Source: an optimization exercise on an open RTL-to-GDS flow (aim: small area). Production flows keep margins and buffers that such runs may drop.
RTL that was checked went through simulation tests only; none was proved equivalent to the original.
Not every run is shown, and edits may drop behaviour that the tests do not exercise.
No functional check of the RTL was part of runs 3 to 5.
The flow treats the clock pin as an ideal source, which a real chip does not have.

==> design/flow/run.sh <==
#!/bin/bash
# synth_recipe.tcl (not shown) runs the flow's synth.tcl, then flattens the netlist and writes it again
# the make line also repeats each setting of config.mk as NAME=value (left out here)
make -C /OpenROAD-flow-scripts/flow DESIGN_CONFIG=/design/flow/config.mk WORK_HOME=/design/flow/orfs CLKGATE_MAP_FILE= SYNTH_SCRIPT=/design/flow/synth_recipe.tcl finish
==> design/flow/config.mk <==
export PLATFORM = sky130hd
export DESIGN_NAME = viterbi
export DESIGN_NICKNAME = viterbi
export VERILOG_FILES = /design/flow/design.v
export SDC_FILE = /design/flow/constraint.sdc
export NUM_CORES = 4
export LEC_CHECK = 0
export CAP_MARGIN = 20
export CORE_MARGIN = 2
export CORE_UTILIZATION = 40
export SLEW_MARGIN = 20
==> design/flow/constraint.sdc <==
create_clock -name core_clock -period 12.0 [get_ports {clk}]
set_input_delay 2.4000 -clock core_clock [delete_from_list [all_inputs] [get_ports {clk}]]
set_output_delay 2.4000 -clock core_clock [all_outputs]
set_load 0.01 [all_outputs]
==> design/flow/design.v <==
module viterbi(in0, in1, in2, in3, in4, in5, in6, in7, out, clk, reset, error);
    input [2:0] in0;
    input [2:0] in1;
    input [2:0] in2;
    input [2:0] in3;
    input [2:0] in4;
    input [2:0] in5;
    input [2:0] in6;
    input [2:0] in7;
    output [2:0] out;
    input clk;
    input reset;
    output error;
    wire sl0 = in0 > in4;
    wire sl1 = in1 > in5;
    wire sl2 = in2 > in6;
    wire sl3 = in3 > in7;
    reg [2:0] s0, s1, s2, s3;
    reg [3:0] sel;                   
    always @(posedge clk) begin
        if (!reset) begin
            s0 <= 3'd0; s1 <= 3'd0; s2 <= 3'd0; s3 <= 3'd0; sel <= 4'd0;
        end else begin
            s0 <= sl0 ? in4 : in0;
            s1 <= sl1 ? in5 : in1;
            s2 <= sl2 ? in6 : in2;
            s3 <= sl3 ? in7 : in3;
            sel <= {sl3, sl2, sl1, sl0};
        end
    end
    reg [3:0] m0, m1, m2, m3;
    wire [4:0] p0_0 = m0 + s0;
    wire [4:0] p2_0 = m2 + s2;
    wire [4:0] p0_1 = m0 + s2;
    wire [4:0] p2_1 = m2 + s0;
    wire [4:0] p1_2 = m1 + s1;
    wire [4:0] p3_2 = m3 + s3;
    wire [4:0] p1_3 = m1 + s3;
    wire [4:0] p3_3 = m3 + s1;
    assign error = p0_0[4] | p2_0[4] | p0_1[4] | p2_1[4] |
                   p1_2[4] | p3_2[4] | p1_3[4] | p3_3[4];
    wire a0 = p0_0 > p2_0;
    wire a1 = p0_1 > p2_1;
    wire a2 = p1_2 > p3_2;
    wire a3 = p1_3 > p3_3;
    wire [4:0] n0 = a0 ? p2_0 : p0_0;
    wire [4:0] n1 = a1 ? p2_1 : p0_1;
    wire [4:0] n2 = a2 ? p3_2 : p1_2;
    wire [4:0] n3 = a3 ? p3_3 : p1_3;
    wire b01 = n0 > n1;
    wire b23 = n2 > n3;
    wire [4:0] na = b01 ? n1 : n0;
    wire [4:0] nb = b23 ? n3 : n2;
    wire bab = na > nb;
    wire [4:0] mn = bab ? nb : na;
    wire [1:0] control = {bab, bab ? b23 : b01};
    wire [4:0] d0 = n0 - mn;
    wire [4:0] d1 = n1 - mn;
    wire [4:0] d2 = n2 - mn;
    wire [4:0] d3 = n3 - mn;
    always @(posedge clk) begin
        if (!reset) begin
            m0 <= 4'd0; m1 <= 4'd0; m2 <= 4'd0; m3 <= 4'd0;
        end else begin
            m0 <= d0[3:0]; m1 <= d1[3:0]; m2 <= d2[3:0]; m3 <= d3[3:0];
        end
    end
    reg [3:0] ah [0:11];
    reg [3:0] sh [0:11];
    integer i;
    always @(posedge clk) begin
        ah[0] <= {a3, a2, a1, a0};
        sh[0] <= sel;
        for (i = 1; i < 12; i = i + 1) begin
            ah[i] <= ah[i-1];
            sh[i] <= sh[i-1];
        end
    end
    reg [3:0] cnt;
    always @(posedge clk) begin
        if (!reset) cnt <= 4'd0;
        else if (cnt != 4'd12) cnt <= cnt + 4'd1;
    end
    wire valid = cnt == 4'd12;
    wire [1:0] idx [0:11];
    assign idx[0] = control;
    genvar g;
    generate
        for (g = 0; g < 11; g = g + 1) begin : tb
            assign idx[g+1] = {ah[g][idx[g]], idx[g][1]};
        end
    endgenerate
    wire [1:0] j = idx[11];
    wire [1:0] k = {ah[11][j] ^ j[0], j[1]};
    wire [2:0] pt = {sh[11][k], k};
    assign out = valid ? pt : 3'd0;
endmodule
run_1/io_placement.png
Bar = 50 um. Pins as bars across the die edge, other pins in gray.
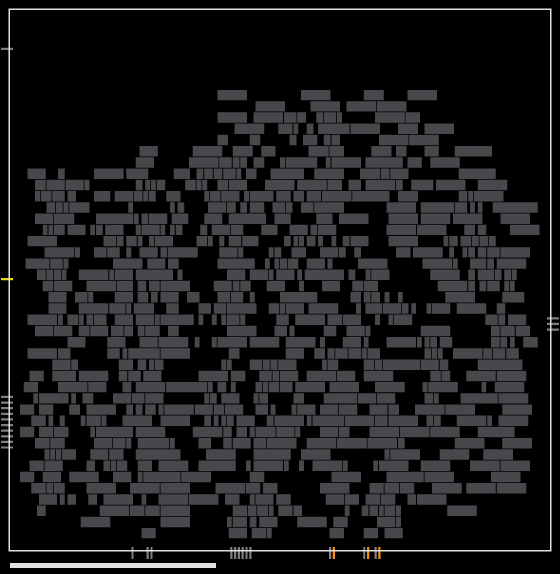
Key: yellow = error [pins 1, direction output, edge west]; orange = in4 [pins 3, direction input, edge south]
Die Y: 131 um
die width: 131 um
Buffers on Ports: 29

run_1/congestion.png
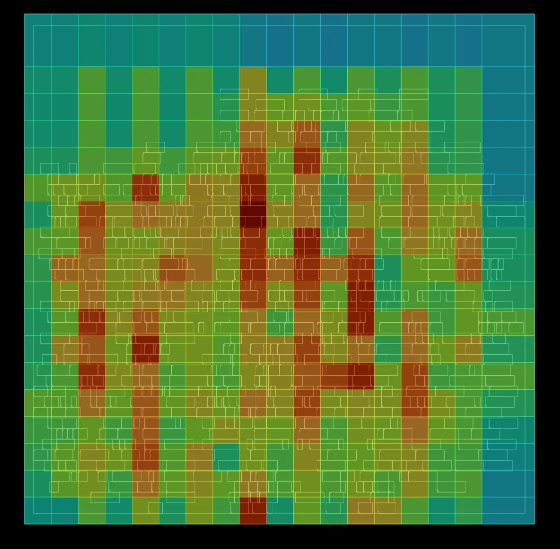
drt wl/cell: 14.2 um
routing usage on met1: 19.8%

==> flow_summary.json, run 1 <==
{
  "r2r-end": "m0[3]",
  "design_area_sq_um": 7920,
  "slowest_stage": "fa_1",
  "slew_headroom_pct": 51.3,
  "numCtsBuffers": 17,
  "cp.required_ps": 9600,
  "cts.hold.buffers_added": 0,
  "netlist_instances": 630,
  "setup_ws_ps": 469,
  "fillers": 1419,
  "r2r_start": "s3[0]",
  "syn_to_final_growth_pct": 23.2,
  "synth_nets": 754,
  "drv_slew": 0,
  "hold-path-endpoint": "sh[0][0]",
  "globalRouteTotalUtil_pct": 16.9,
  "crit_type": "flop to output port",
  "postSynthAreaPerCell_sq_um": 10.2,
  "synth_top_family_by_area": "adder cells",
  "cts.sinks": 132,
  "placed_cell_area_sq_um": 7000,
  "boundaryPins": 30,
  "core_sq_um": 15800,
  "synth_compound_area_share_pct": 12.0,
  "holdPathStages": 0,
  "synthSimpleGateAreaFrac_pct": 10.8,
  "drv_cap": 0,
  "grt_max_degree": 32,
  "synth.area.top_cells": "dfxtp_1 41%, ha_1 17%, mux2i_1 6.1%, inv_1 3.9%, fa_1 3.7%",
  "multi_input_area_sq_um": 3730,
  "cts.htree.levels": 4,
  "drc": 0,
  "synth_mux_area_share_pct": 7.57,
  "regArea_sq_um": 2650,
  "outcome": "complete, no violations",
  "die-area_sq_um": 17100,
  "met3_length_um": 380,
  "dp_slack_ps": 62.8,
  "dp_cells": 875,
  "synth_edf_count": 0,
  "min_from": "sel[0]",
  "fmaxAchievable_mhz": 86.7,
  "min_period_ps": 11530,
  "synthAdderAreaFrac_pct": 20.5,
  "antenna_found_initial": 0,
  "ff2ff_setup_slack_ps": 5350,
  "vias_per_cell": 4.93,
  "clock_latency_ps": 420,
  "synth.distinct_cells": 52,
  "start_kind": "flop",
  "critPathMostFrequentCell": "ha_1",
  "grt-ovfl-total": 0,
  "top_layer_used": "met4",
  "min_period_over_period_pct": 96.1,
  "diodes": 0,
  "crit_fanout": 9,
  "yosys_warnings": 3,
  "r2r_cells": 30,
  "wl_met2_um": 6460,
  "drtIter0Drc": 118,
  "via_count": 4514,
  "ys_seq_area_share_pct": 41.1,
  "cts.clk_slew.worst_paths_ps": 60,
  "grt_pass1_wl_um": 22200,
  "drt_first_pass_iters": 4,
  "async_reset_ff_share_pct": 0
}
run_1/logic_types.png
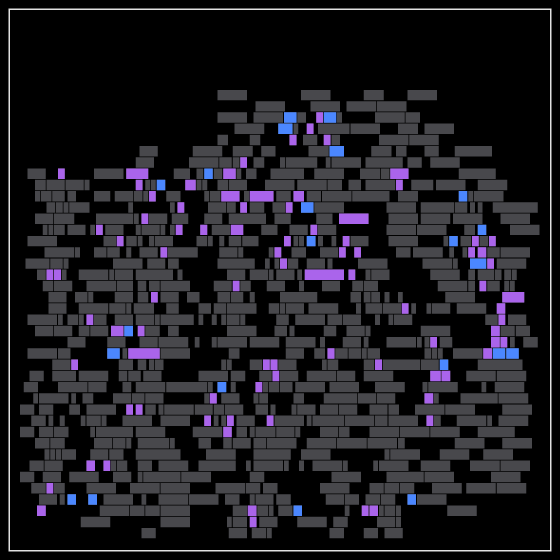
Key: purple = aoi and oai cells [cells 85]; blue = and/or cells [cells 22, where spread over the die]
commonest non-fill, non-tap cell in the layout: dfxtp_1
non-filler cells, final: 916
fraction of area in multi-input gates: 47.1%

run_1/cell_density.png
The die is cut into 13 by 13 equal tiles; white is low, dark blue is high, 0 to 100% covered.
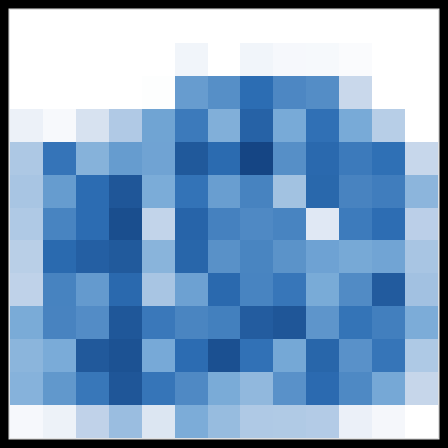
The fullest tile reaches 91%. The mean over all tiles is 45%. The emptiest ninth of the die: north-west. 18% of the tiles are over 75% full.
Core Util, Final: 50.2%
initial core utilization: 40.8%

## run 1: cell families (layout without fill, tap and decap cells)
kind of cell,after synthesis,after routing
AND/OR/NAND/NOR,134,134
flip-flops,132,132
AO/OA/AOI/OAI,121,122
adder cells (fa/ha/maj),98,98
buffers and inverters,70,139
multiplexers,46,46
XOR/XNOR,29,29
## run 1: layout make-up
type | count | area share [%]
Timing Repair Buffer | 41 | 5.09
Tap cell | 216 | 3.41
Clock buffer | 18 | 5.54
Clock inverter | 14 | 2.37
Multi-Input combinational cell | 429 | 47.1
Inverter | 66 | 3.13
Sequential cell | 132 | 33.4
## run 1: per-layer routing
metal	GRT usage (%)	vias to the layer above
met3	4.72	20
met1	19.8	2114
met4	6.95	0
li1	-	2314
met5	0	-
met2	29.2	66
## run 1: synth_stat cells, types with 4 or more instances
cell and instances:
mux2i_1 39, o21ai_0 20, and2_1 5, a31oi_1 12
xor2_1 10, xnor2_1 19, fa_1 12, nand2b_1 5
inv_1 66, a21o_1 25, ha_1 86, nand2_1 30
and4_1 5, dfxtp_1 132, clkbuf_1 4, nand3_1 10
nor2_1 47, nor2b_1 8, mux2_2 4, o21a_1 7
a21oi_1 40
## run 1: critical path: cells and delay by family (launching register included)
family                     cells  cell delay (ps)
and+or+nand+nor                9             1870
DFF                            1              320
AOI/OAI and AO/OA             12             2390
buffers and inverters          3              610
adders and majority gates      5             1670
muxes                          7             1800
## run 1: registers in the layout (all words and copies together), names as in the netlist
register,count
s2,3
cnt,4
m2,4
m1,4
s1,3
s0,3
s3,3
sh,48
m3,4
ah,48
sel,4
m0,4
## run 1: repair_timing
item / in CTS / in global routing
gates resized for setup: 12 / 35
endpoints found under the setup margin: 3 / 3
pin swaps: 0 / 3
cloned: 0 / 1
setup buffers: 3 / 4
## run 1: cells in the final DEF (no fill, tap or decap), drive strengths merged, types with 18 or more instances in the layout
cell and instances:
nand2 31, inv 74, mux2i 40, xnor2 19
a21oi 40, o21ai 22, a21o 25, dfxtp 132
nor2 47, clkdlybuf4s50 28, clkbuf 18, ha 86
run_1/wires.png
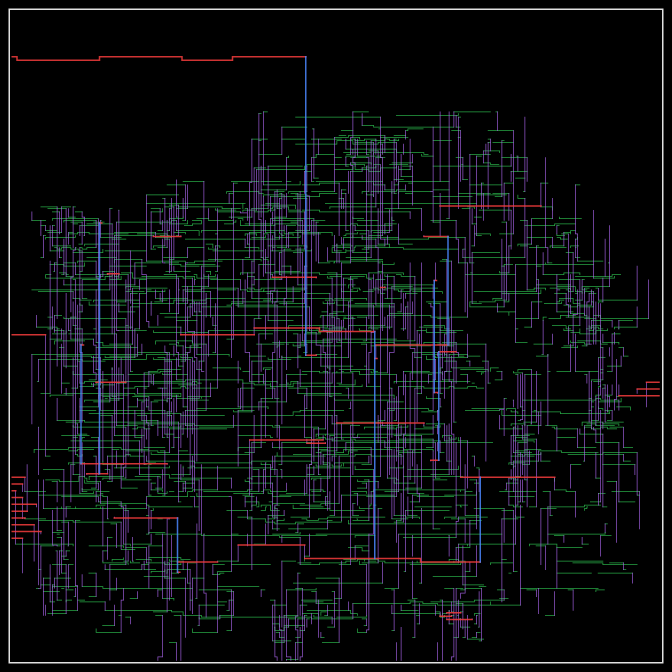

==> run 2: changes to the inputs <==
==> design/flow/flow/run.sh (new file) <==
#!/bin/bash
# Own layout flow: the standard layout (standard.sh), with one change in
# synthesis: ABC maps the logic with an area-oriented script (flow/area.abc)
# instead of ORFS's delay-oriented one, and without ORFS's Kogge-Stone adder
# map and full/half-adder extraction.  Everything else, flip-flops and their
# names included, is the standard synthesis and layout.
set -euo pipefail
W=$(pwd)
ORIG=$(grep -o 'SYNTH_SCRIPT=[^ ]*' standard.sh | head -1 | cut -d= -f2- | tr -d "'\"")
sed "s#SYNTH_SCRIPT=[^ ]*#SYNTH_SCRIPT=$W/flow/synth_wrap.tcl#" standard.sh > my_standard.sh
export ORIG_SYNTH_SCRIPT="$ORIG"
export MY_ABC_SCRIPT="$W/flow/area.abc"
export ADDER_MAP_FILE=
export SYNTH_OPERATIONS_ARGS=-noshare
bash my_standard.sh synth > synth.log 2>&1
bash my_standard.sh > layout.log 2>&1
==> design/flow/flow/area.abc (new file) <==
strash
dch -f
amap
topo
==> design/flow/flow/synth_wrap.tcl (new file) <==
# Runs the standard flow's synthesis script unchanged, except that the abc call uses
# MY_ABC_SCRIPT (area-oriented) in place of its -script, without -D.
proc abc {args} {
  set out {}
  set skip 0
  foreach a $args {
    if { $skip } { set skip 0; continue }
    if { $a eq "-script" || $a eq "-D" } { set skip 1; continue }
    lappend out $a
  }
  yosys abc -script $::env(MY_ABC_SCRIPT) {*}$out
}
source $::env(ORIG_SYNTH_SCRIPT)
==> design/flow/standard.sh (new file) <==
#!/bin/bash
# synth_recipe.tcl (not shown) runs the flow's synth.tcl, then flattens the netlist and writes it again
# the make line also repeats each setting of config.mk as NAME=value (left out here)
make -C /OpenROAD-flow-scripts/flow DESIGN_CONFIG=/design/flow/config.mk WORK_HOME=/design/flow/orfs CLKGATE_MAP_FILE= SYNTH_SCRIPT=/design/flow/synth_recipe.tcl "${@:-finish}"
removed: design/flow/run.sh
run_2/wires.png
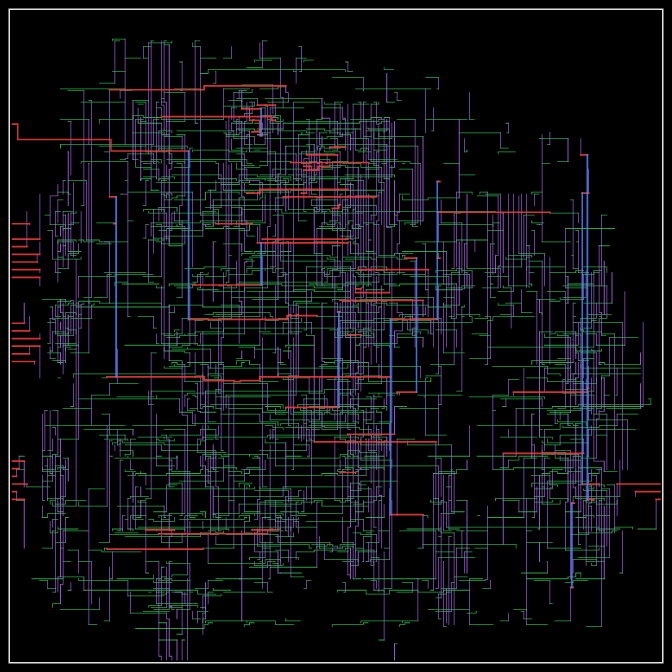
Key: blue = metal 4 [wire length 302 um]; green = metal 1 [wire length 5240 um]; purple = metal 2 [wire length 6040 um]; red = metal 3 [wire length 567 um]
via count: 4497
Tot GR Track Use: 18.5%
drt wl/cell: 14.1 um
total wire length: 12200 um

run_2/cell_density.png
The die is cut into 12 by 12 equal tiles; white is low, dark blue is high, 0 to 100% covered.
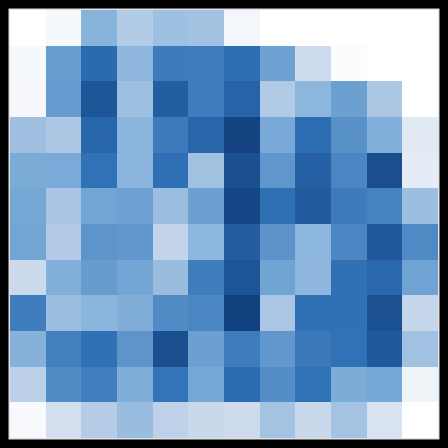
The emptiest ninth of the die: north-east. The fullest tile reaches 93%. 6.9% of the tiles are nearly empty.
Core Util, Final: 56.2%
initial core utilization: 41.3%

run_2/congestion.png
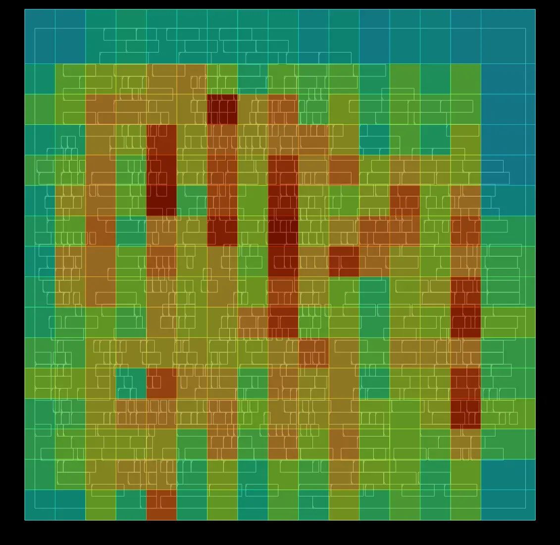
gr busiest metal: met2
met3 Usage GRT: 6.17%
met2 Use GR: 30.8%
routing usage on met1: 21.4%

==> run 2 against run 1 <==
Net effect:
- sequential share of layout area grew 5.4 points
- synthesized cell count shrank 5.1%
- global-route usage grew 1.6 points
- critical endpoint is now out[2]
==> flow_summary.json, run 2 <==
{
  "core_sq_um": 12100,
  "hold_violations": 0,
  "grt_pass1_wl_um": 19100,
  "crit_fanout": 7,
  "synth.area.top_cells": "dfxtp_1 53%, o22ai_1 8.9%, clkinv_1 7.4%, o21ai_0 6.1%, nor2_1 5.5%",
  "endpoint_kind": "output port",
  "ys_seq_area_share_pct": 52.8,
  "routabilityCongestion": 0.914,
  "synth_edf_count": 0,
  "die-area_sq_um": 13400,
  "grt_max_degree": 26,
  "diodes": 0,
  "die_x_um": 116,
  "synth_nets": 624,
  "clk_path_buf_depth": 2,
  "syn_area_sq_um": 5000,
  "drc": 0,
  "mostFrequentLayoutCells": "130 x dfxtp_1, 69 x clkinv_1, 65 x nor2_1, 47 x o21ai_0, 43 x o22ai_1",
  "netlist_instances": 598,
  "drv_cap": 0,
  "crit_type": "flop to output port",
  "synth.distinct_cells": 26,
  "yosysMostFrequentCell": "dfxtp_1",
  "clock_skew_ps": 5.53,
  "crit_arrival_ps": 9120,
  "hpwl_um": 8390,
  "yosys_warnings": 3,
  "first_global_vias": 4256,
  "hold_path.class": "flop to flop",
  "yosysTopAreaCell": "dfxtp_1",
  "cts.clk_slew.worst_paths_ps": 60,
  "start_kind": "flop",
  "boundaryPins": 30,
  "outcome": "complete, no violations",
  "synth_commonest_cells": "132 x dfxtp_1, 98 x clkinv_1, 73 x nor2_1",
  "min_period_ps": 11520,
  "fmaxAchievable_mhz": 86.8,
  "setup_viol_count_final": 0,
  "portBuffers": 29,
  "final_common_cell": "dfxtp_1",
  "die_h_um": 116,
  "cts.htree.levels": 4,
  "vias_per_cell": 5.22,
  "rows": 40,
  "ant_nets": 0,
  "min_period_over_period_pct": 96.0,
  "slowest_stage": "dfxtp_1",
  "critPathMostFrequentCell": "buf_4",
  "async_reset_ff_share_pct": 0,
  "synth_top_area_share_pct": 52.8,
  "synth_flop_cell": "dfxtp_1",
  "layout.nets": 707,
  "grt-ovfl-total": 0,
  "synth_seq_cells": 132,
  "numCtsBuffers": 17,
  "max_slew.worst_pin.slew_ps": 847,
  "drtIter0Drc": 268,
  "clock_latency_ps": 420,
  "fillers": 1071,
  "slew_headroom_pct": 42.9,
  "drv_slew": 0,
  "reg_top3": "ah (48), sh (48)",
  "cts.sinks": 132,
  "cts.hold.buffers_added": 0,
  "cts_root_buf": "clkbuf_16",
  "cts_tree": "done",
  "cp.required_ps": 9600,
  "postSynthAreaPerCell_sq_um": 8.37,
  "crit_path_max_incr_delay_ps": 390,
  "drt_first_pass_iters": 5,
  "syn_to_final_growth_pct": 36.1,
  "drive_gt1_share_pct": 23.3,
  "antenna_found_initial": 0
}
-- run 2: cell families (layout without fill, tap and decap cells) --
group           Yosys count  in the layout  share of synthesized area [%]
buf+inv                  98            194                           7.35
simple gates            147            147                           12.3
flops                   132            132                           52.8
compound gates          221            221                           27.5
-- run 2: path summary, 6_finish.rpt --
check	startpoint	endpoint	slack, ps	cells after the start
setup / recovery	s0[1]	out[2]	480	52
hold reg to reg	sh[1][1]	sh[2][1]	320	0
setup reg to reg	s0[1]	m1[3]	5450	32
hold / removal	sh[1][1]	sh[2][1]	320	0
-- run 2: final cells by class --
cell class | count | area [sq um] | share of cell area, %
flip-flops and latches | 132 | 2650 | 38.8
multi-input cells | 368 | 2410 | 35.5
repair buffers | 64 | 554 | 8.14
clock buffers | 17 | 425 | 6.25
inverters | 98 | 403 | 5.92
well taps | 168 | 210 | 3.09
clock inverters | 15 | 158 | 2.31
-- run 2: critical path: cells and delay by family (launching register included) --
kind | cells | cell delay [ps]
compound gates | 30 | 5000
buf+inv | 17 | 2520
flops | 1 | 390
simple gates | 5 | 770
-- run 2: layer usage --
metal	global-route usage [%]	wire length [um]
met5	0	0
met3	6.17	567
met4	9.21	301
met2	30.8	6040
met1	21.4	5240
-- run 2: timing repair --
action                                  CTS  global route
resized for setup                        27            93
buffers inserted                          0            13
endpoints found under the setup margin    3             3
endpoints found under the hold margin     0             0
pin swaps                                 1            15
-- run 2: metrics by stage --
stage               cells  hold slack, ps  worst slack, ps  TNS [ps]  instance area, sq um
floorplan             598             310             73.0         0                  5050
global placement      817             310             12.2         0                  5720
detailed placement    817             312             -540      -887                  5720
CTS                   849             322             38.9         0                  6430
global route          862             326            -64.6      -108                  6810
finish                862             321              484         0                  6810
==> run 3: changes to the inputs <==
==> design/flow/design.v (replaced) <==
module viterbi(in0, in1, in2, in3, in4, in5, in6, in7, out, clk, reset, error);
    input [2:0] in0;
    input [2:0] in1;
    input [2:0] in2;
    input [2:0] in3;
    input [2:0] in4;
    input [2:0] in5;
    input [2:0] in6;
    input [2:0] in7;
    output [2:0] out;
    input clk;
    input reset;
    output error;
    wire sl0 = in0 > in4;
    wire sl1 = in1 > in5;
    wire sl2 = in2 > in6;
    wire sl3 = in3 > in7;
    reg [2:0] s0, s1, s2, s3;
    reg [3:0] sel;                   
    always @(posedge clk) begin
        if (!reset) begin
            s0 <= 3'd0; s1 <= 3'd0; s2 <= 3'd0; s3 <= 3'd0; sel <= 4'd0;
        end else begin
            s0 <= sl0 ? in4 : in0;
            s1 <= sl1 ? in5 : in1;
            s2 <= sl2 ? in6 : in2;
            s3 <= sl3 ? in7 : in3;
            sel <= {sl3, sl2, sl1, sl0};
        end
    end
    reg [3:0] m0, m1, m2, m3;
    wire smA = m0 > m2, ssA = s0 > s2;
    wire smB = m1 > m3, ssB = s1 > s3;
    wire [3:0] mlA = smA ? m2 : m0, mhA = smA ? m0 : m2;
    wire [3:0] mlB = smB ? m3 : m1, mhB = smB ? m1 : m3;
    wire [2:0] slA = ssA ? s2 : s0, shA = ssA ? s0 : s2;
    wire [2:0] slB = ssB ? s3 : s1, shB = ssB ? s1 : s3;
    wire [3:0] dA = mhA - mlA, dB = mhB - mlB;
    wire [2:0] eA = shA - slA, eB = shB - slB;
    wire [4:0] baseA = mlA + slA, baseB = mlB + slB;     
    wire [4:0] topA = mhA + shA, topB = mhB + shB;       
    assign error = topA[4] | topB[4];
    wire dgtA = dA > eA, dltA = dA < eA;
    wire dgtB = dB > eB, dltB = dB < eB;
    wire [3:0] dlA = dgtA ? eA : dA, dlB = dgtB ? eB : dB;    
    wire a0 = smA ? (ssA | dgtA) : (ssA & dltA);
    wire a1 = smA ? (~ssA | dgtA) : (~ssA & dltA);
    wire a2 = smB ? (ssB | dgtB) : (ssB & dltB);
    wire a3 = smB ? (~ssB | dgtB) : (~ssB & dltB);
    wire b01 = (smA & (s0 < s2)) | (ssA & (m0 < m2));       
    wire b23 = (smB & (s1 < s3)) | (ssB & (m1 < m3));       
    wire bab = baseA > baseB;
    wire [1:0] control = {bab, bab ? b23 : b01};
    wire [4:0] hi = bab ? baseA : baseB, lo = bab ? baseB : baseA;
    wire [4:0] o = hi - lo;
    wire [3:0] oA = bab ? o[3:0] : 4'd0, oB = bab ? 4'd0 : o[3:0];
    wire [3:0] hA = oA + dlA, hB = oB + dlB;
    wire alA = smA == ssA, alB = smB == ssB;                   
    always @(posedge clk) begin
        if (!reset) begin
            m0 <= 4'd0; m1 <= 4'd0; m2 <= 4'd0; m3 <= 4'd0;
        end else begin
            m0 <= alA ? oA : hA;
            m1 <= alA ? hA : oA;
            m2 <= alB ? oB : hB;
            m3 <= alB ? hB : oB;
        end
    end
    reg [3:0] ah [0:11];
    reg [3:0] sh [0:11];
    integer i;
    always @(posedge clk) begin
        ah[0] <= {a3, a2, a1, a0};
        sh[0] <= sel;
        for (i = 1; i < 12; i = i + 1) begin
            ah[i] <= ah[i-1];
            sh[i] <= sh[i-1];
        end
    end
    reg [3:0] cnt;
    always @(posedge clk) begin
        if (!reset) cnt <= 4'd0;
        else if (cnt != 4'd12) cnt <= cnt + 4'd1;
    end
    wire valid = cnt == 4'd12;
    wire [12:0] h;
    assign h[0] = control[0];
    assign h[1] = control[1];
    genvar g;
    generate
        for (g = 0; g < 11; g = g + 1) begin : trace
            wire t1 = h[g] ? ah[g][3] : ah[g][2];
            wire t0 = h[g] ? ah[g][1] : ah[g][0];
            assign h[g+2] = h[g+1] ? t1 : t0;
        end
    endgenerate
    wire x = h[12] ? (h[11] ? ~ah[11][3] : ah[11][2]) : (h[11] ? ~ah[11][1] : ah[11][0]);
    wire sb = x ? (h[12] ? sh[11][3] : sh[11][2]) : (h[12] ? sh[11][1] : sh[11][0]);
    assign out = valid ? {sb, x, h[12]} : 3'd0;
endmodule
==> run 3 against run 2 <==
Net effect:
- final area shrank 8.5%
- wire length fell by 13%
- hold slack better by 2.3 ps
- still clean on timing, DRC and antenna
- clock skew rose by 2.9 ps
- global-route usage decreased by 1.6 points
- sequential cell count unchanged
- sequential share of layout area up 3.6 points
- via count is 7.5% lower
- fmax rose by 3.0%
==> flow_summary.json, run 3 <==
{
  "max_slew.worst_pin.slew_ps": 895,
  "die_x_um": 115,
  "cts.htree.levels": 4,
  "grt_max_degree": 32,
  "wl_met2_um": 4940,
  "clock_latency_ps": 420,
  "boundaryPins": 30,
  "cts_root_buf": "clkbuf_16",
  "cts.clk_slew.worst_paths_ps": 60,
  "hpwl_um": 7650,
  "netlist_instances": 581,
  "yosysTopAreaCell": "dfxtp_1",
  "clk_path_buf_depth": 2,
  "wirelength_um": 10600,
  "yosysMostFrequentCell": "dfxtp_1",
  "syn_area_sq_um": 4880,
  "drt_first_pass_iters": 5,
  "start_kind": "flop",
  "met1_length_um": 4860,
  "async_reset_ff_share_pct": 0,
  "met3_length_um": 493,
  "design_area_sq_um": 6230,
  "synth_seq_cells": 132,
  "hold_violations": 0,
  "crit_path_max_incr_delay_ps": 480,
  "slowest_stage": "clkdlybuf4s50_1",
  "first_global_vias": 3812,
  "setup_viol_count_final": 0,
  "drc": 0,
  "critPathBufInv": 15,
  "crit_fanout": 8,
  "critPathMostFrequentCell": "clkinv_1",
  "synth_edf_count": 0,
  "antenna_found_initial": 0,
  "hold_slack_ps": 323,
  "synth.distinct_cells": 24,
  "postSynthAreaPerCell_sq_um": 8.41,
  "synth_flop_cell": "dfxtp_1",
  "cts.sinks": 132,
  "grt_pass1_wl_um": 17000,
  "vias_per_cell": 5.19,
  "synth_nets": 607,
  "tns_ps": 0,
  "drive_gt1_share_pct": 10.4,
  "portBuffers": 29,
  "reg_top3": "ah (48), sh (48)",
  "placed_cell_area_sq_um": 5420,
  "cp.required_ps": 9600,
  "cpLargestDelayFamily": "compound AO/OA/AOI/OAI gates",
  "final_common_cell": "dfxtp_1",
  "drtIter0Drc": 316,
  "ant_nets": 0,
  "dp_cells": 765,
  "layout.nets": 667,
  "synth_top_area_share_pct": 54.1,
  "synth.area.top_cells": "dfxtp_1 54%, o22ai_1 7.9%, nor2_1 7.3%, clkinv_1 6.1%, a22oi_1 4.5%",
  "yosys_warnings": 3,
  "hold_path.class": "flop to flop",
  "routabilityCongestion": 0.846,
  "setup_ws_ps": 818,
  "clock_skew_ps": 8.48,
  "top_layer_used": "met4",
  "via_count": 4160,
  "syn_to_final_growth_pct": 27.6,
  "mostFrequentLayoutCells": "132 x dfxtp_1, 95 x nor2_1, 72 x clkinv_1, 50 x nand2_1, 49 x o22ai_1",
  "cts_tree": "done",
  "fmaxAchievable_mhz": 89.4,
  "numCtsBuffers": 17,
  "die_h_um": 115,
  "slew_headroom_pct": 39.9,
  "min_period_over_period_pct": 93.2,
  "diodes": 0,
  "synth_commonest_cells": "132 x dfxtp_1, 95 x nor2_1, 79 x clkinv_1",
  "rows": 40,
  "endpoint_kind": "output port",
  "dp_slack_ps": -718,
  "drv_cap": 0,
  "crit_type": "flop to output port",
  "crit_arrival_ps": 8780,
  "drv_slew": 0,
  "grt-ovfl-total": 0,
  "die-area_sq_um": 13100,
  "min_period_ps": 11180,
  "ys_seq_area_share_pct": 54.1,
  "outcome": "complete, no violations"
}
run 3: cell count changes after synthesis, sizes merged, moves of 4 or more:
| cell | previous run | this run |
|---|---|---|
| nand2 | 42 | 50 |
| nor3 | 12 | 8 |
| o21ai | 61 | 43 |
| o22ai | 71 | 62 |
| a211oi | 5 | 1 |
| nor2 | 73 | 95 |
| clkinv | 98 | 79 |
| or2 | 4 | 8 |
| o21a | 7 | 12 |
| o311a | 4 | 0 |
| a222oi | 5 | 0 |
| a22oi | 24 | 29 |
run 3: cells by family after synthesis:
logic type	Yosys count	share of synthesized area (%)
AOI/OAI and AO/OA	195	24.9
and+or+nand+nor	175	14.9
DFF	132	54.1
buffers and inverters	79	6.07
run 3: worst reg2reg max path: cells and delay by family (launching register included):
family | cells | cell delay [ps]
buffers and inverters | 4 | 600
AOI/OAI and AO/OA | 15 | 3050
and+or+nand+nor | 12 | 1410
DFF | 1 | 380
run 3: final cells by class:
class	count	area (sq um)
Fill cell	1100	5730
Timing Repair Buffer	41	380
Inverter	79	299
Clock inverter	12	131
Sequential cell	132	2640
Multi-Input combinational cell	370	2150
Clock buffer	20	447
Tap cell	147	184
run 3: routing by layer:
metal,GRT usage (%),vias up
met1,20.7,1851
met3,4.76,24
met4,9.59,0
met2,26.6,107
li1,-,2178
met5,0,-
run 3: final timing paths:
| path | from | endpoint | slack (ps) | cells past startpoint |
|---|---|---|---|---|
| worst max-delay path | s1[2] | out[2] | 820 | 44 |
| worst min-delay path | sh[6][1] | sh[7][1] | 320 | 0 |
| worst max register to register | s1[2] | m2[3] | 6460 | 31 |
| worst min register to register | sh[6][1] | sh[7][1] | 320 | 0 |
run 3: timing repair:
item / in CTS / in global routing
setup endpoints to repair: 3 / 3
pin swaps: 0 / 2
gates resized for setup: 13 / 31
buffers inserted: 0 / 4
hold buffers: 0 / 0
run_3/congestion.png
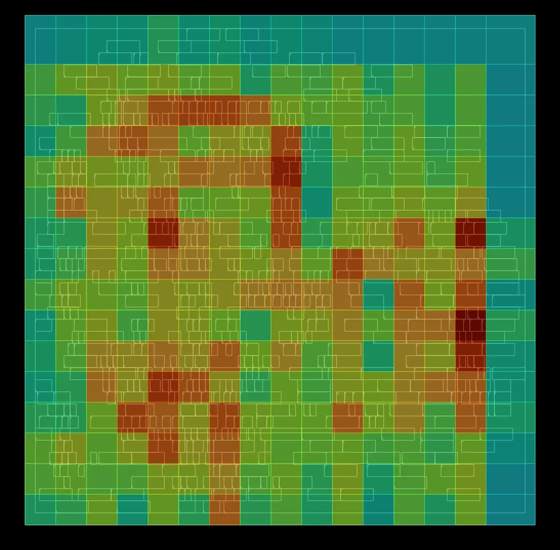
met2 Use GR: 26.6%
drt wl/cell: 13.3 um
Tot GR Track Use: 16.9%

run_3/logic_types.png
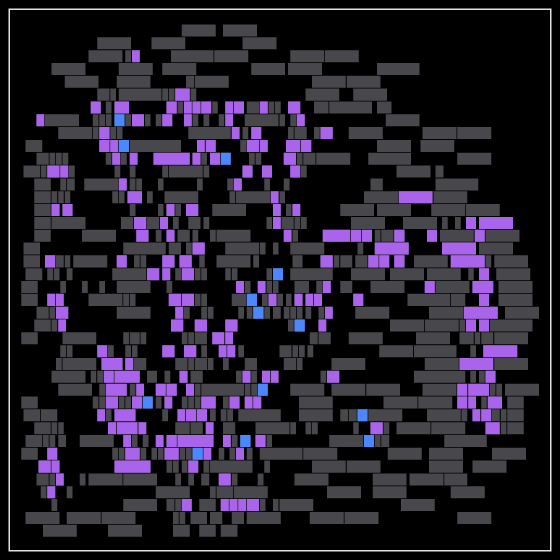
Key: purple = aoi and oai cells [cells 180]; blue = and/or cells [cells 13]
non-filler cells, final: 801
fraction of area in multi-input gates: 34.5%

run_3/cell_density.png
The die is cut into 11 by 11 equal tiles; white is low, dark blue is high, 0 to 100% covered.
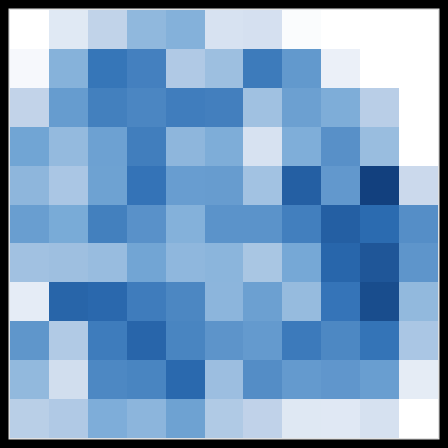
The densest ninth of the die: east. The fullest tile reaches 94%. The emptiest ninth of the die: north-east.
initial core utilization: 40.8%
Core Util, Final: 52.1%
area of the core: 12000 sq um

==> run 4: changes to the inputs <==
==> design/flow/flow/run.sh (replaced) <==
#!/bin/bash
# Own layout flow: the standard layout (standard.sh) with these changes:
#  * synthesis: ABC maps the logic with an area-oriented script (flow/area.abc)
#    instead of ORFS's delay-oriented one, without ORFS's Kogge-Stone adder
#    map and full/half-adder extraction.  Flip-flops, their names and cells
#    are the standard synthesis's.
#  * port buffers are the smallest buffer, sky130_fd_sc_hd__buf_1 (every port
#    is still buffered);
#  * CTS uses small clock buffers and no dummy loads.
# Each tool's output goes to a log file in this folder.
set -euo pipefail
W=$(pwd)
ORIG=$(grep -o 'SYNTH_SCRIPT=[^ ]*' standard.sh | head -1 | cut -d= -f2- | tr -d "'\"")
sed "s#SYNTH_SCRIPT=[^ ]*#SYNTH_SCRIPT=$W/flow/synth_wrap.tcl#" standard.sh > my_standard.sh
export ORIG_SYNTH_SCRIPT="$ORIG"
export MY_ABC_SCRIPT="$W/flow/area.abc"
export ADDER_MAP_FILE=
export SYNTH_OPERATIONS_ARGS=-noshare
export BUFFER_PORTS_ARGS="-buffer_cell sky130_fd_sc_hd__buf_1"
export CTS_ARGS="-sink_clustering_enable -repair_clock_nets -dont_use_dummy_load -buf_list sky130_fd_sc_hd__clkbuf_2 sky130_fd_sc_hd__clkbuf_4"
bash my_standard.sh synth > synth.log 2>&1
bash my_standard.sh > layout.log 2>&1
==> run 4 against run 3 <==
Net effect:
- the run now fails in clock tree synthesis (4_1_cts)
- synthesized area unchanged
- synthesized cell count is the same
==> flow_summary.json, run 4 <==
{
  "rows": 40,
  "synth_nets": 607,
  "synth_commonest_cells": "132 x dfxtp_1, 95 x nor2_1, 79 x clkinv_1",
  "synth.distinct_cells": 24,
  "boundaryPins": 30,
  "postSynthAreaPerCell_sq_um": 8.41,
  "die_x_um": 115,
  "routabilityCongestion": 0.888,
  "hpwl_um": 7650,
  "synth_top_area_share_pct": 54.1,
  "outcome": "aborted with a tool error",
  "start_util_pct": 40.8,
  "synth_seq_cells": 132,
  "stop_stage": "clock tree synthesis (4_1_cts)",
  "netlist_instances": 581,
  "async_reset_ff_share_pct": 0,
  "dp_cells": 764,
  "yosysTopAreaCell": "dfxtp_1",
  "error": "[ERROR STA-0564] clock_tree_synthesis positional arguments not supported.",
  "die_h_um": 115,
  "synth.area.top_cells": "dfxtp_1 54%, o22ai_1 7.9%, nor2_1 7.3%, clkinv_1 6.1%, a22oi_1 4.5%",
  "ys_seq_area_share_pct": 54.1,
  "syn_area_sq_um": 4880,
  "portBuffers": 29,
  "yosys_warnings": 3,
  "synth_flop_cell": "dfxtp_1",
  "yosysMostFrequentCell": "dfxtp_1",
  "synth_edf_count": 0
}
[run 4: cell counts after synthesis]
Identical to the previous run, type by type.
[run 4: worst max-delay path by stage]
stage	start	end	slack, ps	depth (start not counted)
after detailed placement	m0[2]	out[2]	-370	44
after global placement	m0[2]	out[2]	330	44
after floorplan	m0[2]	out[2]	510	43
[run 4: cells by family after synthesis]
logic type             after synthesis  synth area share [%]
AOI/OAI and AO/OA                  195                  24.9
and+or+nand+nor                    175                  14.9
DFF                                132                  54.1
buffers and inverters               79                  6.07
[run 4: stage by stage]
| stage | setup slack, ps | cell area [sq um] | TNS (ps) | util [%] |
|---|---|---|---|---|
| floorplan | 506 | 4880 | 0 | - |
| global placement | 334 | 5230 | 0 | 43.7 |
| detailed placement | -372 | 5230 | -572 | 43.7 |
==> run 5: changes to the inputs <==
--- a/design/flow/flow/run.sh
+++ b/design/flow/flow/run.sh
@@ -17,6 +17,6 @@
 export ADDER_MAP_FILE=
 export SYNTH_OPERATIONS_ARGS=-noshare
 export BUFFER_PORTS_ARGS="-buffer_cell sky130_fd_sc_hd__buf_1"
-export CTS_ARGS="-sink_clustering_enable -repair_clock_nets -dont_use_dummy_load -buf_list sky130_fd_sc_hd__clkbuf_2 sky130_fd_sc_hd__clkbuf_4"
+export CTS_ARGS="-sink_clustering_enable -repair_clock_nets -dont_use_dummy_load -buf_list sky130_fd_sc_hd__clkbuf_4"
 bash my_standard.sh synth > synth.log 2>&1
 bash my_standard.sh > layout.log 2>&1
run_5/congestion.png
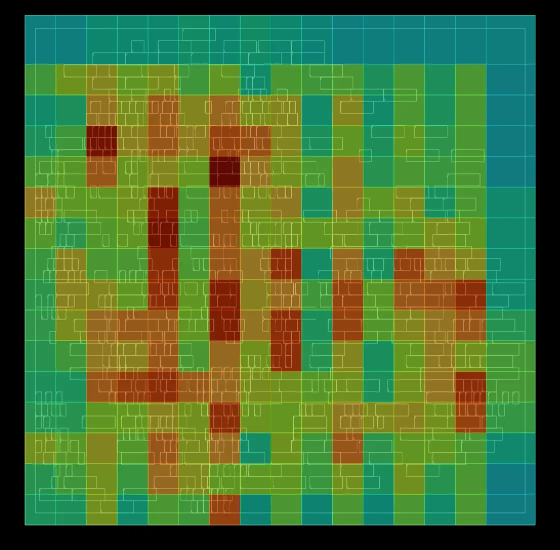
met3 Usage GRT: 5.61%
drt wl/cell: 13.2 um
Tot GR Track Use: 16.9%

run_5/io_placement.png
Bar = 20 um. Pins as bars across the die edge, other pins in gray.
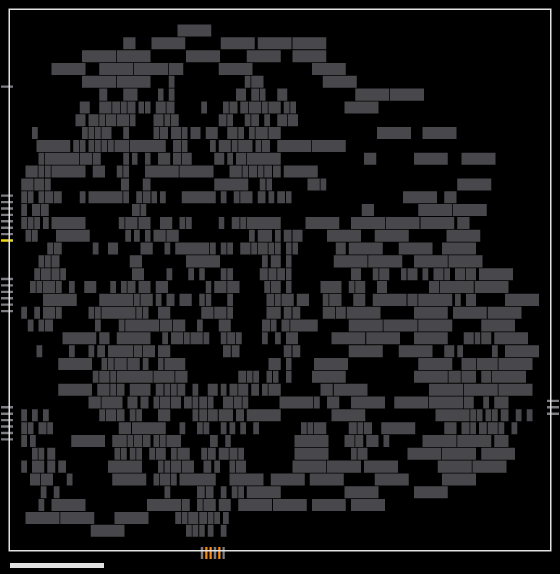
Key: orange = in4 [pins 3, direction input, edge south]; yellow = error [pins 1, direction output, edge west]
die width: 115 um
Die Y: 115 um

run_5/logic_types.png
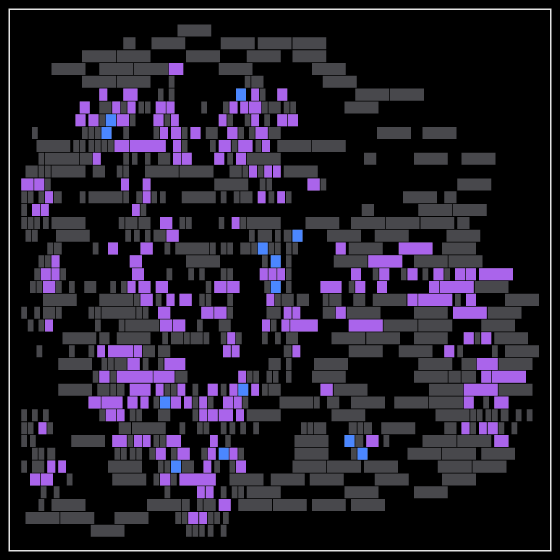
Key: purple = aoi and oai cells [cells 180]; blue = and/or cells [cells 13]
non-filler cells, final: 787
fraction of area in multi-input gates: 38.5%

==> run 5 against run 4 <==
Net effect:
- now clean on timing, DRC and antenna
- synthesized area did not move
- synthesized cell count did not move
==> flow_summary.json, run 5 <==
{
  "synth_flop_cell": "dfxtp_1",
  "ys_seq_area_share_pct": 54.1,
  "setup_viol_count_final": 0,
  "grt_pass1_wl_um": 17200,
  "grt-ovfl-total": 0,
  "syn_to_final_growth_pct": 15.1,
  "drt_first_pass_iters": 4,
  "routabilityCongestion": 0.888,
  "synth.distinct_cells": 24,
  "synth_nets": 607,
  "hold_violations": 0,
  "numCtsBuffers": 17,
  "slowest_stage": "dfxtp_1",
  "synthXorXnorAreaFrac_pct": 0,
  "die-area_sq_um": 13100,
  "ant_nets": 0,
  "synthSimpleGateAreaFrac_pct": 14.9,
  "cts.clk_slew.worst_paths_ps": 120,
  "start_kind": "flop",
  "synthAdderAreaFrac_pct": 0,
  "regArea_sq_um": 2640,
  "hold_path.class": "flop to flop",
  "vias_per_cell": 5.31,
  "cts.sinks": 132,
  "clock_latency_ps": 530,
  "start_util_pct": 40.8,
  "yosysTopAreaCell": "dfxtp_1",
  "wirelength_um": 10400,
  "netlist_instances": 581,
  "reg_top3": "ah (48), sh (48)",
  "clk_path_buf_depth": 2,
  "crit_arrival_ps": 8650,
  "dp_slack_ps": -372,
  "fin_util_pct": 47.0,
  "core_sq_um": 12000,
  "cts.hold.buffers_added": 0,
  "outcome": "complete, no violations",
  "synth_top_area_share_pct": 54.1,
  "grt_max_degree": 32,
  "boundaryPins": 30,
  "rows": 40,
  "min_period_ps": 11050,
  "drive_gt1_share_pct": 9.06,
  "antenna_found_initial": 0,
  "drc": 0,
  "endpoint_kind": "output port",
  "hpwl_um": 7650,
  "drtIter0Drc": 324,
  "final_common_cell": "dfxtp_1",
  "clock_skew_ps": 36.7,
  "portBuffers": 29,
  "setup_ws_ps": 946,
  "mostFrequentLayoutCells": "132 x dfxtp_1, 95 x nor2_1, 71 x clkinv_1, 50 x nand2_1, 48 x o22ai_1",
  "cts.htree.levels": 4,
  "diodes": 0,
  "postSynthAreaPerCell_sq_um": 8.41,
  "synth_edf_count": 0,
  "yosys_warnings": 3,
  "drv_slew": 0,
  "synth.area.top_cells": "dfxtp_1 54%, o22ai_1 7.9%, nor2_1 7.3%, clkinv_1 6.1%, a22oi_1 4.5%",
  "design_area_sq_um": 5620,
  "synth_top_family_by_area": "compound AO/OA/AOI/OAI gates",
  "cts_root_buf": "clkbuf_4",
  "cts_tree": "done",
  "via_count": 4177,
  "async_reset_ff_share_pct": 0,
  "fillers": 1139,
  "cp.required_ps": 9600,
  "multi_input_area_sq_um": 2160,
  "max_slew.worst_pin.slew_ps": 889,
  "synth_seq_cells": 132,
  "synth_mux_area_share_pct": 0,
  "slew_headroom_pct": 40.4,
  "synth_compound_area_share_pct": 24.9,
  "first_global_vias": 3896,
  "placed_cell_area_sq_um": 5230,
  "crit_type": "flop to output port",
  "syn_area_sq_um": 4880,
  "crit_path_max_incr_delay_ps": 390,
  "fmaxAchievable_mhz": 90.5,
  "yosysMostFrequentCell": "dfxtp_1",
  "layout.nets": 668,
  "synth_commonest_cells": "132 x dfxtp_1, 95 x nor2_1, 79 x clkinv_1",
  "min_period_over_period_pct": 92.1,
  "dp_cells": 764,
  "drv_cap": 0,
  "crit_fanout": 9
}
-- run 5: cell counts after synthesis --
No cell type changed its count.
-- run 5: area by class of cell --
| type | instances | area share (%) |
|---|---|---|
| multi-input combinational | 370 | 38.5 |
| clock buffer | 17 | 2.27 |
| sequential | 132 | 47.0 |
| timing repair buffer | 42 | 3.67 |
| inverter | 79 | 5.30 |
| tap | 147 | 3.27 |
-- run 5: cells by family after synthesis --
group                  Yosys count
DFF                            132
AOI/OAI and AO/OA              195
buffers and inverters           79
and+or+nand+nor                175
-- run 5: metrics by stage --
step | hold WS [ps] | TNS (ps)
2_1_floorplan | 310 | 0
5_1_grt | 284 | -34.5
6_report | 285 | 0
3_3_place_gp | 310 | 0
3_5_place_dp | 312 | -572
4_1_cts | 284 | 0
-- run 5: layer usage --
layer | GRT usage, % | routed length (um) | part of all wire, %
met1 | 19.5 | 4640 | 45
met2 | 28.0 | 5080 | 49
met3 | 5.61 | 526 | 5.0
met4 | 8.29 | 171 | 1.6
met5 | 0 | 0 | 0
-- run 5: critical path, delay by kind of cell, from the launching register on --
family                 cells  cell delay [ps]
buffers and inverters     17             2320
AND/OR/NAND/NOR            6              690
flip-flops                 1              390
AO/OA/AOI/OAI             23             4720
-- run 5: timing repair --
action | CTS | global route
endpoints found under the hold margin | 0 | 0
pin swaps | 0 | 2
endpoints found under the setup margin | 3 | 3
gates resized for setup | 11 | 34
setup buffers | 0 | 6
-- run 5: path summary, 6_finish.rpt --
| check | startpoint | endpoint | slack (ps) | cells after the start |
|---|---|---|---|---|
| worst max-delay path | m2[1] | out[2] | 950 | 46 |
| worst min-delay path | sh[4][2] | sh[5][2] | 280 | 0 |
| worst max register to register | m2[1] | m0[3] | 6410 | 32 |
| worst min register to register | sh[4][2] | sh[5][2] | 280 | 0 |
run_5/cell_density.png
The die is cut into 11 by 11 equal tiles; white is low, dark blue is high, 0 to 100% covered.
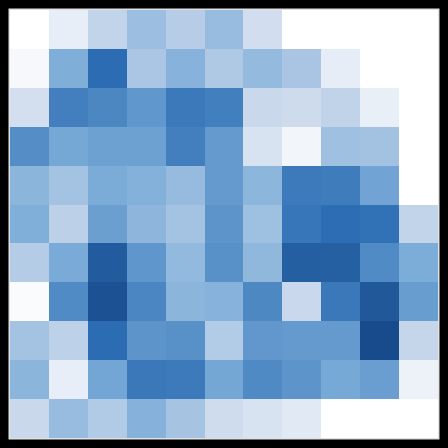

==> run 6: changes to the inputs <==
--- a/design/flow/design.v
+++ b/design/flow/design.v
@@ -15,19 +15,10 @@
     wire sl1 = in1 > in5;
     wire sl2 = in2 > in6;
     wire sl3 = in3 > in7;
-    reg [2:0] s0, s1, s2, s3;
-    reg [3:0] sel;                   
-    always @(posedge clk) begin
-        if (!reset) begin
-            s0 <= 3'd0; s1 <= 3'd0; s2 <= 3'd0; s3 <= 3'd0; sel <= 4'd0;
-        end else begin
-            s0 <= sl0 ? in4 : in0;
-            s1 <= sl1 ? in5 : in1;
-            s2 <= sl2 ? in6 : in2;
-            s3 <= sl3 ? in7 : in3;
-            sel <= {sl3, sl2, sl1, sl0};
-        end
-    end
+    wire [2:0] s0 = sl0 ? in4 : in0;
+    wire [2:0] s1 = sl1 ? in5 : in1;
+    wire [2:0] s2 = sl2 ? in6 : in2;
+    wire [2:0] s3 = sl3 ? in7 : in3;
     reg [3:0] m0, m1, m2, m3;
     wire smA = m0 > m2, ssA = s0 > s2;
     wire smB = m1 > m3, ssB = s1 > s3;
@@ -39,7 +30,7 @@
     wire [2:0] eA = shA - slA, eB = shB - slB;
     wire [4:0] baseA = mlA + slA, baseB = mlB + slB;     
     wire [4:0] topA = mhA + shA, topB = mhB + shB;       
-    assign error = topA[4] | topB[4];
+    wire err_n = topA[4] | topB[4];
     wire dgtA = dA > eA, dltA = dA < eA;
     wire dgtB = dB > eB, dltB = dB < eB;
     wire [3:0] dlA = dgtA ? eA : dA, dlB = dgtB ? eB : dB;    
@@ -50,27 +41,37 @@
     wire b01 = (smA & (s0 < s2)) | (ssA & (m0 < m2));       
     wire b23 = (smB & (s1 < s3)) | (ssB & (m1 < m3));       
     wire bab = baseA > baseB;
-    wire [1:0] control = {bab, bab ? b23 : b01};
+    wire [1:0] ctl_n = {bab, bab ? b23 : b01};
     wire [4:0] hi = bab ? baseA : baseB, lo = bab ? baseB : baseA;
     wire [4:0] o = hi - lo;
     wire [3:0] oA = bab ? o[3:0] : 4'd0, oB = bab ? 4'd0 : o[3:0];
     wire [3:0] hA = oA + dlA, hB = oB + dlB;
     wire alA = smA == ssA, alB = smB == ssB;                   
+    reg [1:0] control;    
+    reg err;
+    reg [3:0] acs;        
+    reg [3:0] sel;        
     always @(posedge clk) begin
         if (!reset) begin
             m0 <= 4'd0; m1 <= 4'd0; m2 <= 4'd0; m3 <= 4'd0;
+            control <= 2'd0; err <= 1'b0; acs <= 4'd0; sel <= 4'd0;
         end else begin
             m0 <= alA ? oA : hA;
             m1 <= alA ? hA : oA;
             m2 <= alB ? oB : hB;
             m3 <= alB ? hB : oB;
+            control <= ctl_n;
+            err <= err_n;
+            acs <= {a3, a2, a1, a0};
+            sel <= {sl3, sl2, sl1, sl0};
         end
     end
+    assign error = err;
     reg [3:0] ah [0:11];
     reg [3:0] sh [0:11];
     integer i;
     always @(posedge clk) begin
-        ah[0] <= {a3, a2, a1, a0};
+        ah[0] <= acs;
         sh[0] <= sel;
         for (i = 1; i < 12; i = i + 1) begin
             ah[i] <= ah[i-1];
--- a/design/flow/flow/run.sh
+++ b/design/flow/flow/run.sh
@@ -17,6 +17,6 @@
 export ADDER_MAP_FILE=
 export SYNTH_OPERATIONS_ARGS=-noshare
 export BUFFER_PORTS_ARGS="-buffer_cell sky130_fd_sc_hd__buf_1"
-export CTS_ARGS="-sink_clustering_enable -repair_clock_nets -dont_use_dummy_load -buf_list sky130_fd_sc_hd__clkbuf_4"
+export CTS_ARGS="-sink_clustering_enable -repair_clock_nets -dont_use_dummy_load -buf_list {sky130_fd_sc_hd__clkbuf_4 sky130_fd_sc_hd__clkbuf_8}"
 bash my_standard.sh synth > synth.log 2>&1
 bash my_standard.sh > layout.log 2>&1
--- a/design/flow/config.mk
+++ b/design/flow/config.mk
@@ -7,5 +7,5 @@
 export LEC_CHECK = 0
 export CAP_MARGIN = 20
 export CORE_MARGIN = 2
-export CORE_UTILIZATION = 40
+export CORE_UTILIZATION = 65
 export SLEW_MARGIN = 20
run_6/cell_density.png
The die is cut into 9 by 9 equal tiles; white is low, dark blue is high, 0 to 100% covered.
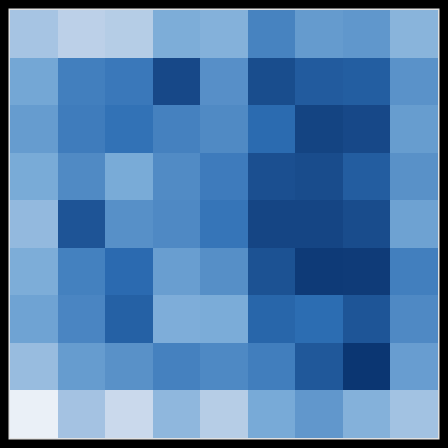
30% of the tiles are over 75% full. The densest ninth of the die: east. The fullest tile reaches 98%. The mean over all tiles is 64%. The emptiest ninth of the die: south-west.
initial core utilization: 66.3%
area of the core: 7140 sq um
Core Util, Final: 72.8%

run_6/congestion.png
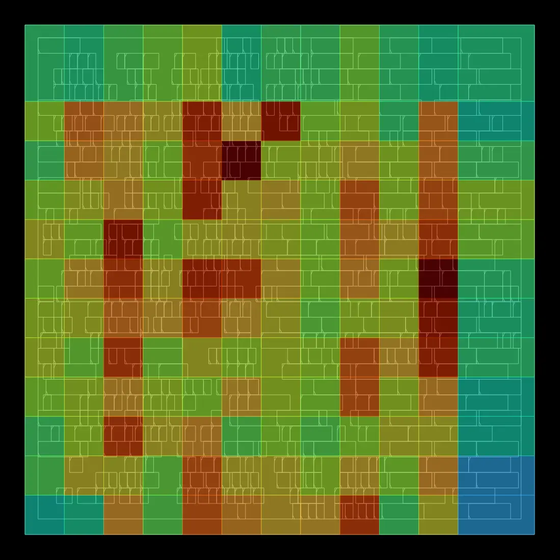
met3 Usage GRT: 6.28%
Tot GR Track Use: 26.5%
drt wl/cell: 14.0 um
routing usage on met1: 31.0%

run_6/wires.png
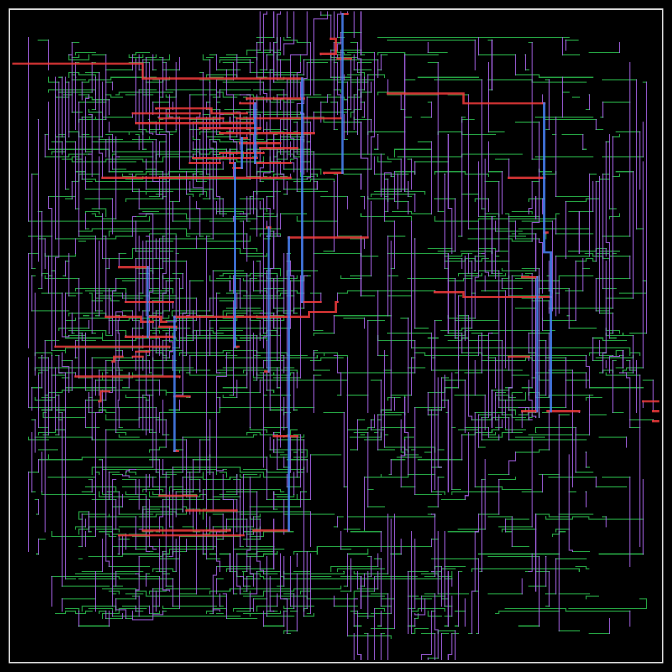
Key: blue = metal 4 [wire length 239 um]; red = metal 3 [wire length 422 um]; green = metal 1 [wire length 4250 um]; purple = metal 2 [wire length 4960 um]
total wire length: 9880 um
via count: 4038

==> run 6 against run 5 <==
Net effect:
- largest cell class unchanged
- utilization is 26 points higher
- still clean on timing, DRC and antenna
- final area down 7.6%
- synthesized cell count is 3.4% lower
- hold slack improved by 20 ps
- cell count shrank 10%
==> flow_summary.json, run 6 <==
{
  "slew_headroom_pct": 26.6,
  "yosysMostFrequentCell": "dfxtp_1",
  "yosysTopAreaCell": "dfxtp_1",
  "layout.nets": 635,
  "setup_viol_count_final": 0,
  "min_period_over_period_pct": 82.0,
  "drc": 0,
  "cts.hold.buffers_added": 0,
  "r2r_start": "m2[3]",
  "r2r-end": "m2[3]",
  "slowest_stage": "a21oi_1",
  "cts_resized": 0,
  "antenna_found_initial": 0,
  "drv_slew": 0,
  "drive_gt1_share_pct": 2.80,
  "drv_cap": 0,
  "cts_tree": "done",
  "crit_path_max_incr_delay_ps": 530,
  "crit_fanout": 9,
  "rows": 31,
  "first_global_vias": 3773,
  "die_x_um": 89.3,
  "outcome": "complete, no violations",
  "synth_flop_cell": "dfxtp_1",
  "start_kind": "primary input",
  "yosys_warnings": 3,
  "max_slew.worst_pin.slew_ps": 1090,
  "async_reset_ff_share_pct": 0,
  "portBuffers": 29,
  "synth_top_area_share_pct": 53.8,
  "crit_type": "primary input to flop",
  "fmaxAchievable_mhz": 102,
  "regArea_sq_um": 2540,
  "hold_violations": 0,
  "drtIter0Drc": 166,
  "cp-endpoint": "m2[3]",
  "grt_busiest_layer": "met2",
  "crit_arrival_ps": 10140,
  "multi_input_area_sq_um": 1900,
  "syn_area_sq_um": 4730,
  "hold_path.class": "flop to flop",
  "synth_commonest_cells": "127 x dfxtp_1, 93 x nor2_1, 75 x clkinv_1",
  "netlist_instances": 561,
  "clock_skew_ps": 28.0,
  "endpoint_kind": "flop",
  "grt_pass1_wl_um": 16100,
  "min_period_ps": 9840,
  "final_common_cell": "dfxtp_1",
  "syn_to_final_growth_pct": 9.87,
  "synth.area.top_cells": "dfxtp_1 54%, o22ai_1 8.6%, nor2_1 7.4%, clkinv_1 6.0%, o21ai_0 4.3%",
  "cts.clk_slew.worst_paths_ps": 70,
  "die_h_um": 89.3,
  "synth_nets": 587,
  "ys_seq_area_share_pct": 53.8,
  "synth_edf_count": 0,
  "post-cts-setup-buffer-count": 0,
  "ff2ff_setup_slack_ps": 4480,
  "fillers": 577,
  "cp.required_ps": 12300,
  "synth_seq_cells": 127,
  "postSynthAreaPerCell_sq_um": 8.43,
  "synth.distinct_cells": 31,
  "r2r_cells": 32,
  "diodes": 0,
  "cts.htree.levels": 4,
  "cts_root_buf": "clkbuf_8",
  "grt_max_degree": 27,
  "reg_top3": "ah (48), sh (48)",
  "clk_path_buf_depth": 2,
  "numCtsBuffers": 17,
  "die-area_sq_um": 7970,
  "rsz0062_at_grt": "no",
  "routabilityCongestion": 0.959,
  "drt_first_pass_iters": 6,
  "critPathMostFrequentCell": "o21ai_0",
  "met2_usage_pct": 46.7,
  "boundaryPins": 30,
  "cts.sinks": 127,
  "clock_latency_ps": 410,
  "ant_nets": 0,
  "vias_per_cell": 5.72,
  "hpwl_um": 7410,
  "grt-ovfl-total": 0,
  "mostFrequentLayoutCells": "127 x dfxtp_1, 93 x nor2_1, 75 x clkinv_1, 65 x o22ai_1, 45 x nand2_1",
  "tns_ps": 0,
  "crit_start": "in3[0]"
}
## run 6: worst max-delay path: cells and delay by family
family,cells,cell delay [ps]
simple gates,11,1430
compound gates,20,4830
buf+inv,8,1470
## run 6: cell families (layout without fill, tap and decap cells)
logic type,Yosys count,in the layout,synth area share (%)
flip-flops,127,127,53.8
AND/OR/NAND/NOR,158,158,13.6
AO/OA/AOI/OAI,201,201,26.7
buffers and inverters,75,121,5.95
## run 6: cell type report
class	count	area share, %
sequential	127	48.9
multi-input combinational	359	36.7
timing repair buffer	29	2.10
tap	99	2.38
inverter	75	5.42
clock buffer	17	4.50
## run 6: metal layers
layer	vias up	part of all wire, %	wire length (um)
li1	2090	-	-
met1	1821	43	4250
met2	100	50	4960
met3	27	4.3	422
met4	0	2.4	238
met5	-	0	0
## run 6: stage by stage
step,util [%],instances,hold WS (ps),worst slack [ps],instance area [sq um]
after detailed placement,69.5,689,312,1930,4960
after CTS,72.8,706,305,2220,5190
after floorplan,-,561,310,3430,4730
final,72.8,706,305,2160,5190
after global placement,69.5,689,310,2350,4960
after global routing,72.8,706,305,1250,5190
## run 6: worst min path at each step
stage / start / end / slack (ps) / depth (start not counted)
after floorplan: acs[0] / ah[0][0] / 310 / 0
after global placement: sh[1][3] / sh[2][3] / 310 / 0
after detailed placement: sh[4][2] / sh[5][2] / 310 / 0
after CTS: sh[3][1] / sh[4][1] / 310 / 0
after global routing: sh[4][0] / sh[5][0] / 300 / 0
final: sh[3][1] / sh[4][1] / 310 / 0
==> run 7: changes to the inputs <==
--- a/design/flow/flow/run.sh
+++ b/design/flow/flow/run.sh
@@ -17,6 +17,6 @@
 export ADDER_MAP_FILE=
 export SYNTH_OPERATIONS_ARGS=-noshare
 export BUFFER_PORTS_ARGS="-buffer_cell sky130_fd_sc_hd__buf_1"
-export CTS_ARGS="-sink_clustering_enable -repair_clock_nets -dont_use_dummy_load -buf_list {sky130_fd_sc_hd__clkbuf_4 sky130_fd_sc_hd__clkbuf_8}"
+export CTS_ARGS="-sink_clustering_enable -repair_clock_nets -dont_use_dummy_load -sink_clustering_size 16 -sink_clustering_max_diameter 200 -buf_list sky130_fd_sc_hd__clkbuf_4"
 bash my_standard.sh synth > synth.log 2>&1
 bash my_standard.sh > layout.log 2>&1
--- a/design/flow/config.mk
+++ b/design/flow/config.mk
@@ -7,5 +7,5 @@
 export LEC_CHECK = 0
 export CAP_MARGIN = 20
 export CORE_MARGIN = 2
-export CORE_UTILIZATION = 65
+export CORE_UTILIZATION = 40
 export SLEW_MARGIN = 20
==> run 7 against run 6 <==
Net effect:
- still clean on timing, DRC and antenna
- sequential share of layout area is 0.42 points higher
- critical path depth unchanged
- worst setup slack lost 130 ps
- register-to-register slack improved by 310 ps
- highest routed layer unchanged
==> flow_summary.json, run 7 <==
{
  "yosys_warnings": 3,
  "cts_root_buf": "clkbuf_4",
  "slew_headroom_pct": 44.6,
  "drt_first_pass_iters": 5,
  "drtIter0Drc": 310,
  "min_period_ps": 9970,
  "yosysTopAreaCell": "dfxtp_1",
  "synth_seq_cells": 127,
  "drv_slew": 0,
  "hold_path.class": "flop to flop",
  "min_period_over_period_pct": 83.1,
  "drv_cap": 0,
  "dp_slack_ps": 1860,
  "rsz0062_at_grt": "no",
  "cts.htree.levels": 4,
  "clk_path_buf_depth": 2,
  "synth_commonest_cells": "127 x dfxtp_1, 93 x nor2_1, 75 x clkinv_1",
  "fillers": 1133,
  "crit_arrival_ps": 10330,
  "start_kind": "primary input",
  "routabilityCongestion": 0.881,
  "rows": 39,
  "layout.nets": 636,
  "die_x_um": 113,
  "critPathMostFrequentCell": "o21ai_0",
  "r2r_cells": 34,
  "synth_top_area_share_pct": 53.8,
  "numCtsBuffers": 17,
  "ys_seq_area_share_pct": 53.8,
  "critPathBufInv": 8,
  "ff2ff_setup_slack_ps": 4790,
  "synth.area.top_cells": "dfxtp_1 54%, o22ai_1 8.6%, nor2_1 7.4%, clkinv_1 6.0%, o21ai_0 4.3%",
  "hold-path-endpoint": "ah[6][1]",
  "crit_path_max_incr_delay_ps": 580,
  "cpLargestDelayFamily": "compound AO/OA/AOI/OAI gates",
  "crit_type": "primary input to flop",
  "dp_cells": 734,
  "max_slew.worst_pin.slew_ps": 826,
  "post-cts-setup-buffer-count": 0,
  "async_reset_ff_share_pct": 0,
  "synth_flop_cell": "dfxtp_1",
  "synth_nets": 587,
  "slowest_stage": "a31oi_1",
  "placed_cell_area_sq_um": 5020,
  "boundaryPins": 30,
  "cts.clk_slew.worst_paths_ps": 120,
  "grt_max_degree": 27,
  "vias_per_cell": 5.34,
  "fin_cells": 751,
  "mostFrequentLayoutCells": "127 x dfxtp_1, 93 x nor2_1, 75 x clkinv_1, 65 x o22ai_1, 45 x nand2_1",
  "crit_fanout": 9,
  "min_from": "ah[5][1]",
  "clock_skew_ps": 40.3,
  "outcome": "complete, no violations",
  "cp.required_ps": 12360,
  "die_h_um": 113,
  "synth_edf_count": 0,
  "hold_violations": 0,
  "syn_area_sq_um": 4730,
  "postSynthAreaPerCell_sq_um": 8.43,
  "setup_ws_ps": 2030,
  "clock_latency_ps": 480,
  "first_global_vias": 3573,
  "r2r_start": "m1[1]",
  "syn_to_final_growth_pct": 8.94,
  "tns_ps": 0,
  "cts_tree": "done",
  "endpoint_kind": "flop",
  "drive_gt1_share_pct": 2.96,
  "fmaxAchievable_mhz": 100,
  "r2r-end": "m0[3]",
  "cts.hold.buffers_added": 0,
  "grt_pass1_wl_um": 15700,
  "grt-ovfl-total": 0,
  "portBuffers": 29,
  "cts_resized": 0,
  "reg_top3": "ah (48), sh (48)",
  "ant_nets": 0,
  "synth.distinct_cells": 31,
  "diodes": 0,
  "antenna_found_initial": 0,
  "holdPathStages": 0,
  "die-area_sq_um": 12700,
  "design_area_sq_um": 5150,
  "netlist_instances": 561,
  "hpwl_um": 7090,
  "drc": 0,
  "setup_viol_count_final": 0,
  "cts.sinks": 127,
  "yosysMostFrequentCell": "dfxtp_1",
  "final_common_cell": "dfxtp_1"
}
==> run 7: cell types whose count changed in the layout (fill, tap and decap cells not counted) <==
cell	change
clkbuf_4	+17
clkbuf_8	-17
buf_4	+1
==> run 7: routing by layer <==
layer	global-route usage [%]	vias to the layer above	routed length, um
met3	4.50	18	401
li1	-	2092	-
met4	5.45	0	181
met2	24.9	89	4420
met5	0	-	0
met1	19.1	1808	4410
==> run 7: cells by family after synthesis <==
family	count (synthesis)	share of synthesized area [%]
AOI/OAI and AO/OA	201	26.7
DFF	127	53.8
buffers and inverters	75	5.95
and+or+nand+nor	158	13.6
==> run 7: worst max path at each step <==
| stage | depth (start not counted) | from | to | slack [ps] |
|---|---|---|---|---|
| after floorplan | 40 | in4[1] | m0[3] | 3430 |
| after global placement | 41 | in3[0] | m2[3] | 2190 |
| after detailed placement | 41 | in3[0] | m2[3] | 1860 |
| after CTS | 39 | in3[0] | m0[3] | 2290 |
| after global routing | 39 | in3[0] | m0[3] | 1220 |
| final | 39 | in3[0] | m0[3] | 2030 |
==> run 7: stage by stage <==
stage | hold slack (ps)
6_report | 301
5_1_grt | 305
4_1_cts | 307
3_5_place_dp | 312
3_3_place_gp | 310
2_1_floorplan | 310
==> run 7: worst reg2reg max path, delay by kind of cell (launching register included) <==
family	cells	cell delay, ps
AOI/OAI and AO/OA	19	4330
buffers and inverters	3	930
DFF	1	350
and+or+nand+nor	12	1500
==> run 7: area by class of cell <==
class                   count  area, sq um  area share (%)
flip-flops and latches    127         2540            49.4
multi-input cells         359         1900            37.0
inverters                  75          282            5.47
well taps                 143          179            3.47
clock buffers              17          128            2.48
repair buffers             30          116            2.26
run_7/wires.png
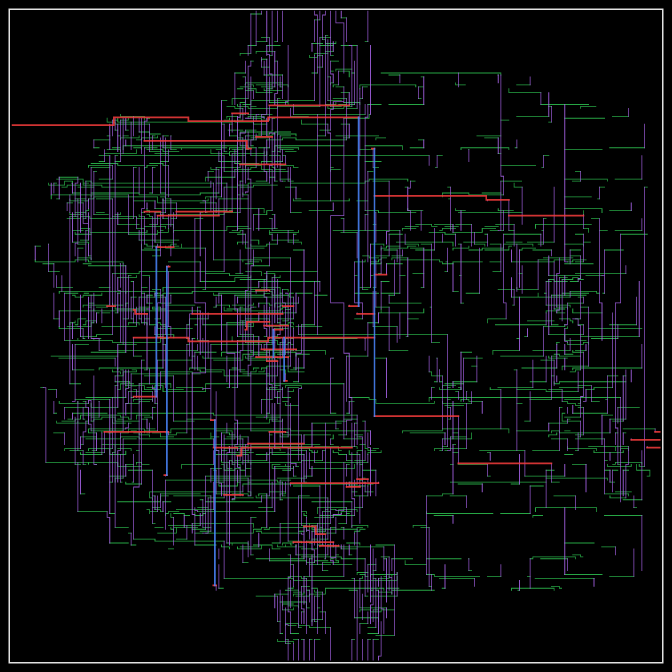
Key: green = metal 1 [wire length 4410 um]; purple = metal 2 [wire length 4420 um]; red = metal 3 [wire length 401 um]; blue = metal 4 [wire length 182 um]
drt wl/cell: 12.5 um
Tot GR Track Use: 15.2%
total wire length: 9400 um
via count: 4007

run_7/congestion.png
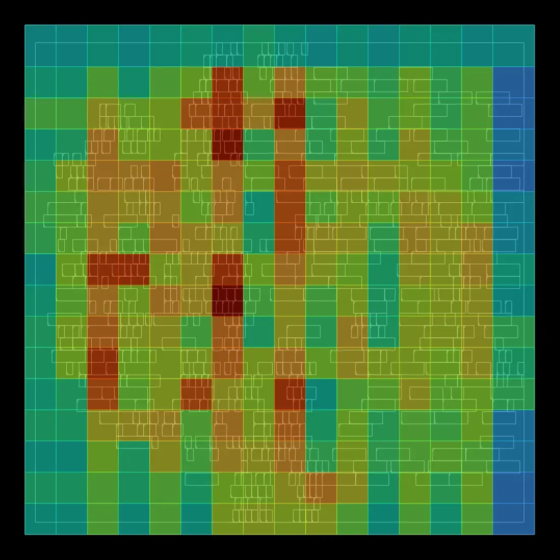
met3 Usage GRT: 4.50%
Core Util, Final: 44.9%
routing usage on met1: 19.1%
met2 Use GR: 24.9%

run_7/cell_density.png
The die is cut into 11 by 11 equal tiles; white is low, dark blue is high, 0 to 100% covered.
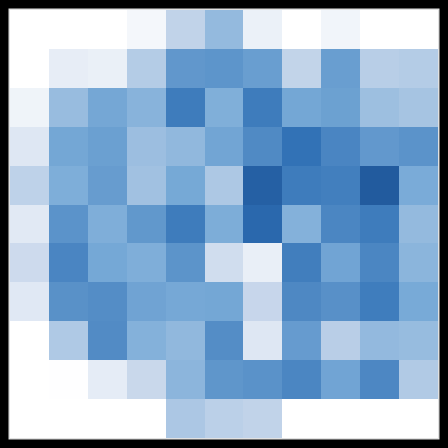
The fullest tile reaches 83%. 15% of the tiles are nearly empty. 2.5% of the tiles are over 75% full. The densest ninth of the die: east. The mean over all tiles is 39%.
area of the core: 11500 sq um
initial core utilization: 41.2%

==> run 8: changes to the inputs <==
--- a/design/flow/flow/run.sh
+++ b/design/flow/flow/run.sh
@@ -17,6 +17,6 @@
 export ADDER_MAP_FILE=
 export SYNTH_OPERATIONS_ARGS=-noshare
 export BUFFER_PORTS_ARGS="-buffer_cell sky130_fd_sc_hd__buf_1"
-export CTS_ARGS="-sink_clustering_enable -repair_clock_nets -dont_use_dummy_load -sink_clustering_size 16 -sink_clustering_max_diameter 200 -buf_list sky130_fd_sc_hd__clkbuf_4"
+export CTS_ARGS="-sink_clustering_enable -repair_clock_nets -dont_use_dummy_load -sink_clustering_size 32 -sink_clustering_max_diameter 300 -buf_list sky130_fd_sc_hd__clkbuf_8"
 bash my_standard.sh synth > synth.log 2>&1
 bash my_standard.sh > layout.log 2>&1
==> run 8 against run 7 <==
Net effect:
- still clean
- sequential cell count unchanged
- sequential share of layout area decreased by 1.0 points
- final area increased by 2.1%
- via count increased by 0.57%
- critical endpoint unchanged
==> flow_summary.json, run 8 <==
{
  "mostFrequentLayoutCells": "127 x dfxtp_1, 93 x nor2_1, 75 x clkinv_1, 65 x o22ai_1, 45 x nand2_1",
  "synth_seq_cells": 127,
  "crit_type": "primary input to flop",
  "drc": 0,
  "portBuffers": 29,
  "layout.nets": 636,
  "clk_path_buf_depth": 2,
  "postSynthAreaPerCell_sq_um": 8.43,
  "ff2ff_setup_slack_ps": 4740,
  "drv_slew": 0,
  "r2r_cells": 34,
  "critPathBufInv": 8,
  "cpLargestDelayFamily": "compound AO/OA/AOI/OAI gates",
  "synth_commonest_cells": "127 x dfxtp_1, 93 x nor2_1, 75 x clkinv_1",
  "drtIter0Drc": 272,
  "numCtsBuffers": 17,
  "synth.distinct_cells": 31,
  "cts_tree": "done",
  "antenna_found_initial": 0,
  "holdPathStages": 0,
  "crit_path_max_incr_delay_ps": 590,
  "min_period_ps": 10040,
  "min_period_over_period_pct": 83.6,
  "cts_root_buf": "clkbuf_8",
  "crit_fanout": 9,
  "placed_cell_area_sq_um": 5020,
  "design_area_sq_um": 5260,
  "max_slew.worst_pin.slew_ps": 814,
  "critPathMostFrequentCell": "o21ai_0",
  "slowest_stage": "a31oi_1",
  "diodes": 0,
  "cp.required_ps": 12310,
  "start_kind": "primary input",
  "hold-path-endpoint": "sh[11][3]",
  "endpoint_kind": "flop",
  "drive_gt1_share_pct": 2.96,
  "rsz0062_at_grt": "no",
  "die-area_sq_um": 12700,
  "fin_util_pct": 45.8,
  "yosys_warnings": 3,
  "outcome": "complete, no violations",
  "routabilityCongestion": 0.881,
  "reg_top3": "ah (48), sh (48)",
  "ys_seq_area_share_pct": 53.8,
  "yosysTopAreaCell": "dfxtp_1",
  "setup_viol_count_final": 0,
  "cts.clk_slew.worst_paths_ps": 80,
  "boundaryPins": 30,
  "drv_cap": 0,
  "worstSetupPathDepth": 39,
  "synth.area.top_cells": "dfxtp_1 54%, o22ai_1 8.6%, nor2_1 7.4%, clkinv_1 6.0%, o21ai_0 4.3%",
  "min_from": "sh[10][3]",
  "yosysMostFrequentCell": "dfxtp_1",
  "synth_edf_count": 0,
  "netlist_instances": 561,
  "cts.htree.levels": 4,
  "synth_nets": 587,
  "hpwl_um": 7090,
  "r2r_start": "m1[1]",
  "async_reset_ff_share_pct": 0,
  "cts_resized": 0,
  "r2r-end": "m0[3]",
  "syn_to_final_growth_pct": 11.2,
  "clock_skew_ps": 24.7,
  "cts.sinks": 127,
  "syn_area_sq_um": 4730,
  "vias_per_cell": 5.37
}
## run 8: cell counts after synthesis
Identical to the previous run, type by type.
## run 8: cell families (layout without fill, tap and decap cells)
| kind of cell | after synthesis | after routing | synth area share [%] |
|---|---|---|---|
| buffers and inverters | 75 | 122 | 5.95 |
| AND/OR/NAND/NOR | 158 | 158 | 13.6 |
| flip-flops | 127 | 127 | 53.8 |
| AO/OA/AOI/OAI | 201 | 201 | 26.7 |
## run 8: worst max-delay path by stage
stage	start	slack, ps	endpoint
after floorplan	in4[1]	3430	m0[3]
after detailed placement	in3[0]	1860	m2[3]
after global placement	in3[0]	2190	m2[3]
final	in3[0]	1960	m0[3]
after global routing	in3[0]	1120	m2[3]
after CTS	in3[0]	2220	m0[3]
## run 8: final cells by class
cell class                      count  area, sq um
Timing Repair Buffer               30          116
Multi-Input combinational cell    359         1900
Clock buffer                       17          234
Sequential cell                   127         2540
Fill cell                        1106         6210
Tap cell                          143          179
Inverter                           75          282
## run 8: stage by stage
stage / hold WS [ps] / std cells / setup WS [ps]
finish: 310 / 751 / 1960
global route: 317 / 751 / 1120
CTS: 315 / 751 / 2220
detailed placement: 312 / 734 / 1860
global placement: 310 / 734 / 2190
floorplan: 310 / 561 / 3430
## run 8: worst reg2reg max path, delay by kind of cell (launching register included)
| family | cells | cell delay, ps |
|---|---|---|
| AOI/OAI and AO/OA | 19 | 4380 |
| buffers and inverters | 3 | 950 |
| and+or+nand+nor | 12 | 1510 |
| DFF | 1 | 340 |
## run 8: per-layer routing
metal | track usage (%) | vias up | wire [um]
li1 | - | 2091 | -
met1 | 19.1 | 1837 | 4440
met2 | 24.8 | 87 | 4450
met3 | 3.91 | 15 | 409
met4 | 6.83 | 0 | 174
met5 | 0 | - | 0
run_8/congestion.png
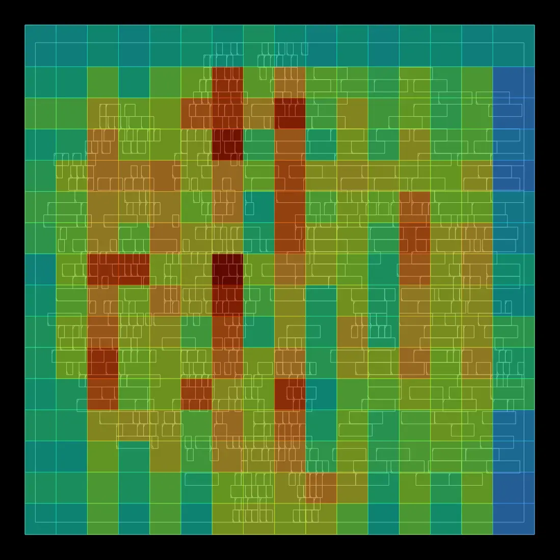
routing usage on met1: 19.1%
met3 Usage GRT: 3.91%
drt wl/cell: 12.6 um
Tot GR Track Use: 15.2%
met2 Use GR: 24.8%

run_8/io_placement.png
Bar = 20 um. Pins as bars across the die edge, other pins in gray.
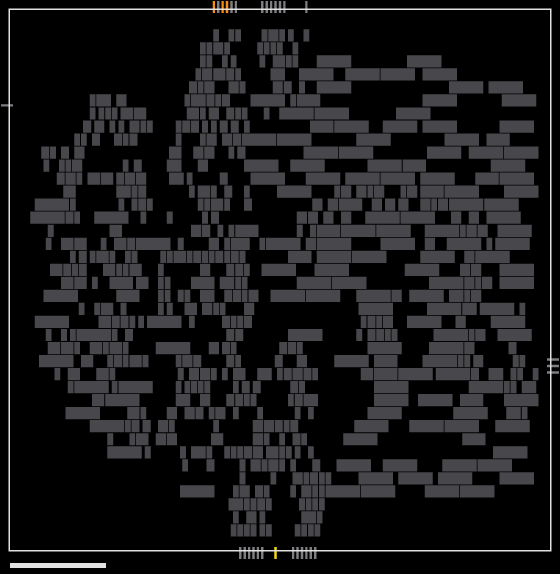
Key: orange = in4 [pins 3, direction input, edge north]; yellow = error [pins 1, direction output, edge south]
All pins by edge: 13 south, 13 north, 3 east, 1 west.
Die Y: 113 um
die width: 113 um

run_8/wires.png
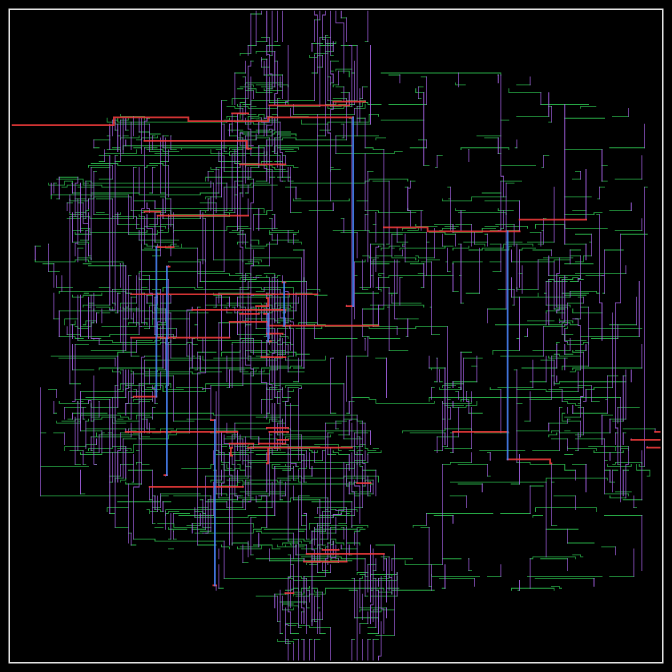
Key: red = metal 3 [wire length 410 um]; purple = metal 2 [wire length 4450 um]; blue = metal 4 [wire length 175 um]; green = metal 1 [wire length 4440 um]
via count: 4030
total wire length: 9480 um

==> run 9: changes to the inputs <==
--- a/design/flow/flow/run.sh
+++ b/design/flow/flow/run.sh
@@ -17,6 +17,6 @@
 export ADDER_MAP_FILE=
 export SYNTH_OPERATIONS_ARGS=-noshare
 export BUFFER_PORTS_ARGS="-buffer_cell sky130_fd_sc_hd__buf_1"
-export CTS_ARGS="-sink_clustering_enable -repair_clock_nets -dont_use_dummy_load -sink_clustering_size 32 -sink_clustering_max_diameter 300 -buf_list sky130_fd_sc_hd__clkbuf_8"
+export CTS_ARGS="-sink_clustering_enable -repair_clock_nets -dont_use_dummy_load -buf_list sky130_fd_sc_hd__clkbuf_4"
 bash my_standard.sh synth > synth.log 2>&1
 bash my_standard.sh > layout.log 2>&1
--- a/design/flow/config.mk
+++ b/design/flow/config.mk
@@ -7,5 +7,5 @@
 export LEC_CHECK = 0
 export CAP_MARGIN = 20
 export CORE_MARGIN = 2
-export CORE_UTILIZATION = 40
+export CORE_UTILIZATION = 70
 export SLEW_MARGIN = 20
==> run 9 against run 8 <==
Net effect:
- hold slack worse by 9.8 ps
- critical path type is now flop to output port
- cell count fell by 8.8%
- highest routed layer unchanged
- still clean
- first-iteration DRC count shrank 10%
- largest cell class unchanged
==> flow_summary.json, run 9 <==
{
  "tns_ps": 0,
  "mostFrequentLayoutCells": "127 x dfxtp_1, 93 x nor2_1, 75 x clkinv_1, 65 x o22ai_1, 45 x nand2_1",
  "cts.clk_slew.worst_paths_ps": 100,
  "vias_per_cell": 6.12,
  "grt_max_degree": 27,
  "regArea_sq_um": 2540,
  "drive_gt1_share_pct": 2.96,
  "crit_arrival_ps": 7760,
  "synth_top_area_share_pct": 53.8,
  "fillers": 443,
  "ys_seq_area_share_pct": 53.8,
  "slew_headroom_pct": 46.3,
  "setup_ws_ps": 1840,
  "dp_slack_ps": 1930,
  "yosysMostFrequentCell": "dfxtp_1",
  "syn_to_final_growth_pct": 7.20,
  "r2r_start": "m1[1]",
  "synth_nets": 587,
  "outcome": "complete, no violations",
  "max_slew.worst_pin.slew_ps": 798,
  "drtIter0Drc": 244,
  "yosysTopAreaCell": "dfxtp_1",
  "synth_seq_cells": 127,
  "cp.required_ps": 9600,
  "antenna_found_initial": 0,
  "fmaxAchievable_mhz": 98.5,
  "cts_resized": 0,
  "min_period_ps": 10160,
  "crit_start": "control[1]",
  "numCtsBuffers": 17,
  "hpwl_um": 8040,
  "clk_path_buf_depth": 2,
  "via_count": 4189,
  "synth_edf_count": 0,
  "cts_tree": "done",
  "drt_first_pass_iters": 5,
  "holdPathStages": 0,
  "synth_commonest_cells": "127 x dfxtp_1, 93 x nor2_1, 75 x clkinv_1",
  "final_common_cell": "dfxtp_1",
  "ant_nets": 0,
  "min_from": "sh[6][1]",
  "cts.hold.buffers_added": 0,
  "yosys_warnings": 3,
  "grt_pass1_wl_um": 17800,
  "drv_cap": 0,
  "start_util_pct": 73.2,
  "drc": 0,
  "grt-ovfl-total": 0,
  "cts.htree.levels": 4,
  "ff2ff_setup_slack_ps": 4740,
  "synth.distinct_cells": 31,
  "rows": 29,
  "clock_latency_ps": 510,
  "die-area_sq_um": 7430,
  "hold_violations": 0,
  "postSynthAreaPerCell_sq_um": 8.43,
  "layout.nets": 636,
  "min_period_over_period_pct": 84.6,
  "endpoint_kind": "output port",
  "hold-path-endpoint": "sh[7][1]",
  "r2r_cells": 36,
  "rsz0062_at_grt": "no",
  "hold_path.class": "flop to flop",
  "boundaryPins": 30,
  "synth_flop_cell": "dfxtp_1"
}
-- run 9: cell types whose count changed in the layout (fill, tap and decap cells not counted) --
cell / delta
clkbuf_4: +17
clkbuf_8: -17
-- run 9: through the flow --
step | cells | area (sq um)
finish | 685 | 5070
CTS | 685 | 5070
floorplan | 561 | 4730
global route | 685 | 5070
detailed placement | 668 | 4940
global placement | 668 | 4940
-- run 9: worst max-delay path, cell delays in order (launching register included) --
cell and delay (ps):
dfxtp_1 400, clkinv_1 140, o22ai_1 330, clkinv_1 190, o22ai_1 370, clkinv_1 210
o22ai_1 350, clkinv_1 190, o22ai_1 350, clkinv_1 180, o22ai_1 350, clkinv_1 200
o22ai_1 350, clkinv_1 210, o22ai_1 360, clkinv_1 210, o22ai_1 350, clkinv_1 200
o22ai_1 310, clkinv_1 190, o22ai_1 390, clkinv_1 120, o22ai_1 350, clkinv_1 240
o22a_1 270, a311oi_1 270, buf_1 180
-- run 9: per-layer routing --
metal	up-vias	part of all wire [%]	global-route usage, %
met5	-	0	0
met4	0	4.2	16.1
met3	47	6.0	8.86
met2	160	50	53.6
met1	1897	40	34.0
li1	2085	-	-
-- run 9: layout make-up --
class,count,area share [%]
well taps,77,1.90
flip-flops and latches,127,50.2
clock buffers,17,2.52
multi-input cells,359,37.6
inverters,75,5.55
repair buffers,30,2.30
-- run 9: worst max path at each step --
| stage | depth (start not counted) | slack [ps] | end |
|---|---|---|---|
| final | 26 | 1840 | out[2] |
| after global placement | 41 | 2370 | m1[3] |
| after CTS | 26 | 1830 | out[2] |
| after global routing | 26 | 930 | out[2] |
| after floorplan | 40 | 3430 | m0[3] |
| after detailed placement | 41 | 1930 | m0[3] |
-- run 9: cell families after synthesis --
family	count (synthesis)	synth area share [%]
simple gates	158	13.6
buf+inv	75	5.95
flops	127	53.8
compound gates	201	26.7
run_9/congestion.png
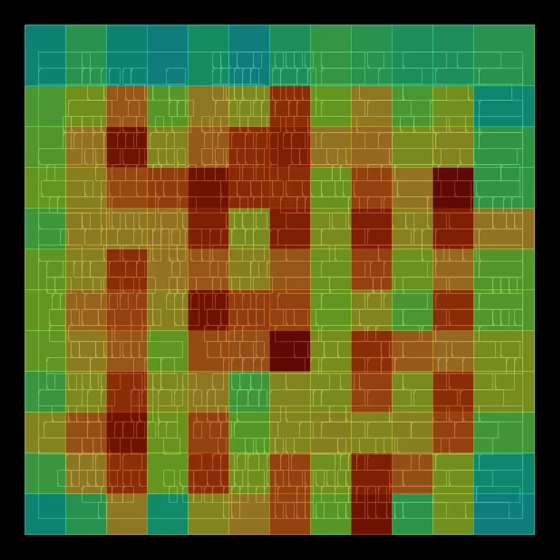
met3 Usage GRT: 8.86%
routing usage on met1: 34.0%
Tot GR Track Use: 30.8%
met2 Use GR: 53.6%
Core Util, Final: 78.5%

run_9/io_placement.png
Bar = 20 um. Pins as bars across the die edge, other pins in gray.
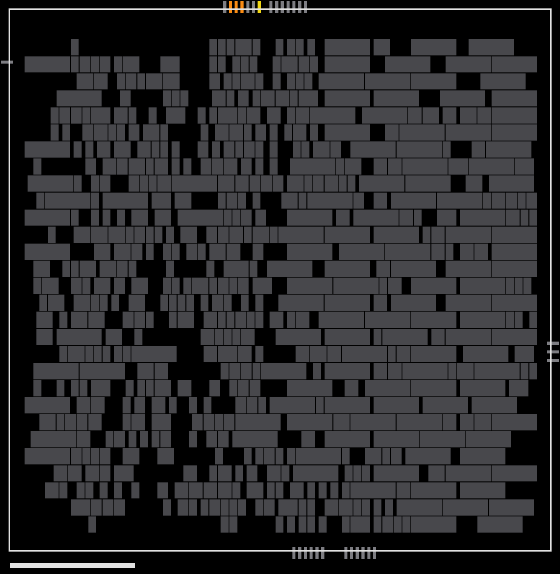
Key: orange = in4 [pins 3, direction input, edge north]; yellow = error [pins 1, direction output, edge north]
All pins by edge: 14 north, 12 south, 3 east, 1 west.
Die Y: 86.2 um
die width: 86.2 um

run_9/wires.png
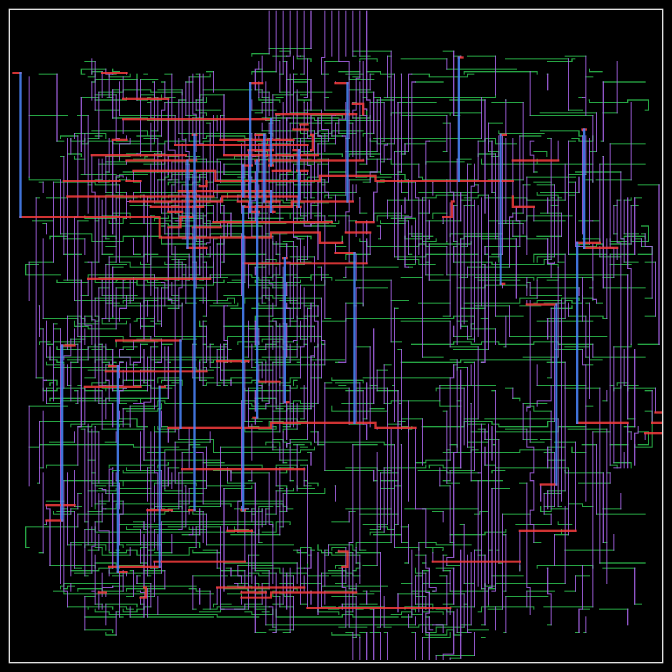
Key: blue = metal 4 [wire length 443 um]; green = metal 1 [wire length 4180 um]; purple = metal 2 [wire length 5290 um]; red = metal 3 [wire length 636 um]
total wire length: 10600 um
drt wl/cell: 15.4 um

==> run 10: changes to the inputs <==
--- a/design/flow/config.mk
+++ b/design/flow/config.mk
@@ -7,5 +7,5 @@
 export LEC_CHECK = 0
 export CAP_MARGIN = 20
 export CORE_MARGIN = 2
-export CORE_UTILIZATION = 70
+export CORE_UTILIZATION = 40
 export SLEW_MARGIN = 20
run_10/logic_types.png
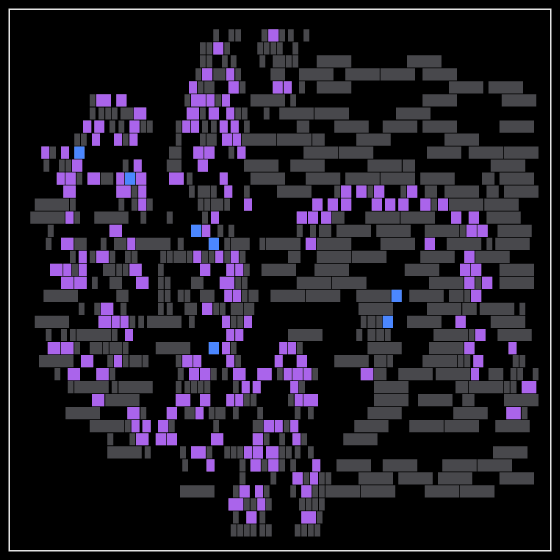
Key: blue = and/or cells [cells 7]; purple = aoi and oai cells [cells 183]
non-filler cells, final: 751
fraction of area in multi-input gates: 37.0%

run_10/io_placement.png
Bar = 20 um. Pins as bars across the die edge, other pins in gray.
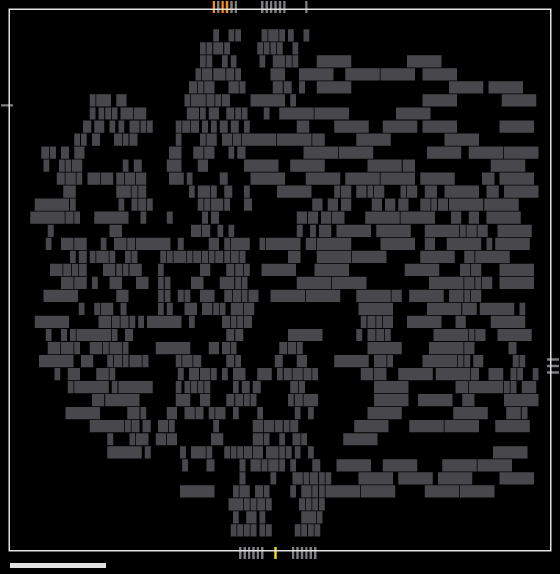
Key: orange = in4 [pins 3, direction input, edge north]; yellow = error [pins 1, direction output, edge south]
All pins by edge: 13 south, 13 north, 3 east, 1 west.
Die Y: 113 um
die width: 113 um

==> run 10 against run 9 <==
Net effect:
- still clean on timing, DRC and antenna
- clock-buffer cell count stayed put
- fmax grew 1.9%
- die area grew 71%
- global-route usage is 16 points lower
- synthesized area did not move
- via count down 4.3%
==> flow_summary.json, run 10 <==
{
  "yosys_warnings": 3,
  "start_kind": "primary input",
  "synth.distinct_cells": 31,
  "first_global_vias": 3573,
  "cts.hold.buffers_added": 0,
  "async_reset_ff_share_pct": 0,
  "routabilityCongestion": 0.881,
  "r2r_start": "m1[1]",
  "crit_type": "primary input to flop",
  "synth.area.top_cells": "dfxtp_1 54%, o22ai_1 8.6%, nor2_1 7.4%, clkinv_1 6.0%, o21ai_0 4.3%",
  "tns_ps": 0,
  "synth_seq_cells": 127,
  "fmaxAchievable_mhz": 100,
  "min_period_ps": 9970,
  "crit_fanout": 9,
  "crit_path_max_incr_delay_ps": 580,
  "reg_top3": "ah (48), sh (48)",
  "synthSimpleGateAreaFrac_pct": 13.6,
  "cp.required_ps": 12360,
  "synthXorXnorAreaFrac_pct": 0,
  "grt-ovfl-total": 0,
  "via_count": 4007,
  "cts_root_buf": "clkbuf_4",
  "wl_met2_um": 4420,
  "drv_cap": 0,
  "drt_first_pass_iters": 5,
  "cts.htree.levels": 4,
  "layout.nets": 636,
  "yosysMostFrequentCell": "dfxtp_1",
  "grt_max_degree": 27,
  "slew_headroom_pct": 44.6,
  "portBuffers": 29,
  "synth_top_area_share_pct": 53.8,
  "crit_start": "in3[0]",
  "clock_latency_ps": 480,
  "synth_nets": 587,
  "drtIter0Drc": 310,
  "synthAdderAreaFrac_pct": 0,
  "postSynthAreaPerCell_sq_um": 8.43,
  "cts.clk_slew.worst_paths_ps": 120,
  "met1_length_um": 4410,
  "wl_per_cell_um": 12.5,
  "synth_compound_area_share_pct": 26.7,
  "boundaryPins": 30,
  "hold_slack_ps": 301,
  "vias_per_cell": 5.34,
  "fillers": 1133,
  "min_period_over_period_pct": 83.1,
  "rows": 39,
  "synth_commonest_cells": "127 x dfxtp_1, 93 x nor2_1, 75 x clkinv_1",
  "synth_mux_area_share_pct": 0,
  "clock_skew_ps": 40.3,
  "rsz0062_at_grt": "no",
  "design_area_sq_um": 5150,
  "dp_cells": 734,
  "max_slew.worst_pin.slew_ps": 826,
  "yosysTopAreaCell": "dfxtp_1",
  "cts_resized": 0,
  "placed_cell_area_sq_um": 5020,
  "ys_seq_area_share_pct": 53.8,
  "hold_path.class": "flop to flop",
  "mostFrequentLayoutCells": "127 x dfxtp_1, 93 x nor2_1, 75 x clkinv_1, 65 x o22ai_1, 45 x nand2_1",
  "cts_tree": "done",
  "setup_ws_ps": 2030,
  "final_common_cell": "dfxtp_1",
  "critPathMostFrequentCell": "o21ai_0",
  "drive_gt1_share_pct": 2.96,
  "antenna_found_initial": 0,
  "synth_top_family_by_area": "compound AO/OA/AOI/OAI gates",
  "setup_viol_count_final": 0,
  "clk_path_buf_depth": 2,
  "synth_flop_cell": "dfxtp_1",
  "min_from": "ah[5][1]",
  "slowest_stage": "a31oi_1",
  "cts.sinks": 127,
  "syn_to_final_growth_pct": 8.94,
  "crit_arrival_ps": 10330,
  "post-cts-setup-buffer-count": 0,
  "drc": 0,
  "start_util_pct": 41.2,
  "met3_length_um": 401,
  "hpwl_um": 7090,
  "globalRouteTotalUtil_pct": 15.2,
  "synth_edf_count": 0,
  "netlist_instances": 561,
  "die-area_sq_um": 12700,
  "dp_slack_ps": 1860,
  "hold_violations": 0,
  "endpoint_kind": "flop",
  "ant_nets": 0,
  "syn_area_sq_um": 4730,
  "diodes": 0,
  "core_sq_um": 11500,
  "outcome": "complete, no violations",
  "grt_pass1_wl_um": 15700,
  "numCtsBuffers": 17,
  "drv_slew": 0,
  "wirelength_um": 9400,
  "top_layer_used": "met4"
}
==> run 10: metal layers <==
metal	GRT usage [%]	vias up
li1	-	2092
met1	19.1	1808
met2	24.9	89
met3	4.50	18
met4	5.45	0
met5	0	-
==> run 10: critical path, delay by kind of cell <==
kind            cells  cell delay [ps]
simple gates       11             1370
buf+inv             8             1630
compound gates     20             4930
==> run 10: worst paths after layout <==
check | endpoint | slack (ps) | depth (start not counted)
worst max-delay path | m0[3] | 2030 | 39
worst min-delay path | ah[6][1] | 300 | 0
worst max register to register | m0[3] | 4790 | 34
worst min register to register | ah[6][1] | 300 | 0
==> run 10: per-stage QoR <==
stage | util (%)
after floorplan | -
after global placement | 43.8
after detailed placement | 43.8
after CTS | 44.9
after global routing | 44.9
final | 44.9
==> run 10: logic make-up after synthesis <==
| group | after synthesis |
|---|---|
| AOI/OAI and AO/OA | 201 |
| and+or+nand+nor | 158 |
| DFF | 127 |
| buffers and inverters | 75 |
==> run 10: cell type report <==
| class | count | area, sq um | share of cell area (%) |
|---|---|---|---|
| timing repair buffer | 30 | 116 | 2.26 |
| multi-input combinational | 359 | 1900 | 37.0 |
| clock buffer | 17 | 128 | 2.48 |
| sequential | 127 | 2540 | 49.4 |
| tap | 143 | 179 | 3.47 |
| inverter | 75 | 282 | 5.47 |
==> run 11: changes to the inputs <==
--- a/design/flow/design.v
+++ b/design/flow/design.v
@@ -22,13 +22,15 @@
     reg [3:0] m0, m1, m2, m3;
     wire smA = m0 > m2, ssA = s0 > s2;
     wire smB = m1 > m3, ssB = s1 > s3;
-    wire [3:0] mlA = smA ? m2 : m0, mhA = smA ? m0 : m2;
-    wire [3:0] mlB = smB ? m3 : m1, mhB = smB ? m1 : m3;
+    wire [3:0] mhA = smA ? m0 : m2;
+    wire [2:0] mlA = smA ? m2[2:0] : m0[2:0];     
+    wire [3:0] mhB = smB ? m1 : m3;
+    wire [2:0] mlB = smB ? m3[2:0] : m1[2:0];
     wire [2:0] slA = ssA ? s2 : s0, shA = ssA ? s0 : s2;
     wire [2:0] slB = ssB ? s3 : s1, shB = ssB ? s1 : s3;
-    wire [3:0] dA = mhA - mlA, dB = mhB - mlB;
+    wire [3:0] dA = mhA - {1'b0, mlA}, dB = mhB - {1'b0, mlB};
     wire [2:0] eA = shA - slA, eB = shB - slB;
-    wire [4:0] baseA = mlA + slA, baseB = mlB + slB;     
+    wire [3:0] baseA = mlA + slA, baseB = mlB + slB;       
     wire [4:0] topA = mhA + shA, topB = mhB + shB;       
     wire err_n = topA[4] | topB[4];
     wire dgtA = dA > eA, dltA = dA < eA;
@@ -42,8 +44,8 @@
     wire b23 = (smB & (s1 < s3)) | (ssB & (m1 < m3));       
     wire bab = baseA > baseB;
     wire [1:0] ctl_n = {bab, bab ? b23 : b01};
-    wire [4:0] hi = bab ? baseA : baseB, lo = bab ? baseB : baseA;
-    wire [4:0] o = hi - lo;
+    wire [3:0] hi = bab ? baseA : baseB, lo = bab ? baseB : baseA;
+    wire [3:0] o = hi - lo;
     wire [3:0] oA = bab ? o[3:0] : 4'd0, oB = bab ? 4'd0 : o[3:0];
     wire [3:0] hA = oA + dlA, hB = oB + dlB;
     wire alA = smA == ssA, alB = smB == ssB;                   
run_11/logic_types.png
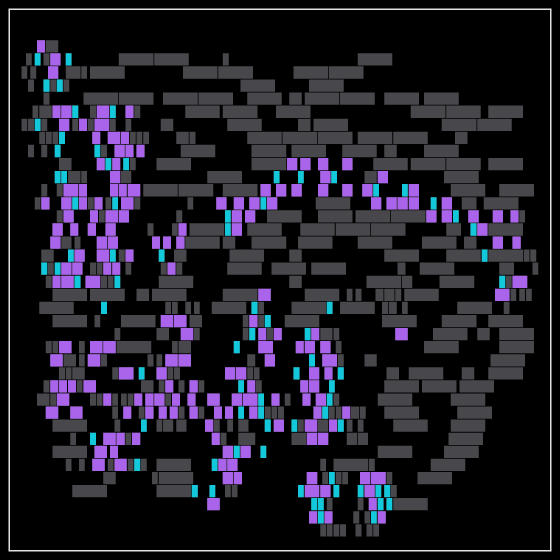
Key: purple = aoi and oai cells [cells 183]; cyan = inv cells [cells 77]
fraction of area in multi-input gates: 36.4%
non-filler cells, final: 742

run_11/io_placement.png
Bar = 20 um. Pins as bars across the die edge, other pins in gray.
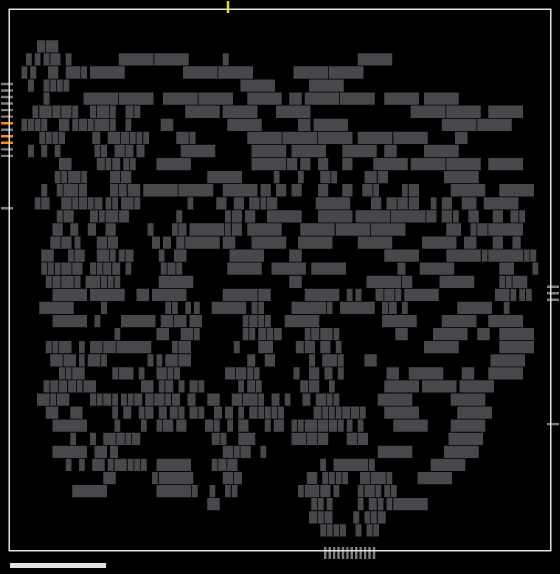
Key: yellow = error [pins 1, direction output, edge north]; orange = in4 [pins 3, direction input, edge west]
All pins by edge: 13 west, 12 south, 4 east, 1 north.
die width: 112 um
Die Y: 112 um

run_11/wires.png
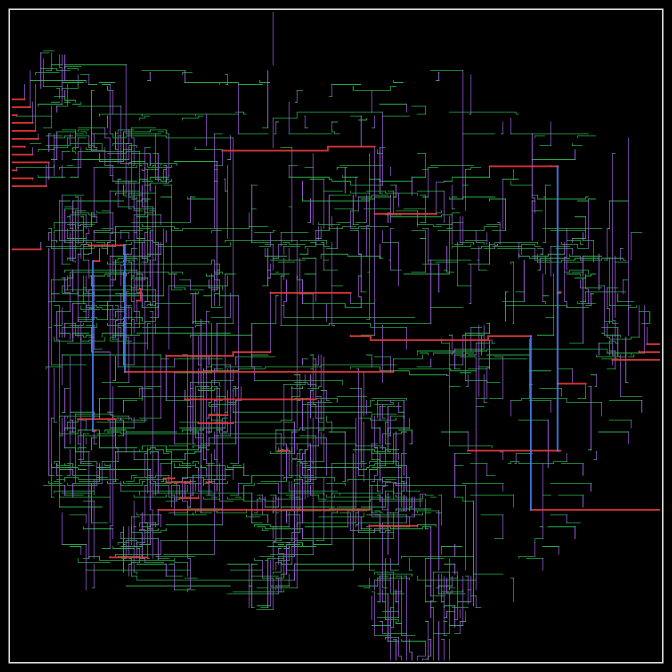
Key: red = metal 3 [wire length 372 um]; green = metal 1 [wire length 4090 um]; blue = metal 4 [wire length 130 um]; purple = metal 2 [wire length 4260 um]
Tot GR Track Use: 14.8%
drt wl/cell: 11.9 um
via count: 3889

==> run 11 against run 10 <==
Net effect:
- clock-buffer cell count stayed put
- utilization is 0.21 points lower
- sequential share of layout area is 0.45 points higher
- global-route usage is 0.42 points lower
- wire length is 5.9% lower
- final area is 0.90% lower
- synthesized area is 0.82% lower
- highest routed layer unchanged
- sequential cell count stayed put
- via count is 2.9% lower
- largest cell class unchanged
- die area is 0.80% lower
==> flow_summary.json, run 11 <==
{
  "outcome": "complete, no violations",
  "synth_top_area_share_pct": 54.2,
  "critPathBufInv": 13,
  "drc": 0,
  "rsz0062_at_grt": "no",
  "min_period_over_period_pct": 78.1,
  "grt_pass1_wl_um": 15000,
  "cts.clk_slew.worst_paths_ps": 90,
  "crit_type": "flop to output port",
  "drt_first_pass_iters": 4,
  "reg_top3": "ah (48), sh (48)",
  "start_util_pct": 41.1,
  "cts.sinks": 127,
  "antenna_found_initial": 0,
  "crit_path_max_incr_delay_ps": 410,
  "cts.hold.buffers_added": 0,
  "r2r-end": "m2[2]",
  "ant_nets": 0,
  "endpoint_kind": "output port",
  "postSynthAreaPerCell_sq_um": 8.48,
  "layout.nets": 627,
  "max_slew.worst_pin.slew_ps": 862,
  "crit_fanout": 6,
  "first_global_vias": 3477,
  "synth_nets": 579,
  "clock_skew_ps": 33.5,
  "clock_latency_ps": 490,
  "holdPathStages": 0,
  "diodes": 0,
  "setup_viol_count_final": 0,
  "ff2ff_setup_slack_ps": 5240,
  "clk_path_buf_depth": 2,
  "drtIter0Drc": 164,
  "tns_ps": 0,
  "synth.distinct_cells": 28,
  "core_sq_um": 11400,
  "async_reset_ff_share_pct": 0,
  "hold_slack_ps": 310,
  "portBuffers": 29,
  "r2r_start": "m1[1]",
  "syn_to_final_growth_pct": 8.86,
  "post-cts-setup-buffer-count": 0,
  "yosysMostFrequentCell": "dfxtp_1",
  "synth_seq_cells": 127,
  "cpLargestDelayFamily": "compound AO/OA/AOI/OAI gates",
  "grt-ovfl-total": 0,
  "hpwl_um": 6870,
  "dp_cells": 725,
  "grt_max_degree": 27,
  "syn_area_sq_um": 4690,
  "slowest_stage": "o22ai_1",
  "slew_headroom_pct": 42.3,
  "min_from": "sh[7][1]",
  "drv_slew": 0,
  "setup_ws_ps": 2630,
  "synth.area.top_cells": "dfxtp_1 54%, o22ai_1 8.5%, nor2_1 7.0%, clkinv_1 6.2%, o21ai_0 4.1%",
  "r2r_cells": 26
}
==> run 11: cell count changes in the layout (fill, tap and decap cells not counted), sizes merged, moves of 2 or more <==
cell,before,now
nand2,45,43
clkinv,75,77
a211oi,1,5
o21a,9,11
nor2,93,88
o32ai,5,3
nor3,2,4
o21ai,41,38
a31oi,3,6
or2,4,0
==> run 11: area by class of cell <==
cell class,instances,area [sq um]
Tap cell,143,179
Multi-Input combinational cell,349,1860
Fill cell,1161,6310
Sequential cell,127,2540
Timing Repair Buffer,29,109
Inverter,77,289
Clock buffer,17,128
==> run 11: worst reg2reg max path: cells and delay by family (launching register included) <==
kind	cells	cell delay, ps
simple gates	6	770
flops	1	350
compound gates	17	4530
buf+inv	3	970
==> run 11: routing by layer <==
layer  vias up  global-route usage [%]  wire length, um
met5         -                       0                0
met4         0                    5.53              129
met3        10                    4.75              372
met2        65                    25.0             4260
met1      1740                    17.6             4090
li1       2074                       -                -
==> run 11: how the worst max path moves through the flow <==
stage | start | endpoint | slack [ps] | cells after the start
after floorplan | in1[0] | m2[3] | 3850 | 34
after global placement | in0[1] | m2[2] | 2810 | 30
after detailed placement | in1[0] | m2[2] | 2620 | 34
after CTS | control[1] | out[2] | 2540 | 26
after global routing | control[1] | out[2] | 1480 | 27
final | control[1] | out[2] | 2630 | 26
==> run 11: through the flow <==
step / cell area (sq um) / util, %
after floorplan: 4690 / -
after global placement: 4980 / 43.6
after detailed placement: 4980 / 43.6
after CTS: 5100 / 44.7
after global routing: 5100 / 44.7
final: 5100 / 44.7
==> run 11: logic make-up after synthesis <==
kind of cell / synth area share (%)
AO/OA/AOI/OAI: 26.9
buffers and inverters: 6.16
flip-flops: 54.2
AND/OR/NAND/NOR: 12.7
==> run 12: changes to the inputs <==
--- a/design/flow/design.v
+++ b/design/flow/design.v
@@ -40,35 +40,31 @@
     wire a1 = smA ? (~ssA | dgtA) : (~ssA & dltA);
     wire a2 = smB ? (ssB | dgtB) : (ssB & dltB);
     wire a3 = smB ? (~ssB | dgtB) : (~ssB & dltB);
-    wire b01 = (smA & (s0 < s2)) | (ssA & (m0 < m2));       
-    wire b23 = (smB & (s1 < s3)) | (ssB & (m1 < m3));       
     wire bab = baseA > baseB;
-    wire [1:0] ctl_n = {bab, bab ? b23 : b01};
     wire [3:0] hi = bab ? baseA : baseB, lo = bab ? baseB : baseA;
     wire [3:0] o = hi - lo;
     wire [3:0] oA = bab ? o[3:0] : 4'd0, oB = bab ? 4'd0 : o[3:0];
     wire [3:0] hA = oA + dlA, hB = oB + dlB;
     wire alA = smA == ssA, alB = smB == ssB;                   
-    reg [1:0] control;    
     reg err;
     reg [3:0] acs;        
     reg [3:0] sel;        
     always @(posedge clk) begin
         if (!reset) begin
             m0 <= 4'd0; m1 <= 4'd0; m2 <= 4'd0; m3 <= 4'd0;
-            control <= 2'd0; err <= 1'b0; acs <= 4'd0; sel <= 4'd0;
+            err <= 1'b0; acs <= 4'd0; sel <= 4'd0;
         end else begin
             m0 <= alA ? oA : hA;
             m1 <= alA ? hA : oA;
             m2 <= alB ? oB : hB;
             m3 <= alB ? hB : oB;
-            control <= ctl_n;
             err <= err_n;
             acs <= {a3, a2, a1, a0};
             sel <= {sl3, sl2, sl1, sl0};
         end
     end
     assign error = err;
+    wire [1:0] control = (m0 == 4'd0) ? 2'd0 : (m1 == 4'd0) ? 2'd1 : (m2 == 4'd0) ? 2'd2 : 2'd3;
     reg [3:0] ah [0:11];
     reg [3:0] sh [0:11];
     integer i;
--- a/design/flow/flow/run.sh
+++ b/design/flow/flow/run.sh
@@ -6,8 +6,6 @@
 #    are the standard synthesis's.
 #  * port buffers are the smallest buffer, sky130_fd_sc_hd__buf_1 (every port
 #    is still buffered);
-#  * CTS uses small clock buffers and no dummy loads.
-# Each tool's output goes to a log file in this folder.
 set -euo pipefail
 W=$(pwd)
 ORIG=$(grep -o 'SYNTH_SCRIPT=[^ ]*' standard.sh | head -1 | cut -d= -f2- | tr -d "'\"")
@@ -18,5 +16,6 @@
 export SYNTH_OPERATIONS_ARGS=-noshare
 export BUFFER_PORTS_ARGS="-buffer_cell sky130_fd_sc_hd__buf_1"
 export CTS_ARGS="-sink_clustering_enable -repair_clock_nets -dont_use_dummy_load -buf_list sky130_fd_sc_hd__clkbuf_4"
+export POST_CTS_TCL="$W/flow/post_cts.tcl"
 bash my_standard.sh synth > synth.log 2>&1
 bash my_standard.sh > layout.log 2>&1
==> design/flow/flow/post_cts.tcl (new file) <==
set clk_slew_target 0.105
proc clkfix_is_clkbuf { inst } {
  return [string match "sky130_fd_sc_hd__clkbuf_*" [get_property $inst ref_name]]
}
proc clkfix_loads { inst } {
  set o [get_pins -of_objects $inst -filter "direction==output"]
  return [get_pins -of_objects [get_nets -of_objects $o] -filter "direction==input"]
}
proc clkfix_worst_slew { inst } {
  set worst 0
  foreach p [clkfix_loads $inst] {
    set s [get_property $p slew_max]
    if { $s > $worst } { set worst $s }
  }
  return $worst
}
set clkfix_bufs {}
foreach inst [get_cells *] { if { [clkfix_is_clkbuf $inst] } { lappend clkfix_bufs $inst } }
set clkfix_leaves {}
foreach b $clkfix_bufs {
  set drives_buf 0
  foreach p [clkfix_loads $b] {
    if { [clkfix_is_clkbuf [get_cells -of_objects $p]] } { set drives_buf 1 }
  }
  if { $drives_buf } {
    replace_cell $b sky130_fd_sc_hd__clkbuf_8
  } else {
    lappend clkfix_leaves $b
  }
}
estimate_parasitics -placement
foreach b $clkfix_leaves {
  foreach sz {sky130_fd_sc_hd__clkbuf_2 sky130_fd_sc_hd__clkbuf_4 sky130_fd_sc_hd__clkbuf_8 sky130_fd_sc_hd__clkbuf_16} {
    replace_cell $b $sz
    estimate_parasitics -placement
    if { [clkfix_worst_slew $b] < $clk_slew_target } { break }
  }
}
detailed_placement
check_placement -verbose
estimate_parasitics -placement
set clkfix_max 0
foreach p [get_pins -hierarchical */CLK] { set s [get_property $p slew_max]; if { $s > $clkfix_max } { set clkfix_max $s } }
puts "clock buffer sizing: worst flip-flop clock slew [format %.3f [expr { $clkfix_max * 1000 }]] ps (estimate)"
==> run 12 against run 11 <==
Net effect:
- highest routed layer unchanged
- largest cell class unchanged
- still clean
- hold slack worse by 21 ps
- sequential cell count fell by 2
- via count grew 1.4%
- critical path type unchanged
- synthesized cell count is 0.90% lower
- utilization fell by 0.24 points
- critical endpoint unchanged
- clock skew grew 7.7 ps
==> flow_summary.json, run 12 <==
{
  "outcome": "complete, no violations",
  "r2r_cells": 26,
  "regArea_sq_um": 2500,
  "routabilityCongestion": 0.912,
  "synth_top_area_share_pct": 54.1,
  "worstSetupPathDepth": 31,
  "vias_per_cell": 5.35,
  "globalRouteTotalUtil_pct": 15.0,
  "syn_area_sq_um": 4630,
  "crit_type": "flop to output port",
  "ant_nets": 0,
  "grt_max_degree": 25,
  "setup_viol_count_final": 0,
  "cts.clk_slew.worst_paths_ps": 90,
  "via_count": 3942,
  "cts_tree": "done",
  "portBuffers": 29,
  "first_global_vias": 3554,
  "hold_path.class": "flop to flop",
  "use_met1_pct": 18.6,
  "layout.nets": 622,
  "yosysMostFrequentCell": "dfxtp_1",
  "fmaxAchievable_mhz": 98.5,
  "synth_edf_count": 0,
  "drt_first_pass_iters": 4,
  "synth_seq_cells": 125,
  "diodes": 0,
  "final_common_cell": "dfxtp_1",
  "synth.area.top_cells": "dfxtp_1 54%, o22ai_1 8.4%, nor2_1 7.6%, clkinv_1 6.1%, a21oi_1 4.3%",
  "die_x_um": 112,
  "die-area_sq_um": 12500,
  "multi_input_area_sq_um": 1850,
  "critPathBufInv": 13,
  "start_kind": "flop",
  "grt-ovfl-total": 0,
  "max_slew.worst_pin.slew_ps": 901,
  "yosysTopAreaCell": "dfxtp_1",
  "wirelength_um": 9170,
  "die_h_um": 112,
  "reg_top3": "ah (48), sh (48)",
  "synth_nets": 574,
  "grt_busiest_layer": "met2",
  "postSynthAreaPerCell_sq_um": 8.45,
  "min_period_over_period_pct": 84.6,
  "hold_violations": 0,
  "synth.distinct_cells": 30,
  "hpwl_um": 6990,
  "holdPathStages": 0,
  "yosys_warnings": 3,
  "synth_flop_cell": "dfxtp_1"
}
[run 12: cell types whose count changed in the layout (fill, tap and decap cells not counted), sizes merged, moves of 3 or more]
cell	before	now
nor2	88	94
a21oi	34	40
nand2	43	35
o32ai	3	6
a211oi	5	1
a31oi	6	1
[run 12: layout make-up]
cell class | instances | share of cell area [%]
Clock buffer | 17 | 2.75
Inverter | 75 | 5.57
Multi-Input combinational cell | 348 | 36.5
Sequential cell | 125 | 49.5
Tap cell | 143 | 3.54
Timing Repair Buffer | 29 | 2.15
[run 12: through the flow]
stage	hold slack (ps)	worst slack [ps]	std cells	utilization (%)	cell area [sq um]
global route	308	911	737	44.5	5060
detailed placement	312	2390	720	43.2	4920
finish	289	1840	737	44.5	5060
floorplan	310	3340	548	-	4630
global placement	311	2810	720	43.2	4920
[run 12: routing by layer]
metal | part of all wire (%) | vias to the layer above
met5 | 0 | -
met4 | 2.0 | 0
met3 | 5.0 | 16
met2 | 47 | 106
met1 | 46 | 1785
li1 | - | 2035
[run 12: path summary, 6_finish.rpt]
path                            startpoint       end  slack (ps)
worst min-delay path              sh[3][2]  sh[4][2]         290
worst max register to register       m1[2]     m2[3]        5630
worst max-delay path                 m1[2]    out[2]        1840
worst min register to register    sh[3][2]  sh[4][2]         290
[run 12: cell families (layout without fill, tap and decap cells)]
family | after synthesis | in the layout | share of synthesized area, %
compound gates | 197 | 197 | 26.6
simple gates | 150 | 150 | 13.1
flops | 125 | 125 | 54.1
buf+inv | 75 | 121 | 6.08
xor+xnor | 1 | 1 | 0.189
[run 12: worst register-to-register path: cells and delay by family (launching register included)]
kind,cells,cell delay (ps)
buf+inv,3,920
compound gates,16,4100
simple gates,7,780
flops,1,400
run_12/congestion.png
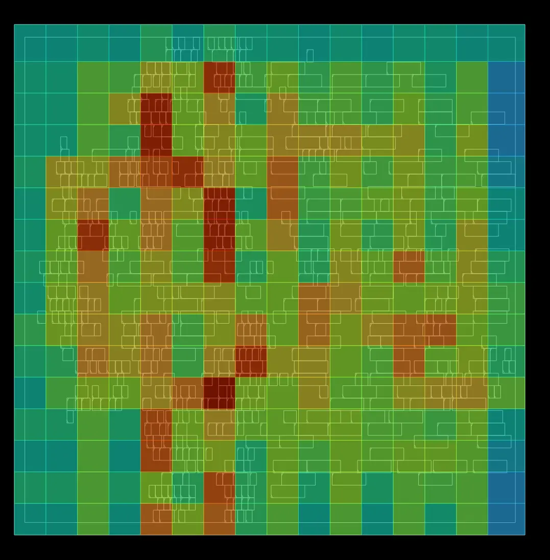
met2 Use GR: 24.2%
met3 Usage GRT: 4.52%

run_12/logic_types.png
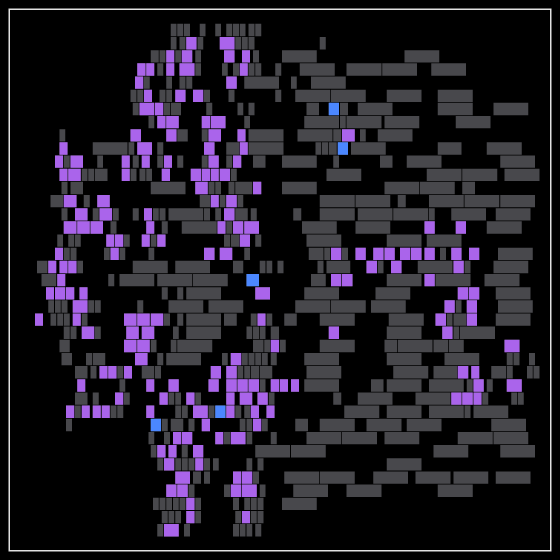
Key: blue = and/or cells [cells 5]; purple = aoi and oai cells [cells 181]
fraction of area in multi-input gates: 36.5%
non-filler cells, final: 737

run_12/cell_density.png
The die is cut into 11 by 11 equal tiles; white is low, dark blue is high, 0 to 100% covered.
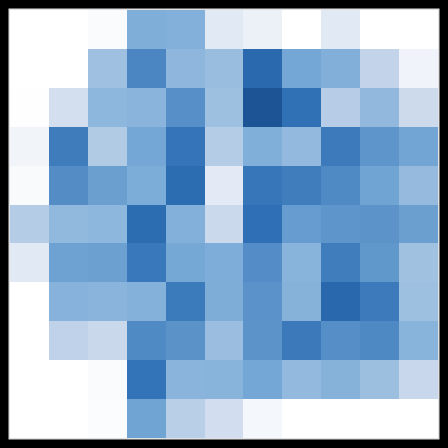
15% of the tiles are nearly empty. The mean over all tiles is 39%. 4.1% of the tiles are over 75% full.
area of the core: 11400 sq um
initial core utilization: 40.7%
Core Util, Final: 44.5%


==> gallery <==
Local utilization.
Plate I
The die is cut into 9 by 9 equal tiles; white is low, dark blue is high, 0 to 100% covered.
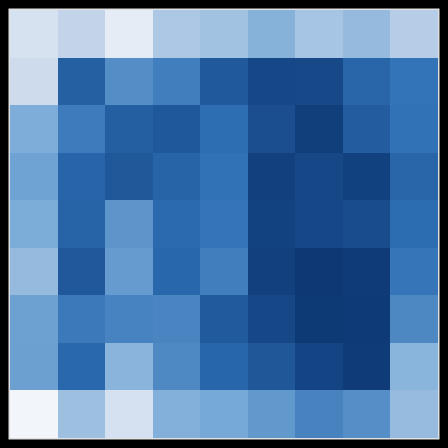
Plate II
The die is cut into 11 by 11 equal tiles; white is low, dark blue is high, 0 to 100% covered.
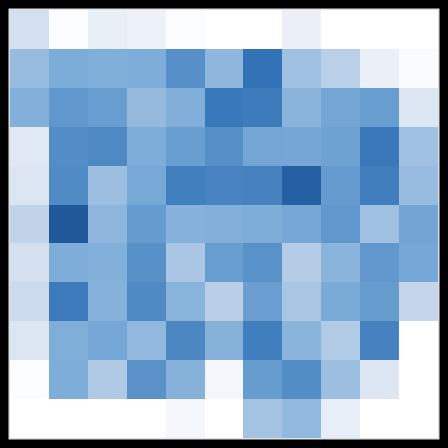
Plate III
The die is cut into 11 by 11 equal tiles; white is low, dark blue is high, 0 to 100% covered.
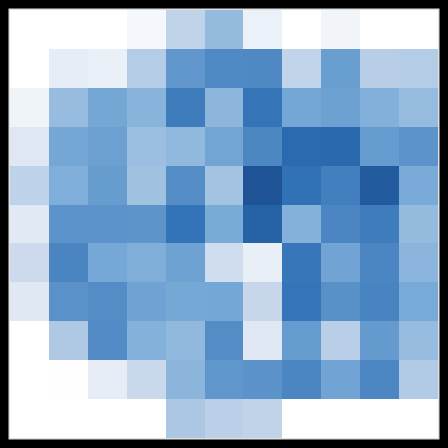
Plate I comes from run 9.
Plate II comes from run 11.
Plate III comes from run 8.
Of these, highest utilization: Plate I


==> notes/layouts.md <==
Pictures saved along the way, in no particular order.

Wiring by layer.
image #1
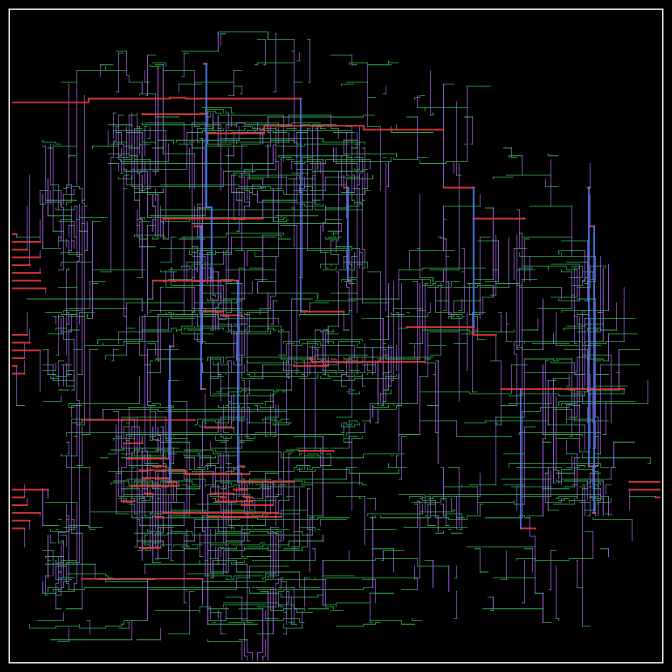
image #2
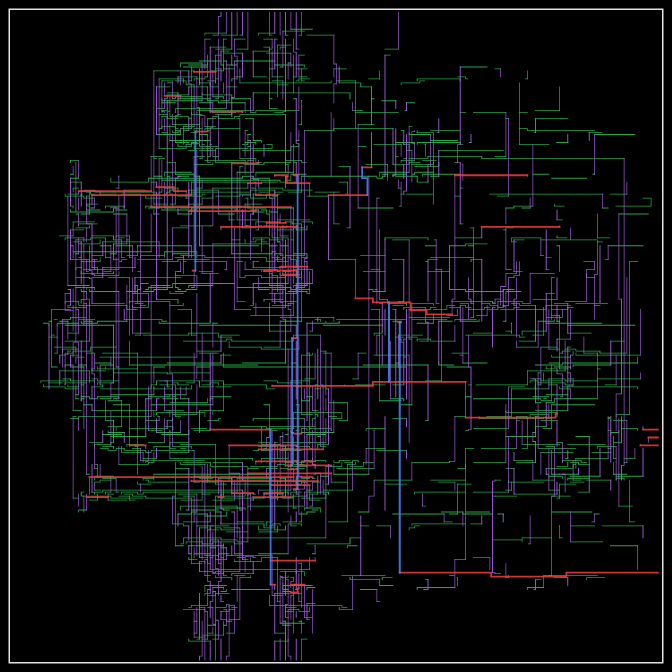
For run 12, see image #2.
For run 3, see image #1.

port drivers added, routing unchanged:
In the flow no input, the clock included, has a driving cell. The finished layouts below were timed again as built, in two steps. Step 1, drivers: a clkbuf_16 drives clk and a buf_2 each remaining input, both assumed. Step 2, shift: input delay + t, output delay - t, t = (earliest + latest rising clock arrival at the registers) / 2. This alone moves slack from input paths to output paths. a / b / c = no drivers / after step 1 / after step 2; a / b = the first two.
run	t, ns	slack for setup (ns)	hold slack, ns	slew at the worst register clock pin (ns)
run 1	0.458	0.469 / 0.427 / 0.885	0.324 / 0.324 / 0.324	0.06 / 0.06
run 2	0.453	0.484 / 0.446 / 0.899	0.321 / 0.321 / 0.321	0.06 / 0.06
run 3	0.453	0.818 / 0.780 / 1.233	0.323 / 0.323 / 0.323	0.06 / 0.06
run 5	0.551	0.946 / 0.910 / 1.462	0.285 / 0.285 / 0.285	0.12 / 0.12
run 6	0.430	2.161 / 2.170 / 1.740	0.305 / 0.305 / 0.305	0.08 / 0.08
run 7	0.491	2.029 / 2.038 / 1.547	0.301 / 0.301 / 0.301	0.12 / 0.12
run 8	0.436	1.964 / 1.975 / 1.539	0.310 / 0.310 / 0.310	0.08 / 0.08
run 9	0.520	1.843 / 1.816 / 1.678	0.301 / 0.301 / 0.301	0.13 / 0.13
run 10	0.491	2.029 / 2.038 / 1.547	0.301 / 0.301 / 0.301	0.12 / 0.12
run 11	0.490	2.630 / 2.603 / 2.434	0.310 / 0.310 / 0.310	0.12 / 0.12
run 12	0.397	1.844 / 1.812 / 2.210	0.289 / 0.289 / 0.289	0.10 / 0.10
After both steps setup and hold are still met in every run listed.
